Context: an optimization exercise on an open-source flow, tuned for small area, a short achievable clock period and few clock cycles per item. The choices shown serve that exercise and are no tape-out recipe. Where RTL was checked, it was by simulation tests only, not by an equivalence proof against the original. Some runs may be left out. An edit can pass the tests and still lose a function that they never use. Function not checked in run 6: the RTL went through the layout flow alone. Power is estimated from default activity; no workload was simulated.

===== flow/config.mk =====
export PLATFORM = sky130hd
export DESIGN_NAME = err_estimat
export DESIGN_NICKNAME = err_estimat
export VERILOG_FILES = /design/flow/design.v
export SDC_FILE = /design/flow/constraint.sdc
export NUM_CORES = 4
export LEC_CHECK = 0
export CAP_MARGIN = 20
export CORE_MARGIN = 2
export CORE_UTILIZATION = 40
export PLACE_DENSITY = 0.6
export SETUP_SLACK_MARGIN = 5
export SLEW_MARGIN = 20

===== flow/constraint.sdc =====
create_clock -name core_clock -period 10.0 [get_ports {clk}]
set_input_delay 2.0000 -clock core_clock [delete_from_list [all_inputs] [get_ports {clk}]]
set_output_delay 2.0000 -clock core_clock [all_outputs]
set_load 0.01 [all_outputs]

===== flow/design.v =====
module err_estimat
(
   input wire         clk,
   input wire         rst,
   input wire         i_start,
   input wire  [20:0] i_nv,
   input wire  [24:0] i_nu,
   input wire  [20:0] i_no,
   input wire  [20:0] i_mv,
   input wire  [20:0] i_mo,
   output wire [31:0] o_s1,
   output wire [31:0] o_e1,
   output reg         o_vld,
   output wire        o_error
);
localparam [2239:0] TT_l_x6 = 2240'hfe00000000000000feffff7f00000000fe1f0080ffff0000fee03f80ff00ff00fee0c08103071f3f7ee1c78e1c78e1c78e26c9b26c9b26c9b24a5294a5294a52946318c6318c6318c6a5294a5294a5294acc6398e631cc63982a5a5495a92a5a548ff01ec33c87f00e933366cccc993332a555aa5555aa5554f0ff0000ff7f00fef000ff00ff800ffef0ff7f0f0080f0fef01f83f01f83f03e31e79c31e79c31c6526ba5d26ba5d64ae6318c6739cc639895a94a54b5ab5a54c33ce31ee11ef10ecc4c6c666666363255d5a5aaaaaa5a540780f0ff0f00f0fe7887f00ff00ff01e9999333333333366aaaa5555555555aaffff000000ffff0000ff00ffff00ff00ffff0000ffff0000ff00ff00ff00ff00;
function [34:0] l_x6;
    input [5:0] d;
    integer j;
    for (j = 0; j < 35; j = j + 1) l_x6[j] = TT_l_x6[j*64 + d];
endfunction
localparam [279:0] TT_l_no = 280'hfe3ec64a98547e8e922492b4e62a706cda6c4a18d48e922492b4e62a706cda6c5accaa;
function [34:0] l_no;
    input [2:0] d;
    integer j;
    for (j = 0; j < 35; j = j + 1) l_no[j] = TT_l_no[j*8 + d];
endfunction
localparam [2367:0] TT_l_y6 = 2368'hf0f0f8f8fcfcfefef0f0f8f8fcfc7e7ef17138381c1c8e8e3692dbc96d24b6925ab4695ab469d2b43366cc3366cc996655aa5555aa55aaaa00ffff0000ffff00ff00ff00ff00ff000000000000000000ffffff0000000000000000ffff000000ff0000ff00ff0000ffff000000ffff00ffff00ffff00ff0000ffff00ffff000000ff0000ff00ff00ff0000ffff00000000ff00ff00ff0000ffffffffffffff000000ffffffffff00ffff000000ffff0000ff0000ff00ff00000000ffff000000ff0000ff00ff0000ffff000000ffff0000ff00ffff00ff00ffff0000ffff0000ff00ff00ff00ff000000000000000000000000000000000000000000000000000000000000000000ffffffff00000000ffff0000ffff0000ff00ff00ff00ff000000000000000000;
function [36:0] l_y6;
    input [5:0] d;
    integer j;
    for (j = 0; j < 37; j = j + 1) l_y6[j] = TT_l_y6[j*64 + d];
endfunction
localparam [511:0] TT_l_nulo = 512'hfffefffefffefffefffe3ffec07ec78ec9b2529418c6694a3398aa540f0e33325554fffefffe07fef83e18c6694a3398aa540f0e3332555401fe1e1e6666aaaa;
function [31:0] l_nulo;
    input [3:0] d;
    integer j;
    for (j = 0; j < 32; j = j + 1) l_nulo[j] = TT_l_nulo[j*16 + d];
endfunction
reg         sp;                  
reg         st_mul, st_div, dfirst;
reg   [2:0] cnt;
reg   [4:0] steps;               
reg         pha;
reg  [20:0] rnv, rnu, rno, rmv, rmo;
reg  [31:0] hx;
reg         xlz;
reg   [4:0] hy;
reg  [28:0] rr;                  
reg         wc, wq, noz;
reg         f_ylez, f_ez, f_s1z, f_s1err;
wire start = ~rst & i_start & ~sp;
wire [34:0] ox  = {{3{hx[31]}}, hx};
wire [34:0] lx1 = l_x6({rnv[2:0], rnu[2:0]});
wire [34:0] lx2 = l_no(rno[2:0]);
wire [34:0] xa  = ox ^ lx1 ^ lx2;
wire [34:0] xb  = {(ox[33:0] & lx1[33:0]) | (ox[33:0] & lx2[33:0]) | (lx1[33:0] & lx2[33:0]), 1'b0};
wire [34:0] sx;
add35 u_sx (.a(xa), .b(xb), .s(sx));
wire [36:0] ly = l_y6({rmv[2:0], rmo[2:0]});
wire [36:0] sy;
add37 u_sy (.a({{3{hy[4]}}, hy, rr}), .b(ly), .s(sy));
wire last_mul = (cnt == 3'd6);
wire        xneg  = hx[31] ^ (hx[30] & wc);
wire        xtopz = wc ? (hx[31:30] == 2'b11) : (hx[31:30] == 2'b00);
wire        xzero = xtopz & (hx[29:0] == 30'd0) & xlz;
wire [28:0] sd    = hx[29:1];
wire        s1z   = xneg | (sd == 29'd0);
wire [52:0] yw = {hy[2:0], rr, rmv};
wire        yneg  = hy[3] ^ wq;
wire        ylez  = yneg | (yw == 53'd0);
wire        ez    = ylez | s1z;
wire [31:0] qa = {rnv, rnu[20:10]};
wire [30:0] t  = {rr, pha ? qa[31:30] : rmv[20:19]};
wire [31:0] c1, c2, c3x;
sub32 u_c1 (.a({1'b0, t}), .b(~{3'b0, sd}), .s(c1));
sub32 u_c2 (.a({1'b0, t}), .b(~{2'b0, sd, 1'b0}), .s(c2));
wire [31:0] ua = ~{1'b0, t}, ub = {3'b0, sd}, uc = {2'b0, sd, 1'b0};
wire [31:0] us = ua ^ ub ^ uc;
wire [31:0] uk = {(ua[30:0] & ub[30:0]) | (ua[30:0] & uc[30:0]) | (ub[30:0] & uc[30:0]), 1'b0};
add32 u_c3 (.a(us), .b(uk), .s(c3x));
wire [31:0] c3 = ~c3x;
wire        g1 = ~c1[31], g2 = ~c2[31], g3 = ~c3[31];
wire        q1 = g2;
wire        q0 = g3 | (g1 & ~g2);
wire [28:0] rnext = g3 ? c3[28:0] : g2 ? c2[28:0] : g1 ? c1[28:0] : t[28:0];
wire [31:0] hm;
genvar gi;
generate for (gi = 0; gi <= 31; gi = gi + 1) begin : g_hm
    if (gi >= 28) begin : g1
        assign hm[gi] = 1'b1;
    end else begin : g0
        assign hm[gi] = ~|sd[28:gi+1];
    end
end endgenerate
wire yhsmall = ~|(yw[52:21] & hm);
wire bstep    = st_div & ~pha & (~dfirst | yhsmall);    
wire to_pha   = dfirst & ~ez & ~yhsmall;
wire div_done = st_div & ((dfirst & ez) | (bstep & (steps == 5'd1)));
always @(posedge clk) begin
    sp <= i_start;
    if (rst) begin
        st_mul <= 1'b0;
        st_div <= 1'b0;
        o_vld  <= 1'b0;
    end else begin
        o_vld  <= div_done & ~start;
        st_mul <= start | (st_mul & ~last_mul);
        st_div <= ~start & ((st_mul & last_mul) | (st_div & ~div_done));
    end
    pha <= st_div & ~start & (to_pha | (pha & (steps != 5'd1)));
end
always @(posedge clk) begin
    dfirst <= st_mul & last_mul;
    cnt <= st_mul ? cnt + 3'd1 : 3'd0;
    if (st_mul) begin
        rnv <= rnv >> 3;
        rnu <= rnu >> 3;
        rno <= rno >> 3;
        rmo <= rmo >> 3;
    end else if (st_div) begin
        if (to_pha)
            {rnv, rnu[20:10]} <= yw[52:21];
        else if (pha)
            {rnv, rnu[20:10]} <= {qa[29:0], q1, q0};
    end else begin
        rnv <= i_nv;
        rnu <= i_nu[24:4];
        rno <= i_no;
        rmo <= i_mo;
    end
    if (st_mul & (cnt == 3'd0)) begin
        wc  <= (rno > 21'd1361165);
        wq  <= (rmo > 21'd1677721);
        noz <= (rno == 21'd0);
    end
    if (dfirst) begin
        f_ylez  <= ylez;
        f_ez    <= ez;
        f_s1z   <= s1z;
        f_s1err <= xneg | (xzero & noz);
    end
    if (st_mul)
    begin
        hx  <= sx[34:3];
        xlz <= xlz & (sx[2:0] == 3'd0);
    end
    else if (~st_div)
    begin
        hx  <= l_nulo(i_nu[3:0]);
        xlz <= 1'b1;
    end
    if (st_mul) begin
        {hy, rr} <= sy[36:3];
        rmv <= {sy[2:0], rmv[20:3]};
    end else if (st_div) begin
        if (to_pha)
            rr <= 29'd0;
        else if (pha | bstep)
            rr <= rnext;
        if (bstep)
            rmv <= {rmv[18:0], q1, q0};
    end else begin
        {hy, rr} <= 34'd0;
        rmv <= i_mv;
    end
    steps <= ~st_div ? 5'd10 : to_pha ? 5'd16 : (pha & (steps == 5'd1)) ? 5'd10 : (pha | bstep) ? steps - 5'd1 : steps;
end
wire [31:0] e1   = {rnu[20:10], rmv[19:0], 1'b0};
wire        e1gt = (|e1[31:25]) | (e1[24] & (|e1[23:0]));
assign o_s1    = f_s1z ? 32'd0 : {3'd0, sd};
assign o_e1    = f_ez ? 32'd0 : e1;
assign o_error = f_s1err | f_ylez | (~f_ez & e1gt);
endmodule
module add35 (input wire [34:0] a, input wire [34:0] b, output wire [34:0] s);
wire [34:0] p = a ^ b;
wire [34:0] g = a & b;
wire g_0 = g[1] | (p[1] & g[0]);
wire g_1 = g[3] | (p[3] & g[2]), p_1 = p[3] & p[2];
wire g_2 = g[5] | (p[5] & g[4]), p_2 = p[5] & p[4];
wire g_3 = g[7] | (p[7] & g[6]), p_3 = p[7] & p[6];
wire g_4 = g[9] | (p[9] & g[8]), p_4 = p[9] & p[8];
wire g_5 = g[11] | (p[11] & g[10]), p_5 = p[11] & p[10];
wire g_6 = g[13] | (p[13] & g[12]), p_6 = p[13] & p[12];
wire g_7 = g[15] | (p[15] & g[14]), p_7 = p[15] & p[14];
wire g_8 = g[17] | (p[17] & g[16]), p_8 = p[17] & p[16];
wire g_9 = g[19] | (p[19] & g[18]), p_9 = p[19] & p[18];
wire g_10 = g[21] | (p[21] & g[20]), p_10 = p[21] & p[20];
wire g_11 = g[23] | (p[23] & g[22]), p_11 = p[23] & p[22];
wire g_12 = g[25] | (p[25] & g[24]), p_12 = p[25] & p[24];
wire g_13 = g[27] | (p[27] & g[26]), p_13 = p[27] & p[26];
wire g_14 = g[29] | (p[29] & g[28]), p_14 = p[29] & p[28];
wire g_15 = g[31] | (p[31] & g[30]), p_15 = p[31] & p[30];
wire g_16 = g[33] | (p[33] & g[32]), p_16 = p[33] & p[32];
wire g_17 = g[2] | (p[2] & g_0);
wire g_18 = g_1 | (p_1 & g_0);
wire g_19 = g[6] | (p[6] & g_2), p_19 = p[6] & p_2;
wire g_20 = g_3 | (p_3 & g_2), p_20 = p_3 & p_2;
wire g_21 = g[10] | (p[10] & g_4), p_21 = p[10] & p_4;
wire g_22 = g_5 | (p_5 & g_4), p_22 = p_5 & p_4;
wire g_23 = g[14] | (p[14] & g_6), p_23 = p[14] & p_6;
wire g_24 = g_7 | (p_7 & g_6), p_24 = p_7 & p_6;
wire g_25 = g[18] | (p[18] & g_8), p_25 = p[18] & p_8;
wire g_26 = g_9 | (p_9 & g_8), p_26 = p_9 & p_8;
wire g_27 = g[22] | (p[22] & g_10), p_27 = p[22] & p_10;
wire g_28 = g_11 | (p_11 & g_10), p_28 = p_11 & p_10;
wire g_29 = g[26] | (p[26] & g_12), p_29 = p[26] & p_12;
wire g_30 = g_13 | (p_13 & g_12), p_30 = p_13 & p_12;
wire g_31 = g[30] | (p[30] & g_14), p_31 = p[30] & p_14;
wire g_32 = g_15 | (p_15 & g_14), p_32 = p_15 & p_14;
wire g_33 = g[34] | (p[34] & g_16), p_33 = p[34] & p_16;
wire g_34 = g[4] | (p[4] & g_18);
wire g_35 = g_2 | (p_2 & g_18);
wire g_36 = g_19 | (p_19 & g_18);
wire g_37 = g_20 | (p_20 & g_18);
wire g_38 = g[12] | (p[12] & g_22), p_38 = p[12] & p_22;
wire g_39 = g_6 | (p_6 & g_22), p_39 = p_6 & p_22;
wire g_40 = g_23 | (p_23 & g_22), p_40 = p_23 & p_22;
wire g_41 = g_24 | (p_24 & g_22), p_41 = p_24 & p_22;
wire g_42 = g[20] | (p[20] & g_26), p_42 = p[20] & p_26;
wire g_43 = g_10 | (p_10 & g_26), p_43 = p_10 & p_26;
wire g_44 = g_27 | (p_27 & g_26), p_44 = p_27 & p_26;
wire g_45 = g_28 | (p_28 & g_26), p_45 = p_28 & p_26;
wire g_46 = g[28] | (p[28] & g_30), p_46 = p[28] & p_30;
wire g_47 = g_14 | (p_14 & g_30), p_47 = p_14 & p_30;
wire g_48 = g_31 | (p_31 & g_30), p_48 = p_31 & p_30;
wire g_49 = g_32 | (p_32 & g_30), p_49 = p_32 & p_30;
wire g_50 = g[8] | (p[8] & g_37);
wire g_51 = g_4 | (p_4 & g_37);
wire g_52 = g_21 | (p_21 & g_37);
wire g_53 = g_22 | (p_22 & g_37);
wire g_54 = g_38 | (p_38 & g_37);
wire g_55 = g_39 | (p_39 & g_37);
wire g_56 = g_40 | (p_40 & g_37);
wire g_57 = g_41 | (p_41 & g_37);
wire g_58 = g[24] | (p[24] & g_45), p_58 = p[24] & p_45;
wire g_59 = g_12 | (p_12 & g_45), p_59 = p_12 & p_45;
wire g_60 = g_29 | (p_29 & g_45), p_60 = p_29 & p_45;
wire g_61 = g_30 | (p_30 & g_45), p_61 = p_30 & p_45;
wire g_62 = g_46 | (p_46 & g_45), p_62 = p_46 & p_45;
wire g_63 = g_47 | (p_47 & g_45), p_63 = p_47 & p_45;
wire g_64 = g_48 | (p_48 & g_45), p_64 = p_48 & p_45;
wire g_65 = g_49 | (p_49 & g_45), p_65 = p_49 & p_45;
wire g_66 = g[16] | (p[16] & g_57);
wire g_67 = g_8 | (p_8 & g_57);
wire g_68 = g_25 | (p_25 & g_57);
wire g_69 = g_26 | (p_26 & g_57);
wire g_70 = g_42 | (p_42 & g_57);
wire g_71 = g_43 | (p_43 & g_57);
wire g_72 = g_44 | (p_44 & g_57);
wire g_73 = g_45 | (p_45 & g_57);
wire g_74 = g_58 | (p_58 & g_57);
wire g_75 = g_59 | (p_59 & g_57);
wire g_76 = g_60 | (p_60 & g_57);
wire g_77 = g_61 | (p_61 & g_57);
wire g_78 = g_62 | (p_62 & g_57);
wire g_79 = g_63 | (p_63 & g_57);
wire g_80 = g_64 | (p_64 & g_57);
wire g_81 = g_65 | (p_65 & g_57);
wire g_82 = g[32] | (p[32] & g_81);
wire g_83 = g_16 | (p_16 & g_81);
wire g_84 = g_33 | (p_33 & g_81);
wire [34:0] c = {g_83, g_82, g_81, g_80, g_79, g_78, g_77, g_76, g_75, g_74, g_73, g_72, g_71, g_70, g_69, g_68, g_67, g_66, g_57, g_56, g_55, g_54, g_53, g_52, g_51, g_50, g_37, g_36, g_35, g_34, g_18, g_17, g_0, g[0], 1'b0};
assign s = p ^ c;
endmodule
module add37 (input wire [36:0] a, input wire [36:0] b, output wire [36:0] s);
wire [36:0] p = a ^ b;
wire [36:0] g = a & b;
wire g_0 = g[1] | (p[1] & g[0]);
wire g_1 = g[3] | (p[3] & g[2]), p_1 = p[3] & p[2];
wire g_2 = g[5] | (p[5] & g[4]), p_2 = p[5] & p[4];
wire g_3 = g[7] | (p[7] & g[6]), p_3 = p[7] & p[6];
wire g_4 = g[9] | (p[9] & g[8]), p_4 = p[9] & p[8];
wire g_5 = g[11] | (p[11] & g[10]), p_5 = p[11] & p[10];
wire g_6 = g[13] | (p[13] & g[12]), p_6 = p[13] & p[12];
wire g_7 = g[15] | (p[15] & g[14]), p_7 = p[15] & p[14];
wire g_8 = g[17] | (p[17] & g[16]), p_8 = p[17] & p[16];
wire g_9 = g[19] | (p[19] & g[18]), p_9 = p[19] & p[18];
wire g_10 = g[21] | (p[21] & g[20]), p_10 = p[21] & p[20];
wire g_11 = g[23] | (p[23] & g[22]), p_11 = p[23] & p[22];
wire g_12 = g[25] | (p[25] & g[24]), p_12 = p[25] & p[24];
wire g_13 = g[27] | (p[27] & g[26]), p_13 = p[27] & p[26];
wire g_14 = g[29] | (p[29] & g[28]), p_14 = p[29] & p[28];
wire g_15 = g[31] | (p[31] & g[30]), p_15 = p[31] & p[30];
wire g_16 = g[33] | (p[33] & g[32]), p_16 = p[33] & p[32];
wire g_17 = g[35] | (p[35] & g[34]), p_17 = p[35] & p[34];
wire g_18 = g[2] | (p[2] & g_0);
wire g_19 = g_1 | (p_1 & g_0);
wire g_20 = g[6] | (p[6] & g_2), p_20 = p[6] & p_2;
wire g_21 = g_3 | (p_3 & g_2), p_21 = p_3 & p_2;
wire g_22 = g[10] | (p[10] & g_4), p_22 = p[10] & p_4;
wire g_23 = g_5 | (p_5 & g_4), p_23 = p_5 & p_4;
wire g_24 = g[14] | (p[14] & g_6), p_24 = p[14] & p_6;
wire g_25 = g_7 | (p_7 & g_6), p_25 = p_7 & p_6;
wire g_26 = g[18] | (p[18] & g_8), p_26 = p[18] & p_8;
wire g_27 = g_9 | (p_9 & g_8), p_27 = p_9 & p_8;
wire g_28 = g[22] | (p[22] & g_10), p_28 = p[22] & p_10;
wire g_29 = g_11 | (p_11 & g_10), p_29 = p_11 & p_10;
wire g_30 = g[26] | (p[26] & g_12), p_30 = p[26] & p_12;
wire g_31 = g_13 | (p_13 & g_12), p_31 = p_13 & p_12;
wire g_32 = g[30] | (p[30] & g_14), p_32 = p[30] & p_14;
wire g_33 = g_15 | (p_15 & g_14), p_33 = p_15 & p_14;
wire g_34 = g[34] | (p[34] & g_16), p_34 = p[34] & p_16;
wire g_35 = g_17 | (p_17 & g_16), p_35 = p_17 & p_16;
wire g_36 = g[4] | (p[4] & g_19);
wire g_37 = g_2 | (p_2 & g_19);
wire g_38 = g_20 | (p_20 & g_19);
wire g_39 = g_21 | (p_21 & g_19);
wire g_40 = g[12] | (p[12] & g_23), p_40 = p[12] & p_23;
wire g_41 = g_6 | (p_6 & g_23), p_41 = p_6 & p_23;
wire g_42 = g_24 | (p_24 & g_23), p_42 = p_24 & p_23;
wire g_43 = g_25 | (p_25 & g_23), p_43 = p_25 & p_23;
wire g_44 = g[20] | (p[20] & g_27), p_44 = p[20] & p_27;
wire g_45 = g_10 | (p_10 & g_27), p_45 = p_10 & p_27;
wire g_46 = g_28 | (p_28 & g_27), p_46 = p_28 & p_27;
wire g_47 = g_29 | (p_29 & g_27), p_47 = p_29 & p_27;
wire g_48 = g[28] | (p[28] & g_31), p_48 = p[28] & p_31;
wire g_49 = g_14 | (p_14 & g_31), p_49 = p_14 & p_31;
wire g_50 = g_32 | (p_32 & g_31), p_50 = p_32 & p_31;
wire g_51 = g_33 | (p_33 & g_31), p_51 = p_33 & p_31;
wire g_52 = g[36] | (p[36] & g_35), p_52 = p[36] & p_35;
wire g_53 = g[8] | (p[8] & g_39);
wire g_54 = g_4 | (p_4 & g_39);
wire g_55 = g_22 | (p_22 & g_39);
wire g_56 = g_23 | (p_23 & g_39);
wire g_57 = g_40 | (p_40 & g_39);
wire g_58 = g_41 | (p_41 & g_39);
wire g_59 = g_42 | (p_42 & g_39);
wire g_60 = g_43 | (p_43 & g_39);
wire g_61 = g[24] | (p[24] & g_47), p_61 = p[24] & p_47;
wire g_62 = g_12 | (p_12 & g_47), p_62 = p_12 & p_47;
wire g_63 = g_30 | (p_30 & g_47), p_63 = p_30 & p_47;
wire g_64 = g_31 | (p_31 & g_47), p_64 = p_31 & p_47;
wire g_65 = g_48 | (p_48 & g_47), p_65 = p_48 & p_47;
wire g_66 = g_49 | (p_49 & g_47), p_66 = p_49 & p_47;
wire g_67 = g_50 | (p_50 & g_47), p_67 = p_50 & p_47;
wire g_68 = g_51 | (p_51 & g_47), p_68 = p_51 & p_47;
wire g_69 = g[16] | (p[16] & g_60);
wire g_70 = g_8 | (p_8 & g_60);
wire g_71 = g_26 | (p_26 & g_60);
wire g_72 = g_27 | (p_27 & g_60);
wire g_73 = g_44 | (p_44 & g_60);
wire g_74 = g_45 | (p_45 & g_60);
wire g_75 = g_46 | (p_46 & g_60);
wire g_76 = g_47 | (p_47 & g_60);
wire g_77 = g_61 | (p_61 & g_60);
wire g_78 = g_62 | (p_62 & g_60);
wire g_79 = g_63 | (p_63 & g_60);
wire g_80 = g_64 | (p_64 & g_60);
wire g_81 = g_65 | (p_65 & g_60);
wire g_82 = g_66 | (p_66 & g_60);
wire g_83 = g_67 | (p_67 & g_60);
wire g_84 = g_68 | (p_68 & g_60);
wire g_85 = g[32] | (p[32] & g_84);
wire g_86 = g_16 | (p_16 & g_84);
wire g_87 = g_34 | (p_34 & g_84);
wire g_88 = g_35 | (p_35 & g_84);
wire g_89 = g_52 | (p_52 & g_84);
wire [36:0] c = {g_88, g_87, g_86, g_85, g_84, g_83, g_82, g_81, g_80, g_79, g_78, g_77, g_76, g_75, g_74, g_73, g_72, g_71, g_70, g_69, g_60, g_59, g_58, g_57, g_56, g_55, g_54, g_53, g_39, g_38, g_37, g_36, g_19, g_18, g_0, g[0], 1'b0};
assign s = p ^ c;
endmodule
module add32 (input wire [31:0] a, input wire [31:0] b, output wire [31:0] s);
wire [31:0] p = a ^ b;
wire [31:0] g = a & b;
wire g_0 = g[1] | (p[1] & g[0]);
wire g_1 = g[3] | (p[3] & g[2]), p_1 = p[3] & p[2];
wire g_2 = g[5] | (p[5] & g[4]), p_2 = p[5] & p[4];
wire g_3 = g[7] | (p[7] & g[6]), p_3 = p[7] & p[6];
wire g_4 = g[9] | (p[9] & g[8]), p_4 = p[9] & p[8];
wire g_5 = g[11] | (p[11] & g[10]), p_5 = p[11] & p[10];
wire g_6 = g[13] | (p[13] & g[12]), p_6 = p[13] & p[12];
wire g_7 = g[15] | (p[15] & g[14]), p_7 = p[15] & p[14];
wire g_8 = g[17] | (p[17] & g[16]), p_8 = p[17] & p[16];
wire g_9 = g[19] | (p[19] & g[18]), p_9 = p[19] & p[18];
wire g_10 = g[21] | (p[21] & g[20]), p_10 = p[21] & p[20];
wire g_11 = g[23] | (p[23] & g[22]), p_11 = p[23] & p[22];
wire g_12 = g[25] | (p[25] & g[24]), p_12 = p[25] & p[24];
wire g_13 = g[27] | (p[27] & g[26]), p_13 = p[27] & p[26];
wire g_14 = g[29] | (p[29] & g[28]), p_14 = p[29] & p[28];
wire g_15 = g[31] | (p[31] & g[30]), p_15 = p[31] & p[30];
wire g_16 = g[2] | (p[2] & g_0);
wire g_17 = g_1 | (p_1 & g_0);
wire g_18 = g[6] | (p[6] & g_2), p_18 = p[6] & p_2;
wire g_19 = g_3 | (p_3 & g_2), p_19 = p_3 & p_2;
wire g_20 = g[10] | (p[10] & g_4), p_20 = p[10] & p_4;
wire g_21 = g_5 | (p_5 & g_4), p_21 = p_5 & p_4;
wire g_22 = g[14] | (p[14] & g_6), p_22 = p[14] & p_6;
wire g_23 = g_7 | (p_7 & g_6), p_23 = p_7 & p_6;
wire g_24 = g[18] | (p[18] & g_8), p_24 = p[18] & p_8;
wire g_25 = g_9 | (p_9 & g_8), p_25 = p_9 & p_8;
wire g_26 = g[22] | (p[22] & g_10), p_26 = p[22] & p_10;
wire g_27 = g_11 | (p_11 & g_10), p_27 = p_11 & p_10;
wire g_28 = g[26] | (p[26] & g_12), p_28 = p[26] & p_12;
wire g_29 = g_13 | (p_13 & g_12), p_29 = p_13 & p_12;
wire g_30 = g[30] | (p[30] & g_14), p_30 = p[30] & p_14;
wire g_31 = g_15 | (p_15 & g_14), p_31 = p_15 & p_14;
wire g_32 = g[4] | (p[4] & g_17);
wire g_33 = g_2 | (p_2 & g_17);
wire g_34 = g_18 | (p_18 & g_17);
wire g_35 = g_19 | (p_19 & g_17);
wire g_36 = g[12] | (p[12] & g_21), p_36 = p[12] & p_21;
wire g_37 = g_6 | (p_6 & g_21), p_37 = p_6 & p_21;
wire g_38 = g_22 | (p_22 & g_21), p_38 = p_22 & p_21;
wire g_39 = g_23 | (p_23 & g_21), p_39 = p_23 & p_21;
wire g_40 = g[20] | (p[20] & g_25), p_40 = p[20] & p_25;
wire g_41 = g_10 | (p_10 & g_25), p_41 = p_10 & p_25;
wire g_42 = g_26 | (p_26 & g_25), p_42 = p_26 & p_25;
wire g_43 = g_27 | (p_27 & g_25), p_43 = p_27 & p_25;
wire g_44 = g[28] | (p[28] & g_29), p_44 = p[28] & p_29;
wire g_45 = g_14 | (p_14 & g_29), p_45 = p_14 & p_29;
wire g_46 = g_30 | (p_30 & g_29), p_46 = p_30 & p_29;
wire g_47 = g_31 | (p_31 & g_29), p_47 = p_31 & p_29;
wire g_48 = g[8] | (p[8] & g_35);
wire g_49 = g_4 | (p_4 & g_35);
wire g_50 = g_20 | (p_20 & g_35);
wire g_51 = g_21 | (p_21 & g_35);
wire g_52 = g_36 | (p_36 & g_35);
wire g_53 = g_37 | (p_37 & g_35);
wire g_54 = g_38 | (p_38 & g_35);
wire g_55 = g_39 | (p_39 & g_35);
wire g_56 = g[24] | (p[24] & g_43), p_56 = p[24] & p_43;
wire g_57 = g_12 | (p_12 & g_43), p_57 = p_12 & p_43;
wire g_58 = g_28 | (p_28 & g_43), p_58 = p_28 & p_43;
wire g_59 = g_29 | (p_29 & g_43), p_59 = p_29 & p_43;
wire g_60 = g_44 | (p_44 & g_43), p_60 = p_44 & p_43;
wire g_61 = g_45 | (p_45 & g_43), p_61 = p_45 & p_43;
wire g_62 = g_46 | (p_46 & g_43), p_62 = p_46 & p_43;
wire g_63 = g_47 | (p_47 & g_43), p_63 = p_47 & p_43;
wire g_64 = g[16] | (p[16] & g_55);
wire g_65 = g_8 | (p_8 & g_55);
wire g_66 = g_24 | (p_24 & g_55);
wire g_67 = g_25 | (p_25 & g_55);
wire g_68 = g_40 | (p_40 & g_55);
wire g_69 = g_41 | (p_41 & g_55);
wire g_70 = g_42 | (p_42 & g_55);
wire g_71 = g_43 | (p_43 & g_55);
wire g_72 = g_56 | (p_56 & g_55);
wire g_73 = g_57 | (p_57 & g_55);
wire g_74 = g_58 | (p_58 & g_55);
wire g_75 = g_59 | (p_59 & g_55);
wire g_76 = g_60 | (p_60 & g_55);
wire g_77 = g_61 | (p_61 & g_55);
wire g_78 = g_62 | (p_62 & g_55);
wire g_79 = g_63 | (p_63 & g_55);
wire [31:0] c = {g_78, g_77, g_76, g_75, g_74, g_73, g_72, g_71, g_70, g_69, g_68, g_67, g_66, g_65, g_64, g_55, g_54, g_53, g_52, g_51, g_50, g_49, g_48, g_35, g_34, g_33, g_32, g_17, g_16, g_0, g[0], 1'b0};
assign s = p ^ c;
endmodule
module sub32 (input wire [31:0] a, input wire [31:0] b, output wire [31:0] s);
wire [31:0] p = a ^ b;
wire [31:0] g = {a[31:1] & b[31:1], a[0] | b[0]};
wire g_0 = g[1] | (p[1] & g[0]);
wire g_1 = g[3] | (p[3] & g[2]), p_1 = p[3] & p[2];
wire g_2 = g[5] | (p[5] & g[4]), p_2 = p[5] & p[4];
wire g_3 = g[7] | (p[7] & g[6]), p_3 = p[7] & p[6];
wire g_4 = g[9] | (p[9] & g[8]), p_4 = p[9] & p[8];
wire g_5 = g[11] | (p[11] & g[10]), p_5 = p[11] & p[10];
wire g_6 = g[13] | (p[13] & g[12]), p_6 = p[13] & p[12];
wire g_7 = g[15] | (p[15] & g[14]), p_7 = p[15] & p[14];
wire g_8 = g[17] | (p[17] & g[16]), p_8 = p[17] & p[16];
wire g_9 = g[19] | (p[19] & g[18]), p_9 = p[19] & p[18];
wire g_10 = g[21] | (p[21] & g[20]), p_10 = p[21] & p[20];
wire g_11 = g[23] | (p[23] & g[22]), p_11 = p[23] & p[22];
wire g_12 = g[25] | (p[25] & g[24]), p_12 = p[25] & p[24];
wire g_13 = g[27] | (p[27] & g[26]), p_13 = p[27] & p[26];
wire g_14 = g[29] | (p[29] & g[28]), p_14 = p[29] & p[28];
wire g_15 = g[31] | (p[31] & g[30]), p_15 = p[31] & p[30];
wire g_16 = g[2] | (p[2] & g_0);
wire g_17 = g_1 | (p_1 & g_0);
wire g_18 = g[6] | (p[6] & g_2), p_18 = p[6] & p_2;
wire g_19 = g_3 | (p_3 & g_2), p_19 = p_3 & p_2;
wire g_20 = g[10] | (p[10] & g_4), p_20 = p[10] & p_4;
wire g_21 = g_5 | (p_5 & g_4), p_21 = p_5 & p_4;
wire g_22 = g[14] | (p[14] & g_6), p_22 = p[14] & p_6;
wire g_23 = g_7 | (p_7 & g_6), p_23 = p_7 & p_6;
wire g_24 = g[18] | (p[18] & g_8), p_24 = p[18] & p_8;
wire g_25 = g_9 | (p_9 & g_8), p_25 = p_9 & p_8;
wire g_26 = g[22] | (p[22] & g_10), p_26 = p[22] & p_10;
wire g_27 = g_11 | (p_11 & g_10), p_27 = p_11 & p_10;
wire g_28 = g[26] | (p[26] & g_12), p_28 = p[26] & p_12;
wire g_29 = g_13 | (p_13 & g_12), p_29 = p_13 & p_12;
wire g_30 = g[30] | (p[30] & g_14), p_30 = p[30] & p_14;
wire g_31 = g_15 | (p_15 & g_14), p_31 = p_15 & p_14;
wire g_32 = g[4] | (p[4] & g_17);
wire g_33 = g_2 | (p_2 & g_17);
wire g_34 = g_18 | (p_18 & g_17);
wire g_35 = g_19 | (p_19 & g_17);
wire g_36 = g[12] | (p[12] & g_21), p_36 = p[12] & p_21;
wire g_37 = g_6 | (p_6 & g_21), p_37 = p_6 & p_21;
wire g_38 = g_22 | (p_22 & g_21), p_38 = p_22 & p_21;
wire g_39 = g_23 | (p_23 & g_21), p_39 = p_23 & p_21;
wire g_40 = g[20] | (p[20] & g_25), p_40 = p[20] & p_25;
wire g_41 = g_10 | (p_10 & g_25), p_41 = p_10 & p_25;
wire g_42 = g_26 | (p_26 & g_25), p_42 = p_26 & p_25;
wire g_43 = g_27 | (p_27 & g_25), p_43 = p_27 & p_25;
wire g_44 = g[28] | (p[28] & g_29), p_44 = p[28] & p_29;
wire g_45 = g_14 | (p_14 & g_29), p_45 = p_14 & p_29;
wire g_46 = g_30 | (p_30 & g_29), p_46 = p_30 & p_29;
wire g_47 = g_31 | (p_31 & g_29), p_47 = p_31 & p_29;
wire g_48 = g[8] | (p[8] & g_35);
wire g_49 = g_4 | (p_4 & g_35);
wire g_50 = g_20 | (p_20 & g_35);
wire g_51 = g_21 | (p_21 & g_35);
wire g_52 = g_36 | (p_36 & g_35);
wire g_53 = g_37 | (p_37 & g_35);
wire g_54 = g_38 | (p_38 & g_35);
wire g_55 = g_39 | (p_39 & g_35);
wire g_56 = g[24] | (p[24] & g_43), p_56 = p[24] & p_43;
wire g_57 = g_12 | (p_12 & g_43), p_57 = p_12 & p_43;
wire g_58 = g_28 | (p_28 & g_43), p_58 = p_28 & p_43;
wire g_59 = g_29 | (p_29 & g_43), p_59 = p_29 & p_43;
wire g_60 = g_44 | (p_44 & g_43), p_60 = p_44 & p_43;
wire g_61 = g_45 | (p_45 & g_43), p_61 = p_45 & p_43;
wire g_62 = g_46 | (p_46 & g_43), p_62 = p_46 & p_43;
wire g_63 = g_47 | (p_47 & g_43), p_63 = p_47 & p_43;
wire g_64 = g[16] | (p[16] & g_55);
wire g_65 = g_8 | (p_8 & g_55);
wire g_66 = g_24 | (p_24 & g_55);
wire g_67 = g_25 | (p_25 & g_55);
wire g_68 = g_40 | (p_40 & g_55);
wire g_69 = g_41 | (p_41 & g_55);
wire g_70 = g_42 | (p_42 & g_55);
wire g_71 = g_43 | (p_43 & g_55);
wire g_72 = g_56 | (p_56 & g_55);
wire g_73 = g_57 | (p_57 & g_55);
wire g_74 = g_58 | (p_58 & g_55);
wire g_75 = g_59 | (p_59 & g_55);
wire g_76 = g_60 | (p_60 & g_55);
wire g_77 = g_61 | (p_61 & g_55);
wire g_78 = g_62 | (p_62 & g_55);
wire g_79 = g_63 | (p_63 & g_55);
wire [31:0] c = {g_78, g_77, g_76, g_75, g_74, g_73, g_72, g_71, g_70, g_69, g_68, g_67, g_66, g_65, g_64, g_55, g_54, g_53, g_52, g_51, g_50, g_49, g_48, g_35, g_34, g_33, g_32, g_17, g_16, g_0, g[0], 1'b1};
assign s = {p[31:1] ^ c[31:1], ~p[0]};
endmodule

===== flow/run.sh =====
#!/bin/bash
# synth_recipe.tcl (not shown) runs the flow's synth.tcl, then flattens the netlist and writes it again
# the make line also repeats each setting of config.mk as NAME=value (left out here)
make -C /OpenROAD-flow-scripts/flow DESIGN_CONFIG=/design/flow/config.mk WORK_HOME=/design/flow/orfs CLKGATE_MAP_FILE= SYNTH_SCRIPT=/design/flow/synth_recipe.tcl finish

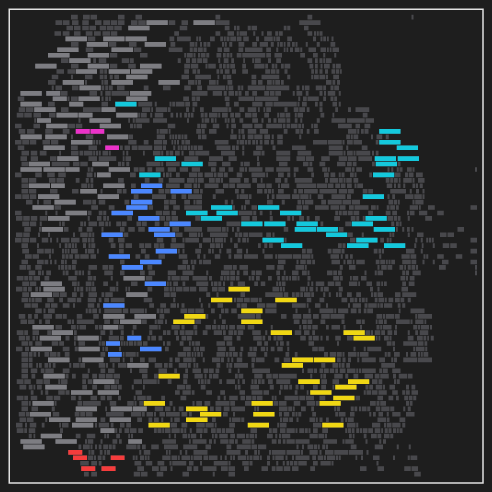
Figure 1: run 1, where the registers sit.
Scale: 2 px per micron. Other sequential cells in the stronger gray, the rest of the logic in the fainter gray.
legend:
  rnv:
    color: blue
    flops: 21
    where: left middle
  steps:
    color: red
    flops: 5
    where: bottom left
  rr:
    color: yellow
    flops: 29
    where: bottom middle
  cnt:
    color: magenta
    flops: 3
  hx:
    color: cyan
    flops: 32
not colored: 103

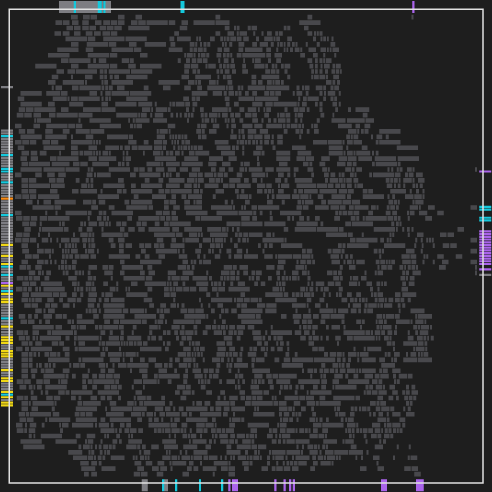
Figure 2: run 1, pin placement.
Scale: 2 px per micron. Pins as bars across the die edge, other pins in gray.
legend:
  i_nu:
    color: cyan
    pins: 25
    direction: input
    edge: 11 left, 6 top, 4 right, 4 bottom
  i_mv:
    color: yellow
    pins: 21
    direction: input
    edge: left
  o_s1:
    color: purple
    pins: 32
    direction: output
    edge: 15 bottom, 15 right, 1 left, 1 top
  o_vld:
    color: orange
    pins: 1
    direction: output
    edge: left

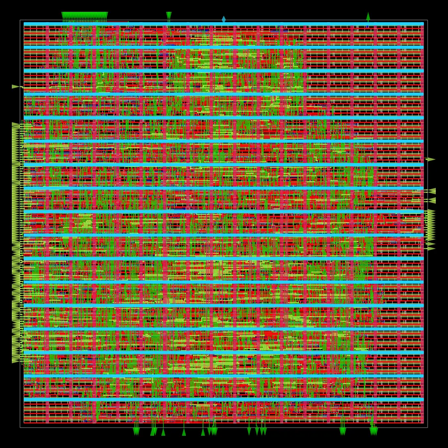
Figure 3: run 1, top view of the die.
row count: 85
Final Instance Count excl. Fillers: 3,351
Die Y: 236 microns

==> key figures, run 1 <==
Run status
  – Status: complete, no violations

Worst setup path
  – Worst Setup End Kind: flop
  – WP data arrival: 5.33 ns
  – CP Launch Point: rnu[1]$_DFFE_PP_
  – Critical path class: flop to flop
  – Critical path buffers and inverters: 3
  – Max incr delay on CP: 0.48 ns
  – Crit path max-delay family: adder cells
  – RR Endpoint: hx[30]$_DFFE_PP_

Power
  – Seq. pwr: 1.22 mW
  – PD cells: between 200 and 250 mW/mm^2
  – Power consumption: about 6 mW
  – Clock group total power: 0.701 mW
  – Max rail drop VDD: between 150 and 200 uV
  – Comb. pwr: roughly 4 mW
  – Pleak: roughly 11 nW
  – Clock power frac: approximately an eighth
  – Combinational group share of total power: roughly 68%

Cells and area
  – Core Util, Final: about 48%
  – Seq Cell Count: between 150 and 200
  – #MultiIn Comb: approximately 2.0k
  – Seq/total area: 21.7%
  – Fraction of area in multi-input gates: roughly three fifths
  – Buffering overhead: between 10% and 20%
  – Area growth syn-to-layout: 18.3%
  – Commonest non-fill, non-tap cells in the layout: nor2_1 (219), ha_1 (185), a21oi_1 (184)
  – Final Cell Area: about 0.026 sq mm
  – Number of flip-flops in the largest register: 32
  – Commonest non-fill, non-tap cell in the layout: nor2_1
  – Clock buffer count: 19
  – Fin nets: 3,030
  – Multi-input logic area: 0.0151 sq mm
  – Register area: approximately 0.0055 sq mm
  – Inverters: 190
  – Top Registers: hx (32), rr (29)

Route
  – WL per Instance: between 20 and 25 microns
  – DRC Markers: 0
  – ANT nets after route: 0
  – Drt via density: a little over 6
  – Met2 routed WL: approximately 34,000 microns
  – TritonRoute pass-1 iters: 6
  – Routed vias: roughly 20k

Logic synthesis
  – Most instantiated cells after synthesis: nor2_1 (231), a21oi_1 (194), ha_1 (193), inv_1 (185), nand2_1 (180)
  – Syn Std Cell Area: around 0.022 sq mm
  – Post-synthesis mux area share: 6.98%
  – Largest cells by area after synthesis: edfxtp_1 (23%), ha_1 (11%), fa_1 (7.8%)
  – Top-area cell type share of the netlist area: approximately a quarter
  – Most used flip-flop cell after synthesis: edfxtp_1
  – XOR/XNOR Fraction of Synth Area: 4.75%

Global route
  – Initial antenna violation count: 1
  – GRT met1 Usage: roughly two fifths
  – M3 GR Usage: around 5.2%
  – GRT Overall Usage: between 20% and 30%
  – Vias in the first global route: approximately 19k
  – First-pass GRT wire length: approximately 120,000 microns

Placed design
  – Routability cong.: roughly 0.93
  – Placed wire-length estimate: 57,800 microns
  – Placed insts: roughly 3.2k
  – IO Port Bufs: between 150 and 200
  – Post-DP Area: approximately 0.024 sq mm

Floorplan
  – Well Taps: around 700
  – Initial Util: 40.3%
  – Die Wd: about 240 microns
  – # IOs: ~180

Timing
  – Clock skew: roughly 0.012 ns
  – Worst-Margin Slew: about 1.2 ns
  – Fin crit share: about 50%
  – Fin crit period: 5.11 ns

Clock tree
  – Clk buf depth: 2
  – Reg clk slew, reported paths: approximately 0.08 ns
  – Sink Count: around 190
  – CTS Buf Count: 17
  – H-tree levels: 4
  – Hold_buf cts: 0

Hold path
  – Worst Hold Class: flop to flop
  – Beginning of the worst hold path: cnt[0]$_SDFF_PN0_
Testbench counts for the RTL of run 1, summed over its fixed seeds: cycles 21,600, items 1,200.
Figure 4. Track usage over the die (run 1).
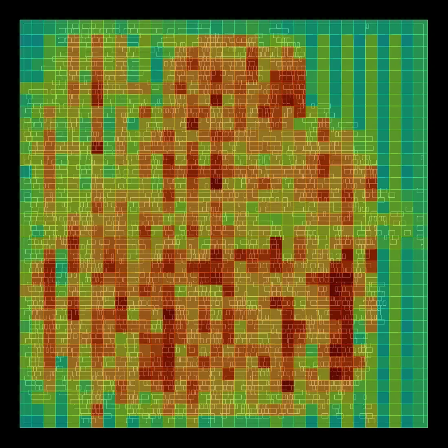

## Run 2: what changed since run 1
--- a/flow/design.v
+++ b/flow/design.v
@@ -15,7 +15,13 @@
 );
-localparam [2239:0] TT_l_x6 = 2240'hfe00000000000000feffff7f00000000fe1f0080ffff0000fee03f80ff00ff00fee0c08103071f3f7ee1c78e1c78e1c78e26c9b26c9b26c9b24a5294a5294a52946318c6318c6318c6a5294a5294a5294acc6398e631cc63982a5a5495a92a5a548ff01ec33c87f00e933366cccc993332a555aa5555aa5554f0ff0000ff7f00fef000ff00ff800ffef0ff7f0f0080f0fef01f83f01f83f03e31e79c31e79c31c6526ba5d26ba5d64ae6318c6739cc639895a94a54b5ab5a54c33ce31ee11ef10ecc4c6c666666363255d5a5aaaaaa5a540780f0ff0f00f0fe7887f00ff00ff01e9999333333333366aaaa5555555555aaffff000000ffff0000ff00ffff00ff00ffff0000ffff0000ff00ff00ff00ff00;
-function [34:0] l_x6;
-    input [5:0] d;
+localparam [279:0] TT_l_nv = 280'he098543ec64a1894c64a1894c6da4c2a706cda6c5accaa00e09854fe3ec65accaa;
+function [34:0] l_nv;
+    input [2:0] d;
+    integer j;
+    for (j = 0; j < 35; j = j + 1) l_nv[j] = TT_l_nv[j*8 + d];
+endfunction
+localparam [279:0] TT_l_nu = 280'hfefefefefe7e8eb294c64a98540e3254fefefe3ec64a98540e3254fe1e66aa00000000;
+function [34:0] l_nu;
+    input [2:0] d;
     integer j;
-    for (j = 0; j < 35; j = j + 1) l_x6[j] = TT_l_x6[j*64 + d];
+    for (j = 0; j < 35; j = j + 1) l_nu[j] = TT_l_nu[j*8 + d];
 endfunction
@@ -53,6 +59,9 @@
 wire [34:0] ox  = {{3{hx[31]}}, hx};
-wire [34:0] lx1 = l_x6({rnv[2:0], rnu[2:0]});
-wire [34:0] lx2 = l_no(rno[2:0]);
-wire [34:0] xa  = ox ^ lx1 ^ lx2;
-wire [34:0] xb  = {(ox[33:0] & lx1[33:0]) | (ox[33:0] & lx2[33:0]) | (lx1[33:0] & lx2[33:0]), 1'b0};
+wire [34:0] lx1 = l_nv(rnv[2:0]);
+wire [34:0] lx2 = l_nu(rnu[2:0]);
+wire [34:0] lx3 = l_no(rno[2:0]);
+wire [34:0] xa0 = lx1 ^ lx2 ^ lx3;
+wire [34:0] xb0 = {(lx1[33:0] & lx2[33:0]) | (lx1[33:0] & lx3[33:0]) | (lx2[33:0] & lx3[33:0]), 1'b0};
+wire [34:0] xa  = ox ^ xa0 ^ xb0;
+wire [34:0] xb  = {(ox[33:0] & xa0[33:0]) | (ox[33:0] & xb0[33:0]) | (xa0[33:0] & xb0[33:0]), 1'b0};
 wire [34:0] sx;
@@ -115,2 +124,4 @@
     cnt <= st_mul ? cnt + 3'd1 : 3'd0;
+    rno <= st_mul ? rno >> 3 : i_no;
+    rmo <= st_mul ? rmo >> 3 : i_mo;
     if (st_mul) begin
@@ -118,14 +129,10 @@
         rnu <= rnu >> 3;
-        rno <= rno >> 3;
-        rmo <= rmo >> 3;
-    end else if (st_div) begin
-        if (to_pha)
-            {rnv, rnu[20:10]} <= yw[52:21];
-        else if (pha)
-            {rnv, rnu[20:10]} <= {qa[29:0], q1, q0};
+    end else if (st_div & (to_pha | pha)) begin
+        {rnv, rnu[20:10]} <= to_pha ? yw[52:21] : {qa[29:0], q1, q0};
+        rnu[9:0] <= i_nu[13:4];
     end else begin
         rnv <= i_nv;
-        rnu <= i_nu[24:4];
-        rno <= i_no;
-        rmo <= i_mo;
+        rnu[9:0] <= i_nu[13:4];
+        if (~st_div)
+            rnu[20:10] <= i_nu[24:14];
     end
@@ -143,25 +150,14 @@
     if (st_mul)
-    begin
-        hx  <= sx[34:3];
-        xlz <= xlz & (sx[2:0] == 3'd0);
-    end
+        hx <= sx[34:3];
     else if (~st_div)
-    begin
-        hx  <= l_nulo(i_nu[3:0]);
-        xlz <= 1'b1;
-    end
-    if (st_mul) begin
-        {hy, rr} <= sy[36:3];
+        hx <= l_nulo(i_nu[3:0]);
+    xlz <= st_mul ? xlz & (sx[2:0] == 3'd0) : 1'b1;
+    hy <= st_mul ? sy[36:32] : 5'd0;
+    rr <= st_mul ? sy[31:3] : (st_div & ~to_pha) ? rnext : 29'd0;
+    if (st_mul)
         rmv <= {sy[2:0], rmv[20:3]};
-    end else if (st_div) begin
-        if (to_pha)
-            rr <= 29'd0;
-        else if (pha | bstep)
-            rr <= rnext;
-        if (bstep)
-            rmv <= {rmv[18:0], q1, q0};
-    end else begin
-        {hy, rr} <= 34'd0;
+    else if (~st_div)
         rmv <= i_mv;
-    end
+    else if (bstep)
+        rmv <= {rmv[18:0], q1, q0};
     steps <= ~st_div ? 5'd10 : to_pha ? 5'd16 : (pha & (steps == 5'd1)) ? 5'd10 : (pha | bstep) ? steps - 5'd1 : steps;
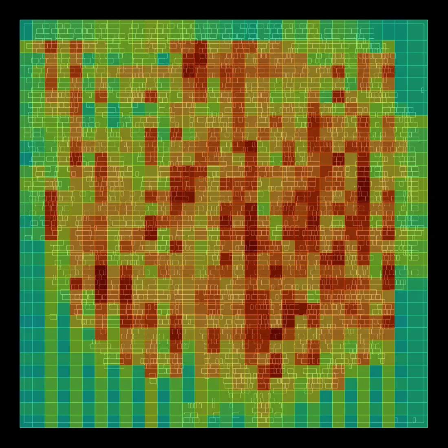
Figure 5: run 2, track usage over the die.
GRT met1 Usage: 34.7%
busiest grt layer: met2
met2 Use GR: 44.4%

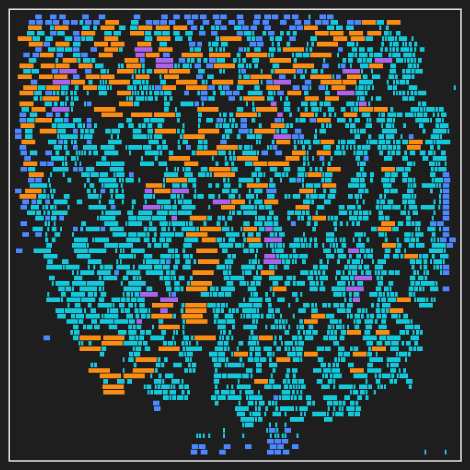
Figure 6: run 2, cells colored by class.
Scale: 2 px per micron.
legend:
  flops:
    color: orange
    cells: 193
  all other logic:
    color: cyan
    cells: 1,934
  other buffers and delay cells:
    color: blue
    cells: 216
  clock drivers and dummy loads:
    color: purple
    cells: 32

==> run 2 against run 1 <==
Net effect:
- global-route usage decreased by 0.61 points
- highest routed layer unchanged
- critical path type unchanged
- cell count decreased by 11%
- critical path depth decreased by 4
- sequential cell count unchanged
- utilization about the same
- non-clock buffer count decreased by 60
- register-to-register slack improved by 0.11 ns
- power increased by 8.8%
- still clean
- worst setup slack improved by 0.11 ns
- maximum frequency increased by 2.2%
==> key figures, run 2 <==
Cells and area
  – Commonest non-fill, non-tap cells in the layout: inv_1 (207), ha_1 (187), clkdlybuf4s50_1 (173)
  – Top Registers: hx (32), rr (29)
  – Core Util, Final: 47.6% (about the same)
  – Seq/total area: 19.8% (-2.0 points)
  – Buffering overhead: 8.93% (-1.6 points)
  – Fin nets: 2,782 (-8.2%)
  – Final Instance Count excl. Fillers: 2,998 (-11%)
  – Seq Cell Count: 193 (unchanged)
  – Register area: 0.00458 sq mm (-17%)
  – Final Cell Area: 0.0232 sq mm (-9.1%)
  – Area growth syn-to-layout: 18.5%
  – Clock buffer count: 21 (+2)
  – Inverters: 218 (+15%)
  – Multi-input logic area: 0.0143 sq mm (-5.2%)
  – Fraction of area in multi-input gates: 61.6% (+2.6 points)
  – #MultiIn Comb: 1,716 (-13%)

Timing
  – Fin crit period: 5.00 ns (-0.108 ns)
  – Clock skew: 0.0159 ns (+0.00389 ns)
  – Worst-Margin Slew: 1.01 ns (-0.167 ns)

Route
  – Drt via density: 5.78 (-4.4%)
  – ANT nets after route: 0 (unchanged)
  – Met2 routed WL: 32,500 microns (-4.2%)
  – TritonRoute pass-1 iters: 6 (unchanged)
  – WL per Instance: 22.7 microns (-2.3%)
  – Routed vias: 17.3k (-15%)

Power
  – Clock group total power: 0.757 mW (+8.0%)
  – PD cells: 280 mW/mm^2 (+20%)
  – Power consumption: 6.49 mW (+8.8%)
  – Clock power frac: 11.7% (about the same)
  – Seq. pwr: 1.18 mW (-3%)
  – Comb. pwr: 4.55 mW (+12%)
  – Pleak: 9.71 nW (-9.7%)
  – Max rail drop VDD: 149 uV (-6.4%)

Floorplan
  – Die Y: 225 microns (-4.7%)
  – # IOs: 178 (unchanged)
  – Initial Util: 40.2% (-0.089 points)
  – Well Taps: 622 (-11%)
  – Die Wd: 225 microns (-4.7%)

Placed design
  – Post-DP Area: 0.0219 sq mm (-8.3%)
  – Placed insts: 2,938 (-9.2%)
  – Placed wire-length estimate: 53,400 microns (-7.7%)
  – Routability cong.: 0.937 (+1.2%)

Global route
  – Vias in the first global route: 17.1k (-11%)
  – GRT Overall Usage: 26.6% (-0.61 points)
  – First-pass GRT wire length: 101,000 microns (-13%)

Worst setup path
  – Worst Setup End Kind: flop
  – WP data arrival: 5.23 ns (-0.10 ns)
  – CP Launch Point: rnu[0]$_DFF_P_
  – Max incr delay on CP: 0.60 ns (+0.12 ns)

Logic synthesis
  – Most used flip-flop cell after synthesis: dfxtp_1
  – XOR/XNOR Fraction of Synth Area: 5.76% (+1.0 points)
  – Post-synthesis mux area share: 8.96% (+2.0 points)
  – Largest cells by area after synthesis: ha_1 (13%), dfxtp_1 (13%), fa_1 (11%)
  – Syn Std Cell Area: 0.0196 sq mm (-9.3%)
  – Most instantiated cells after synthesis: inv_1 (218), ha_1 (201), nand2_1 (164), a21oi_1 (149), o21ai_0 (133)
  – Top-area cell type share of the netlist area: 12.9% (-10 points)

Clock tree
  – H-tree levels: 4 (unchanged)
  – CTS Buf Count: 17 (unchanged)
  – Sink Count: 193 (unchanged)
  – Hold_buf cts: 0 (unchanged)

Run status
  – Status: complete, no violations

Hold path
  – Beginning of the worst hold path: cnt[0]$_SDFF_PN0_
  – Worst Hold Class: flop to flop
Testbench counts for the RTL of run 2, summed over its fixed seeds: cycles 21,600, items 1,200.
Figure 7. Pin placement (run 2).
Scale: 2 px per micron. Pins as bars across the die edge, other pins in gray.
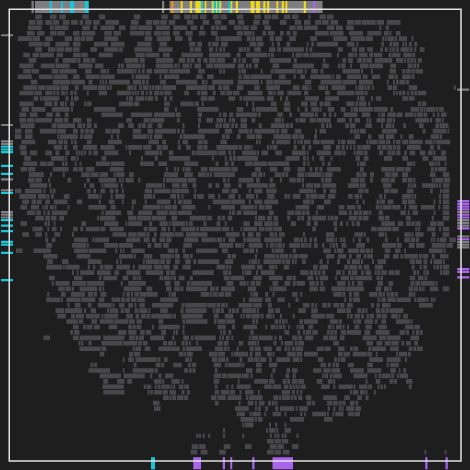

## Run 3: what changed since run 2
--- a/flow/design.v
+++ b/flow/design.v
@@ -57,2 +57,3 @@
 reg         f_ylez, f_ez, f_s1z, f_s1err;
+reg         qlo;                 
 wire start = ~rst & i_start & ~sp;
@@ -139,3 +140,3 @@
     if (st_mul & (cnt == 3'd0)) begin
-        wc  <= (rno > 21'd1361165);
+        wc  <= (rno > 21'd1361170);
         wq  <= (rmo > 21'd1677721);
@@ -162,2 +163,3 @@
         rmv <= {rmv[18:0], q1, q0};
+    qlo <= st_div & (qlo | (bstep & (q1 | q0)));
     steps <= ~st_div ? 5'd10 : to_pha ? 5'd16 : (pha & (steps == 5'd1)) ? 5'd10 : (pha | bstep) ? steps - 5'd1 : steps;
@@ -165,3 +167,3 @@
 wire [31:0] e1   = {rnu[20:10], rmv[19:0], 1'b0};
-wire        e1gt = (|e1[31:25]) | (e1[24] & (|e1[23:0]));
+wire        e1gt = (|e1[31:25]) | (e1[24] & ((|e1[23:21]) | qlo));
 assign o_s1    = f_s1z ? 32'd0 : {3'd0, sd};
--- a/flow/config.mk
+++ b/flow/config.mk
@@ -10,3 +10,3 @@
 export CORE_UTILIZATION = 40
-export PLACE_DENSITY = 0.6
+export PLACE_DENSITY = 0.9
 export SETUP_SLACK_MARGIN = 5
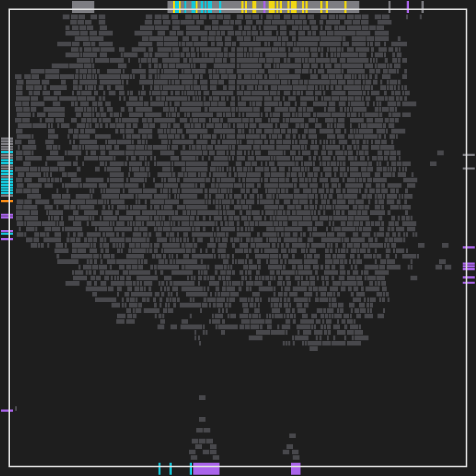
Figure 8: run 3, pin placement.
Scale: 2 px per micron. Pins as bars across the die edge, other pins in gray.
legend:
  o_vld:
    color: orange
    pins: 1
    direction: output
    edge: left
  i_mv:
    color: yellow
    pins: 21
    direction: input
    edge: top
  o_s1:
    color: purple
    pins: 32
    direction: output
    edge: 19 bottom, 6 right, 5 left, 2 top
  i_nu:
    color: cyan
    pins: 25
    direction: input
    edge: 12 left, 10 top, 3 bottom
all pins by edge: 119 top, 29 left, 22 bottom, 8 right

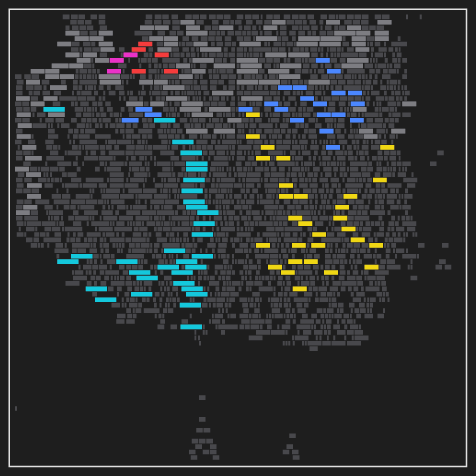
Figure 9: run 3, where the registers sit.
Scale: 2 px per micron. Other sequential cells in the stronger gray, the rest of the logic in the fainter gray.
legend:
  hx:
    color: cyan
    flops: 32
    where: middle
  rnv:
    color: blue
    flops: 21
  steps:
    color: red
    flops: 5
  cnt:
    color: magenta
    flops: 3
  rr:
    color: yellow
    flops: 29

==> run 3 against run 2 <==
Net effect:
- worst setup slack gained 0.12 ns
- die area increased by 2.4%
- global-route usage is 1.4 points lower
- sequential cell count is 1 higher
- worst hold slack improved by 0.0055 ns
- clock power fell by 2.8%
- critical endpoint is now rr[24]$_DFF_P_
- highest routed layer unchanged
==> key figures, run 3 <==
Global route
  – First-pass GRT wire length: 103,000 microns (+1.2%)
  – Vias in the first global route: 18.4k (+7.4%)
  – Met2 Use GR: 41.3% (-3.2 points)
  – GRT met1 Usage: 29.8% (-4.9 points)
  – Busiest grt layer: met2
  – GRT Overall Usage: 25.2% (-1.4 points)

Cells and area
  – Seq/total area: 19.5% (-0.22 points)
  – Register area: 0.00460 sq mm (+0.33%)
  – Final Cell Area: 0.0235 sq mm (+1.5%)
  – Inverters: 253 (+16%)
  – Top Registers: hx (32), rr (29)
  – Buffering overhead: 8.50% (-0.43 points)
  – Core Util, Final: 47.3% (-0.38 points)
  – Final Instance Count excl. Fillers: 3,133 (+4.5%)
  – Seq Cell Count: 194 (+0.52%)
  – Area growth syn-to-layout: 17.4%
  – #MultiIn Comb: 1,773 (+3.3%)
  – Multi-input logic area: 0.0145 sq mm (+1.5%)
  – Fin nets: 2,868 (+3.1%)
  – Largest cell class: multi-input combinational cells
  – Clock buffer count: 19 (-9.5%)
  – Fraction of area in multi-input gates: 61.6% (about the same)
  – Commonest non-fill, non-tap cells in the layout: inv_1 (244), ha_1 (191), nand2_1 (190)

Hold path
  – Worst Hold Class: flop to flop
  – Beginning of the worst hold path: cnt[0]$_SDFF_PN0_

Power
  – PD cells: 282 mW/mm^2 (+0.76%)
  – Comb. pwr: 4.74 mW (+4%)
  – Clock group total power: 0.736 mW (-2.8%)
  – Seq. pwr: 1.16 mW (about the same)
  – Max rail drop VDD: 218 uV (+46%)
  – Clock power frac: 11.1% (-0.6 points)
  – Power consumption: 6.64 mW (+2.2%)
  – Pleak: 10.0 nW (+2.9%)

Placed design
  – Setup WS pre-CTS: around 4.3 ns
  – Placed wire-length estimate: 51,300 microns (-3.9%)
  – Post-DP Area: 0.0224 sq mm (+2.2%)
  – Routability cong.: 0.982 (+4.7%)
  – Placed insts: 3,078 (+4.8%)

Logic synthesis
  – Top-area cell type share of the netlist area: 12.7% (-0.12 points)
  – XOR/XNOR Fraction of Synth Area: 5.03% (-0.73 points)
  – Largest cells by area after synthesis: ha_1 (13%), dfxtp_1 (13%), fa_1 (10%)
  – Syn Std Cell Area: 0.0200 sq mm (+2.5%)
  – Post-synthesis mux area share: 7.40% (-1.6 points)
  – Compound-Gate Fraction of Synth Area: approximately a fifth
  – Most used flip-flop cell after synthesis: dfxtp_1
  – Most instantiated cells after synthesis: inv_1 (251), ha_1 (204), nand2_1 (191), nor2_1 (173), a21oi_1 (145)
  – Post-synth ARST share: 0%

Route
  – First DRT Iteration DRCs: about 1.9k
  – Routed vias: 18.7k (+8.2%)
  – WL per Instance: 21.6 microns (-4.7%)
  – Met2 routed WL: 31,400 microns (-3.3%)
  – Final WL: approximately 68,000 microns
  – ANT nets after route: 0 (unchanged)
  – Drt via density: 5.98 (+3.5%)

Clock tree
  – H-tree levels: 4 (unchanged)
  – CTS Buf Count: 17 (unchanged)
  – Hold_buf cts: 0 (unchanged)
  – Sink Count: 194 (+0.52%)

Worst setup path
  – Worst Setup End Kind: flop
  – Required time worst endpoint: about 10 ns
  – Max incr delay on CP: 0.66 ns (+0.06 ns)
  – Worst Setup EP: rr[24]$_DFF_P_
  – CP Launch Point: pha$_DFF_P_
  – WP data arrival: 5.26 ns (+0.03 ns)
  – Max Fanout on Critical Path: 11

Run status
  – Status: complete, no violations

Floorplan
  – Die Y: 228 microns (+1.2%)
  – # IOs: 178 (unchanged)
  – Initial Util: 40.3% (+0.068 points)
  – Die Wd: 228 microns (+1.2%)
  – Well Taps: 672 (+8.0%)

Timing
  – Setup TNS: 0 ns
  – Clock skew: 0.00973 ns (-0.00617 ns)
  – Worst-Margin Slew: 1.13 ns (+0.125 ns)

Job
  – Max Cap Violations: 0
Testbench counts for the RTL of run 3, summed over its fixed seeds: cycles 21,600, items 1,200.
Figure 10. Top view of the die (run 3).
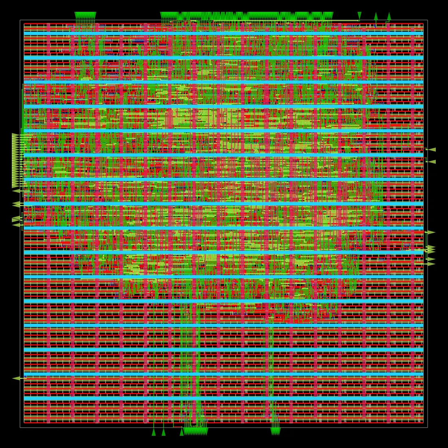

## Run 4: what changed since run 3
--- a/flow/config.mk
+++ b/flow/config.mk
@@ -10,3 +10,3 @@
 export CORE_UTILIZATION = 40
-export PLACE_DENSITY = 0.9
+export PLACE_DENSITY = 0.6
 export SETUP_SLACK_MARGIN = 5
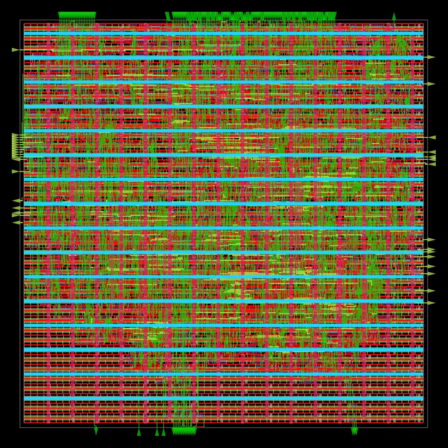
Figure 11: run 4, top view of the die.
row count: 82
Core Util, Final: 46.9%
# IOs: 178
final WL: 70,500 microns

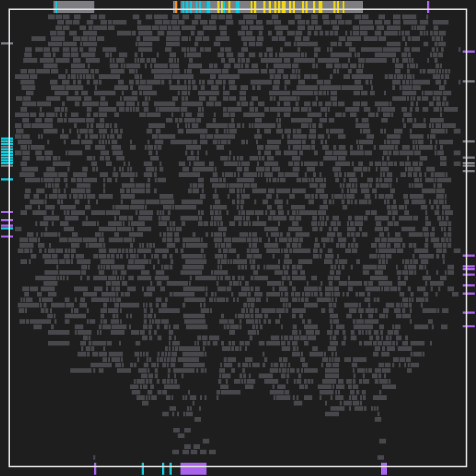
Figure 12: run 4, pin placement.
Scale: 2 px per micron. Pins as bars across the die edge, other pins in gray.
legend:
  i_nu:
    color: cyan
    pins: 25
    direction: input
    edge: 11 left, 11 top, 3 bottom
  o_vld:
    color: orange
    pins: 1
    direction: output
    edge: top
  o_s1:
    color: purple
    pins: 32
    direction: output
    edge: 18 bottom, 9 right, 4 left, 1 top
  i_mv:
    color: yellow
    pins: 21
    direction: input
    edge: top

==> run 4 against run 3 <==
Net effect:
- synthesized cell count is the same
- worst setup slack worse by 0.060 ns
- clock-buffer cell count is 2 higher
- power decreased by 2.7%
- cell count about the same
==> key figures, run 4 <==
Cells and area
  – Top Registers: hx (32), rr (29)
  – Largest cell class: multi-input combinational cells
  – Fraction of area in multi-input gates: 61.6% (about the same)
  – Fin nets: 2,866 (-0.070%)
  – Buffering overhead: 8.54% (+0.047 points)
  – Area fraction of clock buffers and clock inverters: 2.38%
  – Register area: 0.00459 sq mm (-0.11%)
  – Final Cell Area: 0.0233 sq mm (-0.86%)
  – Fillers: 4,855
  – Largest register by flop count: hx
  – Area growth syn-to-layout: 16.4%
  – Seq Cell Count: 194 (unchanged)
  – Commonest non-fill, non-tap cell in the layout: inv_1
  – Antenna diode count: 1
  – Fraction of layout cells with a size suffix above 1: under 10%
  – Inverters: 253 (unchanged)
  – Final Instance Count excl. Fillers: 3,131 (-0.064%)
  – Seq/total area: 19.7% (+0.15 points)
  – #MultiIn Comb: 1,773 (unchanged)
  – Nonclk buf count: about 200
  – Number of flip-flops in the largest register: 32
  – Commonest non-fill, non-tap cells in the layout: inv_1 (243), ha_1 (200), nand2_1 (191)
  – Multi-input logic area: 0.0144 sq mm (-0.76%)
  – Clock buffer count: 21 (+2)

Route
  – Top layer in use: met4
  – DRC Markers: 0
  – Drt via density: 5.71 (-4.6%)
  – TritonRoute pass-1 iters: 5
  – First DRT Iteration DRCs: 1,516 (-21%)
  – Met2 routed WL: 34,700 microns (+10%)
  – Routed vias: 17.9k (-4.7%)
  – ANT nets after route: 0 (unchanged)
  – WL per Instance: 22.5 microns (+4.1%)
  – M1 WL: 29,600 microns
  – Met3 wire len: between 3000 and 4000 microns

Floorplan
  – Die area: 0.0519 sq mm
  – Die Wd: 228 microns (unchanged)
  – Initial Util: 40.3% (unchanged)
  – Well Taps: 672 (unchanged)
  – Core area: 0.0498 sq mm
  – Die Y: 228 microns (unchanged)

Worst setup path
  – Required time worst endpoint: 10.22 ns (-0.16 ns)
  – Worst Setup End Kind: flop
  – Crit-path cells: inv_4, ha_1, nor2_2, a21o_1, inv_1, fa_1, fa_1, inv_1, ha_1, a21o_1, a21o_1, a21oi_2, nor2_1, a2111oi_4, a21boi_2, o21ai_0, nand2b_1, fa_1, xnor2_1, o21ai_0
  – Worst flop-to-flop path startpoint: rnv[1]$_DFF_P_
  – Critical path's slowest cell: fa_1
  – Critical Path Stages: 20
  – Critical path buffers and inverters: 3
  – Startpoint Class: flop
  – Worst Reg-to-Reg Cells: 20
  – Max Fanout on Critical Path: 9 (-2)
  – Crit path max-delay family: adder cells
  – Worst Setup EP: hx[30]$_DFFE_PP_
  – R2R Setup Slk: 5.06 ns
  – CP Launch Point: rnv[1]$_DFF_P_
  – Critical path class: flop to flop
  – WP data arrival: 5.16 ns (-0.10 ns)
  – RR Endpoint: hx[30]$_DFFE_PP_
  – Max incr delay on CP: 0.53 ns (-0.13 ns)

Clock tree
  – CTS root buf: clkbuf_16
  – CTS Buf Count: 17 (unchanged)
  – Postcts setup bufs: 1
  – CTS tree: done
  – Sink Count: 194 (unchanged)
  – Hold_buf cts: 0 (unchanged)
  – Clk buf depth: 2
  – Reg clk slew, reported paths: around 0.08 ns
  – H-tree levels: 4 (unchanged)
  – Skew-Pair Late Insertion Delay: 0.49 ns
  – Post-CTS Resized: 34

Placed design
  – IO Port Bufs: 173
  – Placed wire-length estimate: 55,700 microns (+8.5%)
  – Setup WS pre-CTS: 4.23 ns (-0.0386 ns)
  – Placed insts: 3,084 (+0.19%)
  – Routability cong.: 0.955 (-2.7%)
  – Post-DP Area: 0.0224 sq mm (+0.20%)

Global route
  – GRT met1 Usage: 33.6% (+3.8 points)
  – M3 GR Usage: 3.28%
  – Total gr overflow: 0
  – Largest net degree at the start of global routing: just under 100
  – Initial antenna violation count: 2
  – Busiest grt layer: met2
  – Vias in the first global route: 17.8k (-3.1%)
  – GRT Overall Usage: 26.5% (+1.3 points)
  – First-pass GRT wire length: 106,000 microns (+3.1%)
  – Met2 Use GR: 46.4% (+5.1 points)

Hold path
  – Min-Delay Endpoint: cnt[0]$_SDFF_PN0_
  – Beginning of the worst hold path: cnt[0]$_SDFF_PN0_
  – Worst Hold Depth: 1
  – Worst Hold Class: flop to flop

Timing
  – Setup TNS: 0 ns (unchanged)
  – Worst-Margin Slew: 1.12 ns (-0.0112 ns)
  – Clock skew: 0.0236 ns (+0.0138 ns)
  – Max-slew violations: 0
  – Max Fclk: between 200 and 250 MHz
  – Final hold violations: 0
  – RSZ-0062 raised after global routing: true
  – Final setup vio count: 0
  – Worst hold slack: 0.443 ns
  – Fin crit period: 4.94 ns
  – Fin crit share: between 40% and 50%
  – Slew headroom: about 25%
  – PnR worst setup slack: approximately 5 ns

Logic synthesis
  – Seq cells post-synth: ~190
  – Largest cells by area after synthesis: ha_1 (13%), dfxtp_1 (13%), fa_1 (10%)
  – Post-Synthesis Cells: 2,302
  – Synth Area in Adders: roughly 23%
  – Compound-Gate Fraction of Synth Area: 20.5% (unchanged)
  – Synth cell types: between 90 and 100
  – Combinational family with the most area after synthesis: adder cells
  – Top-count cell post-synth: inv_1
  – Most used flip-flop cell after synthesis: dfxtp_1
  – Syn Std Cell Area: 0.0200 sq mm (unchanged)
  – Most instantiated cells after synthesis: inv_1 (251), ha_1 (204), nand2_1 (191), nor2_1 (173), a21oi_1 (145)
  – Simple-gate share of the synthesized area: about 14%
  – XOR/XNOR Fraction of Synth Area: 5.03% (unchanged)
  – Mean Syn Cell Area: 8.71 sq um
  – Post-synth EDFFs: 68
  – Post-synthesis mux area share: 7.40% (unchanged)
  – Synth Warn #: 1
  – Top-area cell type share of the netlist area: 12.7% (unchanged)
  – Area leader, netlist: ha_1
  – Post-synth ARST share: 0% (unchanged)
  – Register area share after synthesis: 22.8%

Power
  – Combinational group share of total power: 71.5%
  – Comb. pwr: 4.62 mW (-3%)
  – Max rail drop VDD: 216 uV (-0.86%)
  – Switching share of power: approximately half
  – Top Consumer: combinational logic
  – Int Power: approximately 3.2 mW
  – Power consumption: 6.46 mW (-2.7%)
  – Pleak: 9.96 nW (-0.35%)
  – Clock group total power: 0.702 mW (-4.6%)
  – PD cells: 277 mW/mm^2 (-1.9%)
  – Seq. pwr: 1.14 mW (about the same)
  – Switching power: around 3.3 mW
  – Clock power frac: 10.9% (-0.2 points)
  – Seq pwr share: around 18%

Run status
  – Status: complete, no violations

Job
  – Max Cap Violations: 0 (unchanged)
Figure 13. Where the registers sit (run 4).
Scale: 2 px per micron. Other sequential cells in the stronger gray, the rest of the logic in the fainter gray.
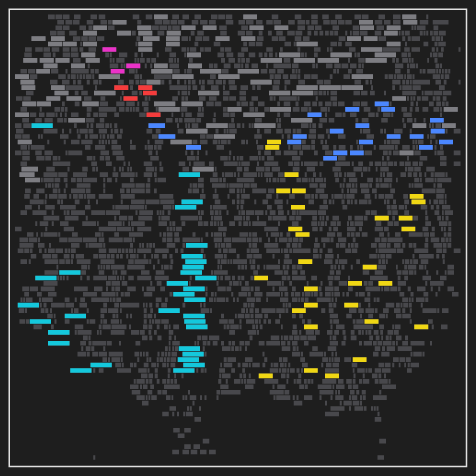

## Run 5: what changed since run 4
--- a/flow/config.mk
+++ b/flow/config.mk
@@ -10,3 +10,3 @@
 export CORE_UTILIZATION = 40
-export PLACE_DENSITY = 0.6
+export PLACE_DENSITY = 0.75
 export SETUP_SLACK_MARGIN = 5
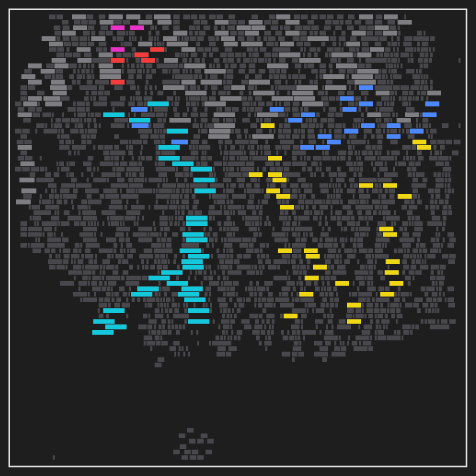
Figure 14: run 5, where the registers sit.
Scale: 2 px per micron. Other sequential cells in the stronger gray, the rest of the logic in the fainter gray.
legend:
  hx:
    color: cyan
    flops: 32
  cnt:
    color: magenta
    flops: 3
  rnv:
    color: blue
    flops: 21
  steps:
    color: red
    flops: 5
  rr:
    color: yellow
    flops: 29

==> run 5 against run 4 <==
Net effect:
- still clean on timing, DRC and antenna
- sequential cell count unchanged
- global-route usage is 1.1 points lower
- clock power grew 7.8%
- synthesized area is the same
- cell count barely moved
- worst setup slack improved by 0.058 ns
- first-iteration DRC count up 18%
- critical path type unchanged
- largest power group unchanged
==> key figures, run 5 <==
Worst setup path
  – Critical path buffers and inverters: 3 (unchanged)
  – Worst flop-to-flop path startpoint: rno[0]$_DFF_P_
  – RR Endpoint: hx[29]$_DFFE_PP_
  – Crit path max-delay family: adder cells
  – CP Launch Point: rno[0]$_DFF_P_
  – Critical path class: flop to flop
  – WP data arrival: 5.10 ns (-0.06 ns)
  – Worst Reg-to-Reg Cells: 19 (-5.0%)
  – Startpoint Class: flop
  – R2R Setup Slk: 5.12 ns (+0.06 ns)
  – Critical Path Stages: 19 (-5.0%)
  – Max incr delay on CP: 0.56 ns (+0.03 ns)
  – Required time worst endpoint: 10.21 ns (about the same)

Cells and area
  – Fillers: 4,681 (-3.6%)
  – Largest register by flop count: hx
  – Fin nets: 2,862 (-0.14%)
  – Core Util, Final: 47.1% (+0.22 points)
  – Clock buffer count: 17 (-19%)
  – Fraction of area in multi-input gates: 61.6% (about the same)
  – Register area: 0.00459 sq mm (about the same)
  – Nonclk buf count: 202 (-1.9%)
  – Final Instance Count excl. Fillers: 3,128 (-0.096%)
  – Number of flip-flops in the largest register: 32 (unchanged)
  – Commonest non-fill, non-tap cells in the layout: inv_1 (243), ha_1 (198), nand2_1 (190)
  – Inverters: 253 (unchanged)
  – Area growth syn-to-layout: 16.9%
  – Multi-input logic area: 0.0144 sq mm (+0.40%)
  – Buffering overhead: 8.34% (-0.21 points)
  – Final Cell Area: 0.0234 sq mm (+0.47%)
  – Largest cell class: multi-input combinational cells
  – Seq/total area: 19.6% (-0.082 points)
  – Seq Cell Count: 194 (unchanged)
  – Antenna diode count: 2 (+1)
  – Fraction of layout cells with a size suffix above 1: 9.98% (+0.18 points)

Timing
  – Worst-Margin Slew: 1.15 ns (+0.0270 ns)
  – Max-slew violations: 0 (unchanged)
  – Fin crit period: 4.88 ns (-0.0583 ns)
  – Setup TNS: 0 ns (unchanged)
  – Slew headroom: 23.0% (-2.4 points)
  – Max Fclk: 205 MHz (+1.2%)
  – Worst hold slack: 0.453 ns (+0.00983 ns)
  – PnR worst setup slack: 5.12 ns (+0.0583 ns)
  – Fin crit share: 48.8% (-0.58 points)
  – Final hold violations: 0 (unchanged)

Floorplan
  – Initial Util: 40.3% (unchanged)
  – Die area: 0.0519 sq mm (unchanged)
  – Well Taps: 672 (unchanged)
  – Core area: 0.0498 sq mm (unchanged)
  – Die Wd: 228 microns (unchanged)
  – # IOs: 178 (unchanged)

Logic synthesis
  – Synth Area in Adders: 23.2% (unchanged)
  – Post-synth ARST share: 0% (unchanged)
  – Synth cell types: 98 (unchanged)
  – Syn Std Cell Area: 0.0200 sq mm (unchanged)
  – Post-synth EDFFs: 68 (unchanged)
  – Most instantiated cells after synthesis: inv_1 (251), ha_1 (204), nand2_1 (191), nor2_1 (173), a21oi_1 (145)
  – Largest cells by area after synthesis: ha_1 (13%), dfxtp_1 (13%), fa_1 (10%)
  – Seq cells post-synth: 194 (unchanged)
  – Simple-gate share of the synthesized area: 14.4% (unchanged)
  – Synth Warn #: 1 (unchanged)
  – Post-Synthesis Cells: 2,302 (unchanged)
  – Post-synthesis mux area share: 7.40% (unchanged)
  – Top-area cell type share of the netlist area: 12.7% (unchanged)

Global route
  – Vias in the first global route: 18.1k (+1.7%)
  – GRT met1 Usage: 32.1% (-1.5 points)
  – Initial antenna violation count: 5 (+3)
  – Largest net degree at the start of global routing: 88 (-9.3%)
  – Met2 Use GR: 43.1% (-3.3 points)
  – GRT Overall Usage: 25.4% (-1.1 points)
  – M3 GR Usage: 3.50% (+0.23 points)
  – First-pass GRT wire length: 103,000 microns (-2.4%)

Power
  – Combinational group share of total power: 70.8% (-0.7 points)
  – Switching share of power: 50.3% (-0.45 points)
  – Top Consumer: combinational logic
  – Pleak: 9.98 nW (+0.16%)
  – Clock power frac: 11.6% (+0.7 points)
  – Power consumption: 6.51 mW (+0.89%)
  – Switching power: 3.28 mW (about the same)
  – PD cells: 278 mW/mm^2 (+0.42%)

Hold path
  – Worst Hold Depth: 1 (unchanged)
  – Worst Hold Class: flop to flop

Route
  – TritonRoute pass-1 iters: 6 (+1)
  – Final WL: 67,600 microns (-4.1%)
  – WL per Instance: 21.6 microns (-4.0%)
  – Routed vias: 18.4k (+3.0%)
  – Drt via density: 5.88 (+3.1%)
  – First DRT Iteration DRCs: 1,784 (+18%)

Placed design
  – Placed wire-length estimate: 53,200 microns (-4.4%)
  – IO Port Bufs: 173 (unchanged)
  – Routability cong.: 0.949 (-0.62%)
  – Placed insts: 3,079 (-0.16%)

Clock tree
  – Hold_buf cts: 0 (unchanged)
  – CTS tree: done
  – Skew-Pair Late Insertion Delay: 0.48 ns (about the same)
  – Post-CTS Resized: 30 (-12%)
  – Reg clk slew, reported paths: 0.08 ns (about the same)
  – Sink Count: 194 (unchanged)

Run status
  – Status: complete, no violations
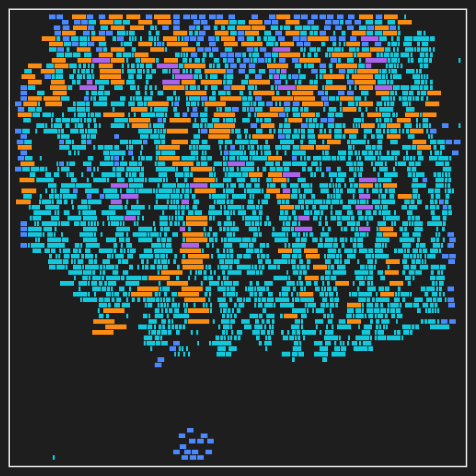
Figure 15: run 5, cells colored by class.
Scale: 2 px per micron.
legend:
  other buffers and delay cells:
    color: blue
    cells: 202
  all other logic:
    color: cyan
    cells: 2,026
  clock drivers and dummy loads:
    color: purple
    cells: 32
  flops:
    color: orange
    cells: 194

Figure 16. Track usage over the die (run 5).
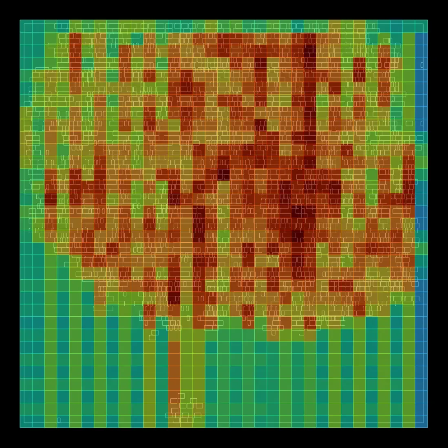

## Run 6: what changed since run 5
--- a/flow/design.v
+++ b/flow/design.v
@@ -140,3 +140,3 @@
     if (st_mul & (cnt == 3'd0)) begin
-        wc  <= (rno > 21'd1361170);
+        wc  <= (rno > 21'd1361165);
         wq  <= (rmo > 21'd1677721);
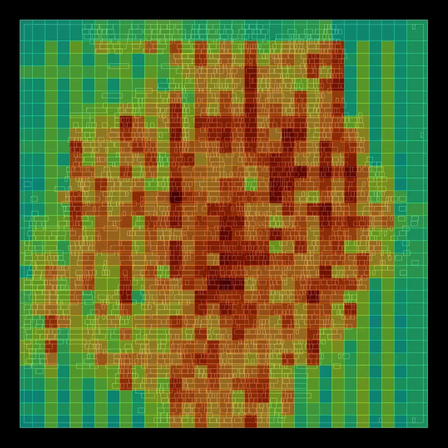
Figure 17: run 6, track usage over the die.
M3 GR Usage: 4.24%
Core Util, Final: 46.9%

==> run 6 against run 5 <==
Net effect:
- sequential cell count stayed put
- critical path type unchanged
- non-clock buffer count is 4 lower
- largest cell class unchanged
- still clean on timing, DRC and antenna
- via count is 4.5% lower
- sequential power hardly changed
- cell count is 4.3% lower
- register-to-register slack hardly changed
- worst hold slack worse by 0.0026 ns
- highest routed layer is now met5
- utilization is 0.23 points lower
- first-iteration DRC count is 11% lower
==> key figures, run 6 <==
Cells and area
  – Fillers: 4,577 (-2.2%)
  – Clock buffer count: 17 (unchanged)
  – Top Registers: hx (32), rr (29)
  – Multi-input logic area: 0.0141 sq mm (-2.6%)
  – Largest cell class: multi-input combinational cells
  – Fraction of layout cells with a size suffix above 1: 8.53% (-1.5 points)
  – Largest register by flop count: hx
  – Area growth syn-to-layout: 16.2%
  – Commonest non-fill, non-tap cell in the layout: inv_1
  – Seq Cell Count: 194 (unchanged)
  – Final Cell Area: 0.0228 sq mm (-2.7%)
  – Fin nets: 2,776 (-3.0%)
  – Commonest non-fill, non-tap cells in the layout: inv_1 (215), ha_1 (197), clkdlybuf4s50_1 (173)
  – Inverters: 221 (-13%)
  – Final Instance Count excl. Fillers: 2,992 (-4.3%)
  – Antenna diode count: 1 (-1)
  – Nonclk buf count: 198 (-2.0%)
  – #MultiIn Comb: 1,724
  – Seq/total area: 20.2% (+0.54 points)
  – Register area: 0.00459 sq mm (about the same)
  – Number of flip-flops in the largest register: 32 (unchanged)
  – Area fraction of clock buffers and clock inverters: 2.69%
  – Fraction of area in multi-input gates: 61.7% (+0.078 points)
  – Buffering overhead: 8.42% (+0.084 points)

Clock tree
  – Skew-Pair Late Insertion Delay: 0.48 ns (about the same)
  – Clk buf depth: 2
  – CTS root buf: clkbuf_16
  – CTS tree: done
  – H-tree levels: 4
  – Hold_buf cts: 0 (unchanged)
  – Postcts setup bufs: 1
  – Sink Count: 194 (unchanged)
  – Post-CTS Resized: 23 (-23%)
  – CTS Buf Count: 17
  – Reg clk slew, reported paths: 0.09 ns (about the same)

Logic synthesis
  – Simple-gate share of the synthesized area: 13.3% (-1.1 points)
  – Post-synth ARST share: 0% (unchanged)
  – Syn Std Cell Area: 0.0196 sq mm (-2.1%)
  – Top-area cell type share of the netlist area: 12.9% (+0.12 points)
  – Synth cell types: 90 (-8.2%)
  – Synth Area in Adders: 23.8% (+0.57 points)
  – Post-Synthesis Cells: 2,217 (-3.7%)
  – Register area share after synthesis: between 20% and 30%
  – Top-count cell post-synth: inv_1
  – Most instantiated cells after synthesis: inv_1 (218), ha_1 (201), nand2_1 (162), a21oi_1 (159), nor2_1 (151)
  – Combinational family with the most area after synthesis: adder cells
  – Seq cells post-synth: 194 (unchanged)
  – Largest cells by area after synthesis: dfxtp_1 (13%), ha_1 (13%), fa_1 (11%)
  – Area leader, netlist: dfxtp_1
  – Mean Syn Cell Area: approximately 8.8 sq um
  – Synth Warn #: 1 (unchanged)
  – Post-synthesis mux area share: 8.28% (+0.88 points)
  – Compound-Gate Fraction of Synth Area: 19.8%
  – Post-synth EDFFs: 68 (unchanged)

Global route
  – GRT met1 Usage: 31.8% (-0.31 points)
  – Vias in the first global route: 17.4k (-4.1%)
  – Initial antenna violation count: 1 (-4)
  – First-pass GRT wire length: 99,700 microns (-3.5%)
  – GRT Overall Usage: 25.7% (+0.28 points)
  – Largest net degree at the start of global routing: 94 (+6.8%)
  – Busiest grt layer: met2
  – Met2 Use GR: 43.3% (+0.24 points)

Worst setup path
  – Startpoint Class: flop
  – Crit-path cells: inv_1, fa_1, inv_1, ha_1, a21o_1, a21o_1, a32oi_1, a41oi_2, o21ai_2, o41a_1, a21oi_2, a2111oi_1, a211o_1
  – RR Endpoint: rnu[10]$_DFFE_PP_
  – Max Fanout on Critical Path: 8
  – Worst flop-to-flop path startpoint: hx[9]$_DFFE_PP_
  – WP data arrival: 5.23 ns (+0.13 ns)
  – Required time worst endpoint: 10.35 ns (+0.14 ns)
  – Worst Setup End Kind: flop
  – CP Launch Point: hx[9]$_DFFE_PP_
  – Critical path buffers and inverters: 2 (-1)
  – Max incr delay on CP: 0.61 ns (+0.05 ns)
  – Worst Reg-to-Reg Cells: 13 (-6)
  – Worst Setup EP: rnu[10]$_DFFE_PP_
  – Crit path max-delay family: compound AO/OA/AOI/OAI gates
  – Critical path's slowest cell: fa_1
  – R2R Setup Slk: 5.12 ns (about the same)
  – Critical Path Stages: 13 (-6)
  – Critical path class: flop to flop

Power
  – Pleak: 9.60 nW (-3.8%)
  – Switching power: 3.20 mW (-2.5%)
  – Comb. pwr: between 4 and 5 mW
  – PD cells: 282 mW/mm^2 (+1.3%)
  – Combinational group share of total power: 70.5% (-0.3 points)
  – Max rail drop VDD: 178 uV
  – Seq pwr share: 18.1%
  – Top Consumer: combinational logic
  – Clock group total power: about 0.73 mW
  – Power consumption: 6.42 mW (-1.5%)
  – Int Power: around 3.2 mW
  – Switching share of power: 49.8% (-0.52 points)
  – Seq. pwr: between 1 and 1.5 mW
  – Clock power frac: 11.4% (-0.2 points)

Placed design
  – Placed insts: 2,954 (-4.1%)
  – Setup WS pre-CTS: 4.32 ns
  – Routability cong.: 0.963 (+1.5%)
  – Placed wire-length estimate: 52,100 microns (-2.1%)
  – Post-DP Area: approximately 0.022 sq mm
  – IO Port Bufs: 173 (unchanged)

Timing
  – PnR worst setup slack: 5.12 ns (+0.00700 ns)
  – Fin crit share: 48.8% (-0.070 points)
  – RSZ-0062 raised after global routing: false
  – Worst hold slack: 0.451 ns (-0.00257 ns)
  – Max Fclk: 205 MHz (+0.14%)
  – Final hold violations: 0 (unchanged)
  – Slew headroom: 21.4% (-1.7 points)
  – Fin crit period: 4.88 ns (-0.00700 ns)
  – Max-slew violations: 0 (unchanged)
  – Setup TNS: 0 ns (unchanged)
  – Worst-Margin Slew: 1.17 ns (+0.0244 ns)
  – Clock skew: ~0.018 ns

Route
  – TritonRoute pass-1 iters: 7 (+1)
  – First DRT Iteration DRCs: 1,593 (-11%)
  – DRC Markers: 0
  – ANT nets after route: 0
  – WL per Instance: 21.8 microns (+0.96%)
  – Routed vias: 17.6k (-4.5%)
  – Met3 wire len: about 4400 microns
  – Final WL: 65,300 microns (-3.4%)
  – Met2 routed WL: 31,100 microns
  – Drt via density: 5.87 (-0.16%)
  – Top layer in use: met5
  – M1 WL: approximately 26,000 microns

Hold path
  – Worst Hold Depth: 1 (unchanged)
  – Beginning of the worst hold path: cnt[0]$_SDFF_PN0_
  – Worst Hold Class: flop to flop

Floorplan
  – Core area: 0.0486 sq mm (-2.2%)
  – Die area: 0.0508 sq mm (-2.1%)
  – Well Taps: 622 (-7.4%)
  – Die Y: roughly 230 microns
  – Row count: between 80 and 90
  – # IOs: 178 (unchanged)
  – Initial Util: 40.3% (+0.047 points)
  – Die Wd: 225 microns (-1.0%)

Run status
  – Status: complete, no violations

Job
  – Max Cap Violations: 0
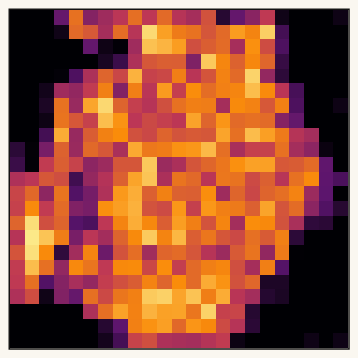
Figure 18: run 6, local utilization.
Scale: 1.5 px per micron. The die is cut into 23 by 23 equal tiles; black is low, pale yellow is high, 0 to 100% covered.
tiles over 75% full: 13%
mean over tiles: 43%
fullest tile: 95%
nearly empty tiles: 22%

Figure 19. Top view of the die (run 6).
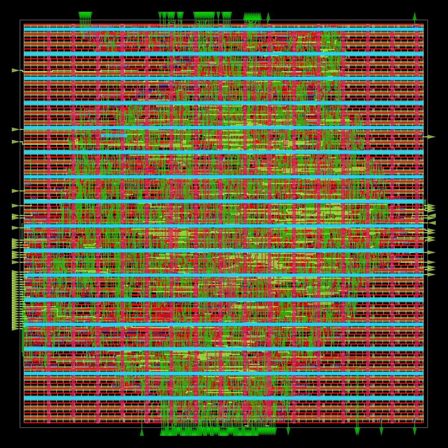

## Run 7: what changed since run 6
--- a/flow/design.v
+++ b/flow/design.v
@@ -140,3 +140,3 @@
     if (st_mul & (cnt == 3'd0)) begin
-        wc  <= (rno > 21'd1361165);
+        wc  <= (rno > 21'd1361170);
         wq  <= (rmo > 21'd1677721);
--- a/flow/config.mk
+++ b/flow/config.mk
@@ -10,2 +10,4 @@
 export CORE_UTILIZATION = 40
+export CTS_CLUSTER_DIAMETER = 120
+export CTS_CLUSTER_SIZE = 40
 export PLACE_DENSITY = 0.75
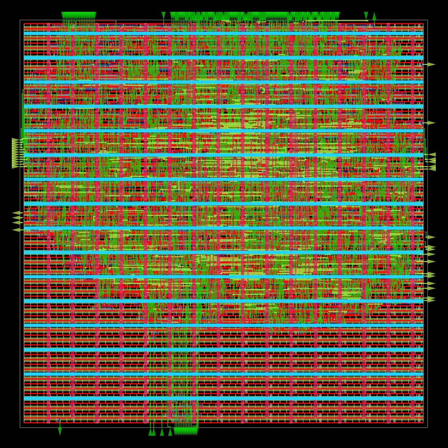
Figure 20: run 7, top view of the die.
Final Cell Area: 0.0234 sq mm
Die Y: 228 microns
Die Wd: 228 microns

==> run 7 against run 6 <==
Net effect:
- still clean on timing, DRC and antenna
- worst hold slack better by 0.0026 ns
- sequential share of layout area down 0.54 points
- clock skew down 0.0079 ns
- die area up 2.1%
- first-iteration DRC count up 12%
- global-route usage down 0.28 points
- utilization up 0.23 points
- sequential power about the same
- largest cell class unchanged
==> key figures, run 7 <==
Power
  – Seq. pwr: 1.15 mW (about the same)
  – Top Consumer: combinational logic
  – Max rail drop VDD: 198 uV (+11%)
  – Combinational group share of total power: 70.8% (+0.3 points)
  – Int Power: 3.24 mW (+0.44%)
  – Comb. pwr: 4.61 mW (+2%)
  – PD cells: 278 mW/mm^2 (-1.3%)
  – Switching power: 3.28 mW (+2.6%)
  – Seq pwr share: 17.6% (-0.5 points)
  – Power consumption: 6.51 mW (+1.5%)
  – Clock group total power: 0.757 mW (+3.3%)
  – Switching share of power: 50.3% (+0.52 points)
  – Pleak: 9.98 nW (+4.0%)
  – Clock power frac: 11.6% (+0.2 points)

Cells and area
  – Area fraction of clock buffers and clock inverters: 2.75% (+0.061 points)
  – Multi-input logic area: 0.0144 sq mm (+2.7%)
  – Final Instance Count excl. Fillers: 3,128 (+4.5%)
  – Largest cell class: multi-input combinational cells
  – Top Registers: hx (32), rr (29)
  – Fillers: 4,681 (+2.3%)
  – Nonclk buf count: 202 (+2.0%)
  – Antenna diode count: 2 (+1)
  – Buffering overhead: 8.34% (-0.084 points)
  – Fraction of layout cells with a size suffix above 1: 9.98% (+1.5 points)
  – Clock buffer count: 17 (unchanged)
  – Commonest non-fill, non-tap cells in the layout: inv_1 (243), ha_1 (198), nand2_1 (190)
  – Register area: 0.00459 sq mm (about the same)
  – Fin nets: 2,862 (+3.1%)
  – Area growth syn-to-layout: 16.9%
  – Commonest non-fill, non-tap cell in the layout: inv_1
  – Seq Cell Count: 194 (unchanged)
  – Seq/total area: 19.6% (-0.54 points)
  – Core Util, Final: 47.1% (+0.23 points)
  – Inverters: 253 (+14%)
  – Fraction of area in multi-input gates: 61.6% (-0.078 points)
  – Number of flip-flops in the largest register: 32 (unchanged)
  – Largest register by flop count: hx
  – #MultiIn Comb: 1,773 (+2.8%)

Placed design
  – Post-DP Area: 0.0224 sq mm (+1.9%)
  – Setup WS pre-CTS: 4.08 ns (-0.240 ns)
  – Placed insts: 3,079 (+4.2%)
  – Placed wire-length estimate: 53,200 microns (+2.2%)
  – Routability cong.: 0.949 (-1.5%)
  – IO Port Bufs: 173 (unchanged)

Worst setup path
  – Critical path's slowest cell: or4_4
  – Max incr delay on CP: 0.56 ns (-0.05 ns)
  – Required time worst endpoint: 10.21 ns (-0.14 ns)
  – R2R Setup Slk: 5.12 ns (about the same)
  – Worst flop-to-flop path startpoint: rno[0]$_DFF_P_
  – Worst Reg-to-Reg Cells: 19 (+6)
  – Worst Setup End Kind: flop
  – WP data arrival: 5.10 ns (-0.13 ns)
  – CP Launch Point: rno[0]$_DFF_P_
  – Critical path class: flop to flop
  – RR Endpoint: hx[29]$_DFFE_PP_
  – Crit-path cells: inv_1, ha_1, nand2_2, o21a_4, inv_1, fa_1, inv_1, fa_1, ha_1, nand4_1, or4_4, a31oi_4, o2111ai_4, a21boi_2, o21ai_1, nand2b_1, fa_1, nand2_1, nand2_1
  – Startpoint Class: flop
  – Worst Setup EP: hx[29]$_DFFE_PP_
  – Crit path max-delay family: adder cells
  – Critical path buffers and inverters: 3 (+1)
  – Max Fanout on Critical Path: 7 (-1)
  – Critical Path Stages: 19 (+6)

Route
  – M1 WL: 27,000 microns (+2.2%)
  – DRC Markers: 0 (unchanged)
  – WL per Instance: 21.6 microns (-0.95%)
  – First DRT Iteration DRCs: 1,784 (+12%)
  – ANT nets after route: 0 (unchanged)
  – TritonRoute pass-1 iters: 6 (-1)
  – Met2 routed WL: 32,500 microns (+4.2%)
  – Drt via density: 5.88 (+0.16%)
  – Top layer in use: met4
  – Routed vias: 18.4k (+4.7%)
  – Final WL: 67,600 microns (+3.5%)
  – Met3 wire len: 5190 microns (+18%)

Hold path
  – Worst Hold Depth: 1 (unchanged)
  – Beginning of the worst hold path: cnt[0]$_SDFF_PN0_
  – Worst Hold Class: flop to flop

Global route
  – First-pass GRT wire length: 103,000 microns (+3.6%)
  – Largest net degree at the start of global routing: 88 (-6.4%)
  – Initial antenna violation count: 5 (+4)
  – M3 GR Usage: 3.50% (-0.74 points)
  – Vias in the first global route: 18.1k (+4.2%)
  – GRT met1 Usage: 32.1% (+0.31 points)
  – Busiest grt layer: met2
  – GRT Overall Usage: 25.4% (-0.28 points)
  – Met2 Use GR: 43.1% (-0.24 points)

Timing
  – Final setup vio count: 0
  – Final hold violations: 0 (unchanged)
  – Max Fclk: 205 MHz (-0.14%)
  – Max-slew violations: 0 (unchanged)
  – RSZ-0062 raised after global routing: true
  – Slew headroom: 23.0% (+1.7 points)
  – PnR worst setup slack: 5.12 ns (-0.00700 ns)
  – Clock skew: 0.00975 ns (-0.00791 ns)
  – Worst-Margin Slew: 1.15 ns (-0.0244 ns)
  – Setup TNS: 0 ns (unchanged)
  – Fin crit period: 4.88 ns (+0.00700 ns)
  – Worst hold slack: 0.453 ns (+0.00257 ns)
  – Fin crit share: 48.8% (+0.070 points)

Logic synthesis
  – Post-synth ARST share: 0% (unchanged)
  – Largest cells by area after synthesis: ha_1 (13%), dfxtp_1 (13%), fa_1 (10%)
  – Synth cell types: 98 (+8.9%)
  – Mean Syn Cell Area: 8.71 sq um (-1.6%)
  – Most used flip-flop cell after synthesis: dfxtp_1
  – Post-synth EDFFs: 68 (unchanged)
  – Top-area cell type share of the netlist area: 12.7% (-0.12 points)
  – Seq cells post-synth: 194 (unchanged)
  – Synth Warn #: 1 (unchanged)
  – Register area share after synthesis: 22.8% (-0.49 points)
  – Combinational family with the most area after synthesis: adder cells
  – Syn Std Cell Area: 0.0200 sq mm (+2.2%)
  – Compound-Gate Fraction of Synth Area: 20.5% (+0.65 points)
  – Top-count cell post-synth: inv_1
  – Post-synthesis mux area share: 7.40% (-0.88 points)
  – Synth Area in Adders: 23.2% (-0.57 points)
  – Post-Synthesis Cells: 2,302 (+3.8%)
  – Simple-gate share of the synthesized area: 14.4% (+1.1 points)
  – Most instantiated cells after synthesis: inv_1 (251), ha_1 (204), nand2_1 (191), nor2_1 (173), a21oi_1 (145)
  – Area leader, netlist: ha_1

Run status
  – Status: complete, no violations

Clock tree
  – CTS Buf Count: 17 (unchanged)
  – H-tree levels: 4 (unchanged)
  – CTS root buf: clkbuf_16
  – Postcts setup bufs: 2 (+1)
  – Sink Count: 194 (unchanged)
  – Skew-Pair Late Insertion Delay: 0.48 ns (about the same)
  – CTS tree: done
  – Clk buf depth: 2 (unchanged)
  – Reg clk slew, reported paths: 0.08 ns (about the same)
  – Hold_buf cts: 0 (unchanged)
  – Post-CTS Resized: 30 (+30%)

Floorplan
  – Initial Util: 40.3% (-0.047 points)
  – Row count: 82 (+1.2%)
  – # IOs: 178 (unchanged)
  – Well Taps: 672 (+8.0%)
  – Core area: 0.0498 sq mm (+2.3%)
  – Die area: 0.0519 sq mm (+2.1%)

Job
  – Max Cap Violations: 0 (unchanged)
Testbench counts for the RTL of run 7, summed over its fixed seeds: cycles 21,600, items 1,200.
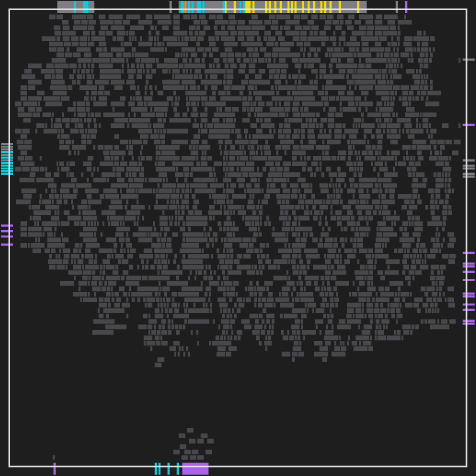
Figure 21: run 7, pin placement.
Scale: 2 px per micron. Pins as bars across the die edge, other pins in gray.
legend:
  i_mv:
    color: yellow
    pins: 21
    direction: input
    edge: top
  o_s1:
    color: purple
    pins: 32
    direction: output
    edge: 15 bottom, 12 right, 4 left, 1 top
  i_nu:
    color: cyan
    pins: 25
    direction: input
    edge: 14 top, 7 left, 4 bottom
  o_vld:
    color: orange
    pins: 1
    direction: output
    edge: top
all pins by edge: 125 top, 19 bottom, 18 right, 16 left

Figure 22. Local utilization (run 7).
Scale: 1.5 px per micron. The die is cut into 23 by 23 equal tiles; black is low, pale yellow is high, 0 to 100% covered.
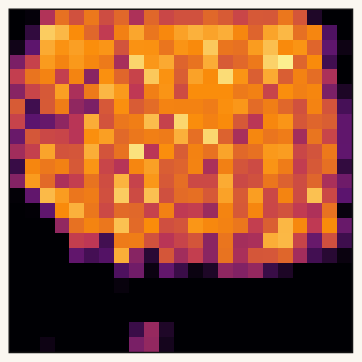

## Run 8: what changed since run 7
--- a/flow/design.v
+++ b/flow/design.v
@@ -84,10 +84,10 @@
 wire [30:0] t  = {rr, pha ? qa[31:30] : rmv[20:19]};
-wire [31:0] c1, c2, c3x;
+wire [31:0] c1, c2;
 sub32 u_c1 (.a({1'b0, t}), .b(~{3'b0, sd}), .s(c1));
 sub32 u_c2 (.a({1'b0, t}), .b(~{2'b0, sd, 1'b0}), .s(c2));
-wire [31:0] ua = ~{1'b0, t}, ub = {3'b0, sd}, uc = {2'b0, sd, 1'b0};
+wire [31:0] ua = {1'b0, t}, ub = ~{3'b0, sd}, uc = ~{2'b0, sd, 1'b0};
 wire [31:0] us = ua ^ ub ^ uc;
-wire [31:0] uk = {(ua[30:0] & ub[30:0]) | (ua[30:0] & uc[30:0]) | (ub[30:0] & uc[30:0]), 1'b0};
-add32 u_c3 (.a(us), .b(uk), .s(c3x));
-wire [31:0] c3 = ~c3x;
+wire [30:0] uk = (ua[30:0] & ub[30:0]) | (ua[30:0] & uc[30:0]) | (ub[30:0] & uc[30:0]);
+wire [31:0] c3;
+sub32 u_c3 (.a(us), .b({uk, 1'b1}), .s(c3));
 wire        g1 = ~c1[31], g2 = ~c2[31], g3 = ~c3[31];
@@ -95,3 +95,4 @@
 wire        q0 = g3 | (g1 & ~g2);
-wire [28:0] rnext = g3 ? c3[28:0] : g2 ? c2[28:0] : g1 ? c1[28:0] : t[28:0];
+wire        e3 = g3, e2 = g2 & ~g3, e1s = g1 & ~g2, e0 = ~g1;
+wire [28:0] rnext = ({29{e3}} & c3[28:0]) | ({29{e2}} & c2[28:0]) | ({29{e1s}} & c1[28:0]) | ({29{e0}} & t[28:0]);
 wire [31:0] hm;
@@ -358,88 +359,2 @@
 assign s = p ^ c;
-endmodule
-module add32 (input wire [31:0] a, input wire [31:0] b, output wire [31:0] s);
-wire [31:0] p = a ^ b;
-wire [31:0] g = a & b;
-wire g_0 = g[1] | (p[1] & g[0]);
-wire g_1 = g[3] | (p[3] & g[2]), p_1 = p[3] & p[2];
-wire g_2 = g[5] | (p[5] & g[4]), p_2 = p[5] & p[4];
-wire g_3 = g[7] | (p[7] & g[6]), p_3 = p[7] & p[6];
-wire g_4 = g[9] | (p[9] & g[8]), p_4 = p[9] & p[8];
-wire g_5 = g[11] | (p[11] & g[10]), p_5 = p[11] & p[10];
-wire g_6 = g[13] | (p[13] & g[12]), p_6 = p[13] & p[12];
-wire g_7 = g[15] | (p[15] & g[14]), p_7 = p[15] & p[14];
-wire g_8 = g[17] | (p[17] & g[16]), p_8 = p[17] & p[16];
-wire g_9 = g[19] | (p[19] & g[18]), p_9 = p[19] & p[18];
-wire g_10 = g[21] | (p[21] & g[20]), p_10 = p[21] & p[20];
-wire g_11 = g[23] | (p[23] & g[22]), p_11 = p[23] & p[22];
-wire g_12 = g[25] | (p[25] & g[24]), p_12 = p[25] & p[24];
-wire g_13 = g[27] | (p[27] & g[26]), p_13 = p[27] & p[26];
-wire g_14 = g[29] | (p[29] & g[28]), p_14 = p[29] & p[28];
-wire g_15 = g[31] | (p[31] & g[30]), p_15 = p[31] & p[30];
-wire g_16 = g[2] | (p[2] & g_0);
-wire g_17 = g_1 | (p_1 & g_0);
-wire g_18 = g[6] | (p[6] & g_2), p_18 = p[6] & p_2;
-wire g_19 = g_3 | (p_3 & g_2), p_19 = p_3 & p_2;
-wire g_20 = g[10] | (p[10] & g_4), p_20 = p[10] & p_4;
-wire g_21 = g_5 | (p_5 & g_4), p_21 = p_5 & p_4;
-wire g_22 = g[14] | (p[14] & g_6), p_22 = p[14] & p_6;
-wire g_23 = g_7 | (p_7 & g_6), p_23 = p_7 & p_6;
-wire g_24 = g[18] | (p[18] & g_8), p_24 = p[18] & p_8;
-wire g_25 = g_9 | (p_9 & g_8), p_25 = p_9 & p_8;
-wire g_26 = g[22] | (p[22] & g_10), p_26 = p[22] & p_10;
-wire g_27 = g_11 | (p_11 & g_10), p_27 = p_11 & p_10;
-wire g_28 = g[26] | (p[26] & g_12), p_28 = p[26] & p_12;
-wire g_29 = g_13 | (p_13 & g_12), p_29 = p_13 & p_12;
-wire g_30 = g[30] | (p[30] & g_14), p_30 = p[30] & p_14;
-wire g_31 = g_15 | (p_15 & g_14), p_31 = p_15 & p_14;
-wire g_32 = g[4] | (p[4] & g_17);
-wire g_33 = g_2 | (p_2 & g_17);
-wire g_34 = g_18 | (p_18 & g_17);
-wire g_35 = g_19 | (p_19 & g_17);
-wire g_36 = g[12] | (p[12] & g_21), p_36 = p[12] & p_21;
-wire g_37 = g_6 | (p_6 & g_21), p_37 = p_6 & p_21;
-wire g_38 = g_22 | (p_22 & g_21), p_38 = p_22 & p_21;
-wire g_39 = g_23 | (p_23 & g_21), p_39 = p_23 & p_21;
-wire g_40 = g[20] | (p[20] & g_25), p_40 = p[20] & p_25;
-wire g_41 = g_10 | (p_10 & g_25), p_41 = p_10 & p_25;
-wire g_42 = g_26 | (p_26 & g_25), p_42 = p_26 & p_25;
-wire g_43 = g_27 | (p_27 & g_25), p_43 = p_27 & p_25;
-wire g_44 = g[28] | (p[28] & g_29), p_44 = p[28] & p_29;
-wire g_45 = g_14 | (p_14 & g_29), p_45 = p_14 & p_29;
-wire g_46 = g_30 | (p_30 & g_29), p_46 = p_30 & p_29;
-wire g_47 = g_31 | (p_31 & g_29), p_47 = p_31 & p_29;
-wire g_48 = g[8] | (p[8] & g_35);
-wire g_49 = g_4 | (p_4 & g_35);
-wire g_50 = g_20 | (p_20 & g_35);
-wire g_51 = g_21 | (p_21 & g_35);
-wire g_52 = g_36 | (p_36 & g_35);
-wire g_53 = g_37 | (p_37 & g_35);
-wire g_54 = g_38 | (p_38 & g_35);
-wire g_55 = g_39 | (p_39 & g_35);
-wire g_56 = g[24] | (p[24] & g_43), p_56 = p[24] & p_43;
-wire g_57 = g_12 | (p_12 & g_43), p_57 = p_12 & p_43;
-wire g_58 = g_28 | (p_28 & g_43), p_58 = p_28 & p_43;
-wire g_59 = g_29 | (p_29 & g_43), p_59 = p_29 & p_43;
-wire g_60 = g_44 | (p_44 & g_43), p_60 = p_44 & p_43;
-wire g_61 = g_45 | (p_45 & g_43), p_61 = p_45 & p_43;
-wire g_62 = g_46 | (p_46 & g_43), p_62 = p_46 & p_43;
-wire g_63 = g_47 | (p_47 & g_43), p_63 = p_47 & p_43;
-wire g_64 = g[16] | (p[16] & g_55);
-wire g_65 = g_8 | (p_8 & g_55);
-wire g_66 = g_24 | (p_24 & g_55);
-wire g_67 = g_25 | (p_25 & g_55);
-wire g_68 = g_40 | (p_40 & g_55);
-wire g_69 = g_41 | (p_41 & g_55);
-wire g_70 = g_42 | (p_42 & g_55);
-wire g_71 = g_43 | (p_43 & g_55);
-wire g_72 = g_56 | (p_56 & g_55);
-wire g_73 = g_57 | (p_57 & g_55);
-wire g_74 = g_58 | (p_58 & g_55);
-wire g_75 = g_59 | (p_59 & g_55);
-wire g_76 = g_60 | (p_60 & g_55);
-wire g_77 = g_61 | (p_61 & g_55);
-wire g_78 = g_62 | (p_62 & g_55);
-wire g_79 = g_63 | (p_63 & g_55);
-wire [31:0] c = {g_78, g_77, g_76, g_75, g_74, g_73, g_72, g_71, g_70, g_69, g_68, g_67, g_66, g_65, g_64, g_55, g_54, g_53, g_52, g_51, g_50, g_49, g_48, g_35, g_34, g_33, g_32, g_17, g_16, g_0, g[0], 1'b0};
-assign s = p ^ c;
 endmodule
--- a/flow/config.mk
+++ b/flow/config.mk
@@ -10,4 +10,2 @@
 export CORE_UTILIZATION = 40
-export CTS_CLUSTER_DIAMETER = 120
-export CTS_CLUSTER_SIZE = 40
 export PLACE_DENSITY = 0.75
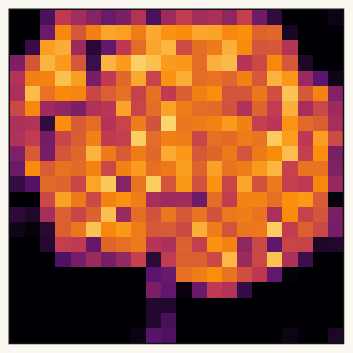
Figure 23: run 8, local utilization.
Scale: 1.5 px per micron. The die is cut into 22 by 22 equal tiles; black is low, pale yellow is high, 0 to 100% covered.
emptiest ninth of the die: bottom left
tiles over 75% full: 15%
mean over tiles: 44%
fullest tile: 91%
nearly empty tiles: 23%

==> run 8 against run 7 <==
Net effect:
- cell area down 4.7%
- wire length is 6.3% lower
- maximum frequency fell by 0.68%
- first-iteration DRC count is 7.6% lower
- sequential cell count is the same
- worst hold slack improved by 0.0036 ns
- worst setup slack worse by 0.033 ns
- clock-buffer cell count stayed put
- largest cell class unchanged
- still clean on timing, DRC and antenna
- sequential power is essentially flat
- utilization increased by 0.78 points
==> key figures, run 8 <==
Run status
  – Status: complete, no violations

Worst setup path
  – Worst flop-to-flop path startpoint: rnu[0]$_DFF_P_
  – Worst Setup EP: hx[30]$_DFFE_PP_
  – Startpoint Class: flop
  – Crit-path cells: clkinvlp_4, ha_4, or2_4, nand2_2, fa_1, fa_1, ha_4, o21a_1, o2111ai_2, o21ai_2, a221oi_2, o21ai_2, o2bb2ai_4, a211o_1, a21o_1, fa_1, xor2_1, a21o_1
  – Critical Path Stages: 18 (-1)
  – Crit path max-delay family: compound AO/OA/AOI/OAI gates
  – CP Launch Point: rnu[0]$_DFF_P_
  – Worst Reg-to-Reg Cells: 18 (-1)
  – Critical path buffers and inverters: 1 (-2)
  – Max Fanout on Critical Path: 5 (-2)
  – Max incr delay on CP: 0.55 ns (about the same)
  – Required time worst endpoint: 10.22 ns (about the same)
  – Worst Setup End Kind: flop
  – RR Endpoint: hx[30]$_DFFE_PP_
  – Critical path class: flop to flop
  – Critical path's slowest cell: fa_1

Cells and area
  – Final Cell Area: 0.0223 sq mm (-4.7%)
  – Largest register by flop count: hx
  – Area fraction of clock buffers and clock inverters: 2.68% (-0.066 points)
  – Register area: 0.00460 sq mm (about the same)
  – Number of flip-flops in the largest register: 32 (unchanged)
  – #MultiIn Comb: 1,686 (-4.9%)
  – Clock buffer count: 17 (unchanged)
  – Multi-input logic area: 0.0137 sq mm (-5.4%)
  – Buffering overhead: 9.04% (+0.70 points)
  – Final Instance Count excl. Fillers: 2,909 (-7.0%)
  – Fin nets: 2,704 (-5.5%)
  – Antenna diode count: 1 (-1)
  – Largest cell class: multi-input combinational cells
  – Seq/total area: 20.6% (+0.98 points)
  – Inverters: 180 (-29%)
  – Nonclk buf count: 209 (+3.5%)
  – Commonest non-fill, non-tap cells in the layout: ha_1 (192), clkdlybuf4s50_1 (173), inv_1 (170)
  – Core Util, Final: 47.9% (+0.78 points)
  – Seq Cell Count: 194 (unchanged)
  – Fraction of area in multi-input gates: 61.1% (-0.45 points)
  – Commonest non-fill, non-tap cell in the layout: ha_1
  – Fillers: 4,387 (-6.3%)

Route
  – First DRT Iteration DRCs: 1,648 (-7.6%)
  – TritonRoute pass-1 iters: 18 (+12)
  – Final WL: 63,300 microns (-6.3%)
  – Drt via density: 5.95 (+1.1%)
  – ANT nets after route: 0 (unchanged)
  – Met2 routed WL: 30,300 microns (-6.7%)
  – DRC Markers: 0 (unchanged)
  – Routed vias: 17.3k (-6.0%)

Global route
  – Met2 Use GR: 42.8% (-0.27 points)
  – Busiest grt layer: met2
  – M3 GR Usage: 4.40% (+0.90 points)
  – Initial antenna violation count: 3 (-2)
  – GRT Overall Usage: 25.4% (about the same)
  – First-pass GRT wire length: 97,800 microns (-5.3%)
  – Largest net degree at the start of global routing: 156 (+77%)
  – GRT met1 Usage: 32.2% (+0.059 points)

Logic synthesis
  – Post-synthesis mux area share: 6.08% (-1.3 points)
  – Top-count cell post-synth: ha_1
  – Register area share after synthesis: 24.1% (+1.3 points)
  – Combinational family with the most area after synthesis: adder cells
  – Synth Area in Adders: 24.4% (+1.2 points)
  – Simple-gate share of the synthesized area: 13.0% (-1.4 points)
  – Top-area cell type share of the netlist area: 13.3% (+0.56 points)
  – Most instantiated cells after synthesis: ha_1 (199), inv_1 (180), nand2_1 (165), a21oi_1 (163), nor2_1 (161)
  – Post-synth EDFFs: 68 (unchanged)
  – Post-synth ARST share: 0% (unchanged)
  – Syn Std Cell Area: 0.0190 sq mm (-5.3%)
  – Mean Syn Cell Area: 8.85 sq um (+1.7%)
  – Post-Synthesis Cells: 2,144 (-6.9%)
  – Area leader, netlist: dfxtp_1
  – Most used flip-flop cell after synthesis: dfxtp_1
  – Synth Warn #: 1 (unchanged)
  – Synth cell types: 83 (-15%)
  – Compound-Gate Fraction of Synth Area: 20.4% (-0.036 points)

Timing
  – Max Fclk: 203 MHz (-0.68%)
  – Setup TNS: 0 ns (unchanged)
  – Clock skew: 0.0172 ns (+0.00743 ns)
  – Worst hold slack: 0.457 ns (+0.00364 ns)
  – Final hold violations: 0 (unchanged)
  – Slew headroom: 36.9% (+14 points)
  – Max-slew violations: 0 (unchanged)
  – Worst-Margin Slew: 0.944 ns (-0.202 ns)
  – Final setup vio count: 0 (unchanged)
  – RSZ-0062 raised after global routing: true
  – Fin crit share: 49.2% (+0.33 points)

Power
  – Max rail drop VDD: 149 uV (-25%)
  – Clock group total power: 0.719 mW (-5.0%)
  – Seq pwr share: 19.1% (+1.5 points)
  – Seq. pwr: 1.18 mW (about the same)
  – Combinational group share of total power: 69.2% (-1.6 points)
  – Power consumption: 6.15 mW (-5.5%)
  – Clock power frac: 11.7% (about the same)
  – Top Consumer: combinational logic
  – Pleak: 9.65 nW (-3.3%)
  – Comb. pwr: 4.26 mW (-7.6%)
  – Int Power: 3.16 mW (-2.3%)
  – PD cells: 276 mW/mm^2 (-0.89%)

Placed design
  – IO Port Bufs: 173 (unchanged)
  – Post-DP Area: 0.0212 sq mm (-5.1%)
  – Routability cong.: 0.950 (+0.14%)
  – Setup WS pre-CTS: 4.29 ns (+0.205 ns)
  – Placed wire-length estimate: 49,400 microns (-7.2%)

Clock tree
  – Skew-Pair Late Insertion Delay: 0.47 ns (about the same)
  – CTS root buf: clkbuf_16
  – H-tree levels: 4 (unchanged)
  – Post-CTS Resized: 34 (+13%)
  – Hold_buf cts: 0 (unchanged)
  – Sink Count: 194 (unchanged)
  – Clk buf depth: 2 (unchanged)

Floorplan
  – Row count: 79 (-3.7%)
  – Die area: 0.0492 sq mm (-5.2%)
  – Initial Util: 40.7% (+0.39 points)
  – Die Wd: 222 microns (-2.7%)
  – # IOs: 178 (unchanged)
  – Die Y: 222 microns (-2.7%)
  – Well Taps: 607 (-9.7%)

Job
  – Max Cap Violations: 0 (unchanged)

Hold path
  – Beginning of the worst hold path: cnt[0]$_SDFF_PN0_
  – Worst Hold Class: flop to flop
  – Worst Hold Depth: 1 (unchanged)
Testbench counts for the RTL of run 8, summed over its fixed seeds: cycles 21,600, items 1,200.
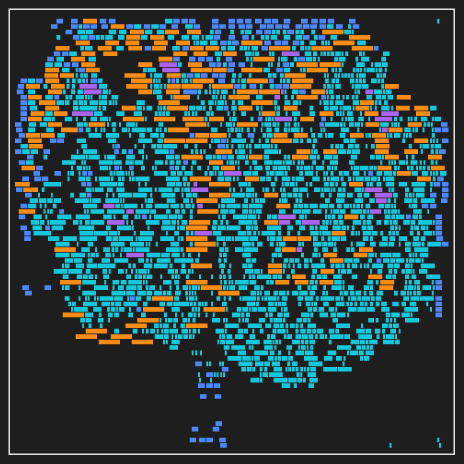
Figure 24: run 8, cells colored by class.
Scale: 2 px per micron.
legend:
  other buffers and delay cells:
    color: blue
    cells: 209
  all other logic:
    color: cyan
    cells: 1,866
  flops:
    color: orange
    cells: 194
  clock drivers and dummy loads:
    color: purple
    cells: 32

[separate check: timing with driven ports]
Ports are ideal in the flow. The routed layouts listed here were re-timed in OpenROAD. Step 1 sets driving cells, clkbuf_16 on the clock port and buf_2 on the other inputs (assumed; they add their load-dependent delay and slew). Step 2 moves the port delays by t, midway between the first and last clock arrival at a register: inputs arrive t later, outputs are due t later. That takes back most of the time a late clock gives input paths. a / b / c = no drivers / after step 1 / after step 2; a / b = the first two.
| run | shift t [ns] | slack for setup (ns) | worst data-port slew with drivers (ns) |
|---|---|---|---|
| run 1 | 0.520 | 4.892 / 4.892 / 4.892 | 0.06 |
| run 2 | 0.520 | 5.000 / 5.000 / 5.000 | 0.10 |
| run 3 | 0.522 | 5.118 / 5.118 / 5.118 | 0.09 |
| run 4 | 0.534 | 5.058 / 5.058 / 5.058 | 0.10 |
| run 5 | 0.528 | 5.116 / 5.116 / 5.116 | 0.09 |
| run 6 | 0.518 | 5.123 / 5.123 / 5.123 | 0.08 |
| run 7 | 0.528 | 5.116 / 5.116 / 5.116 | 0.09 |
| run 8 | 0.512 | 5.083 / 5.083 / 5.083 | 0.08 |
After both steps every run listed still meets setup and hold.
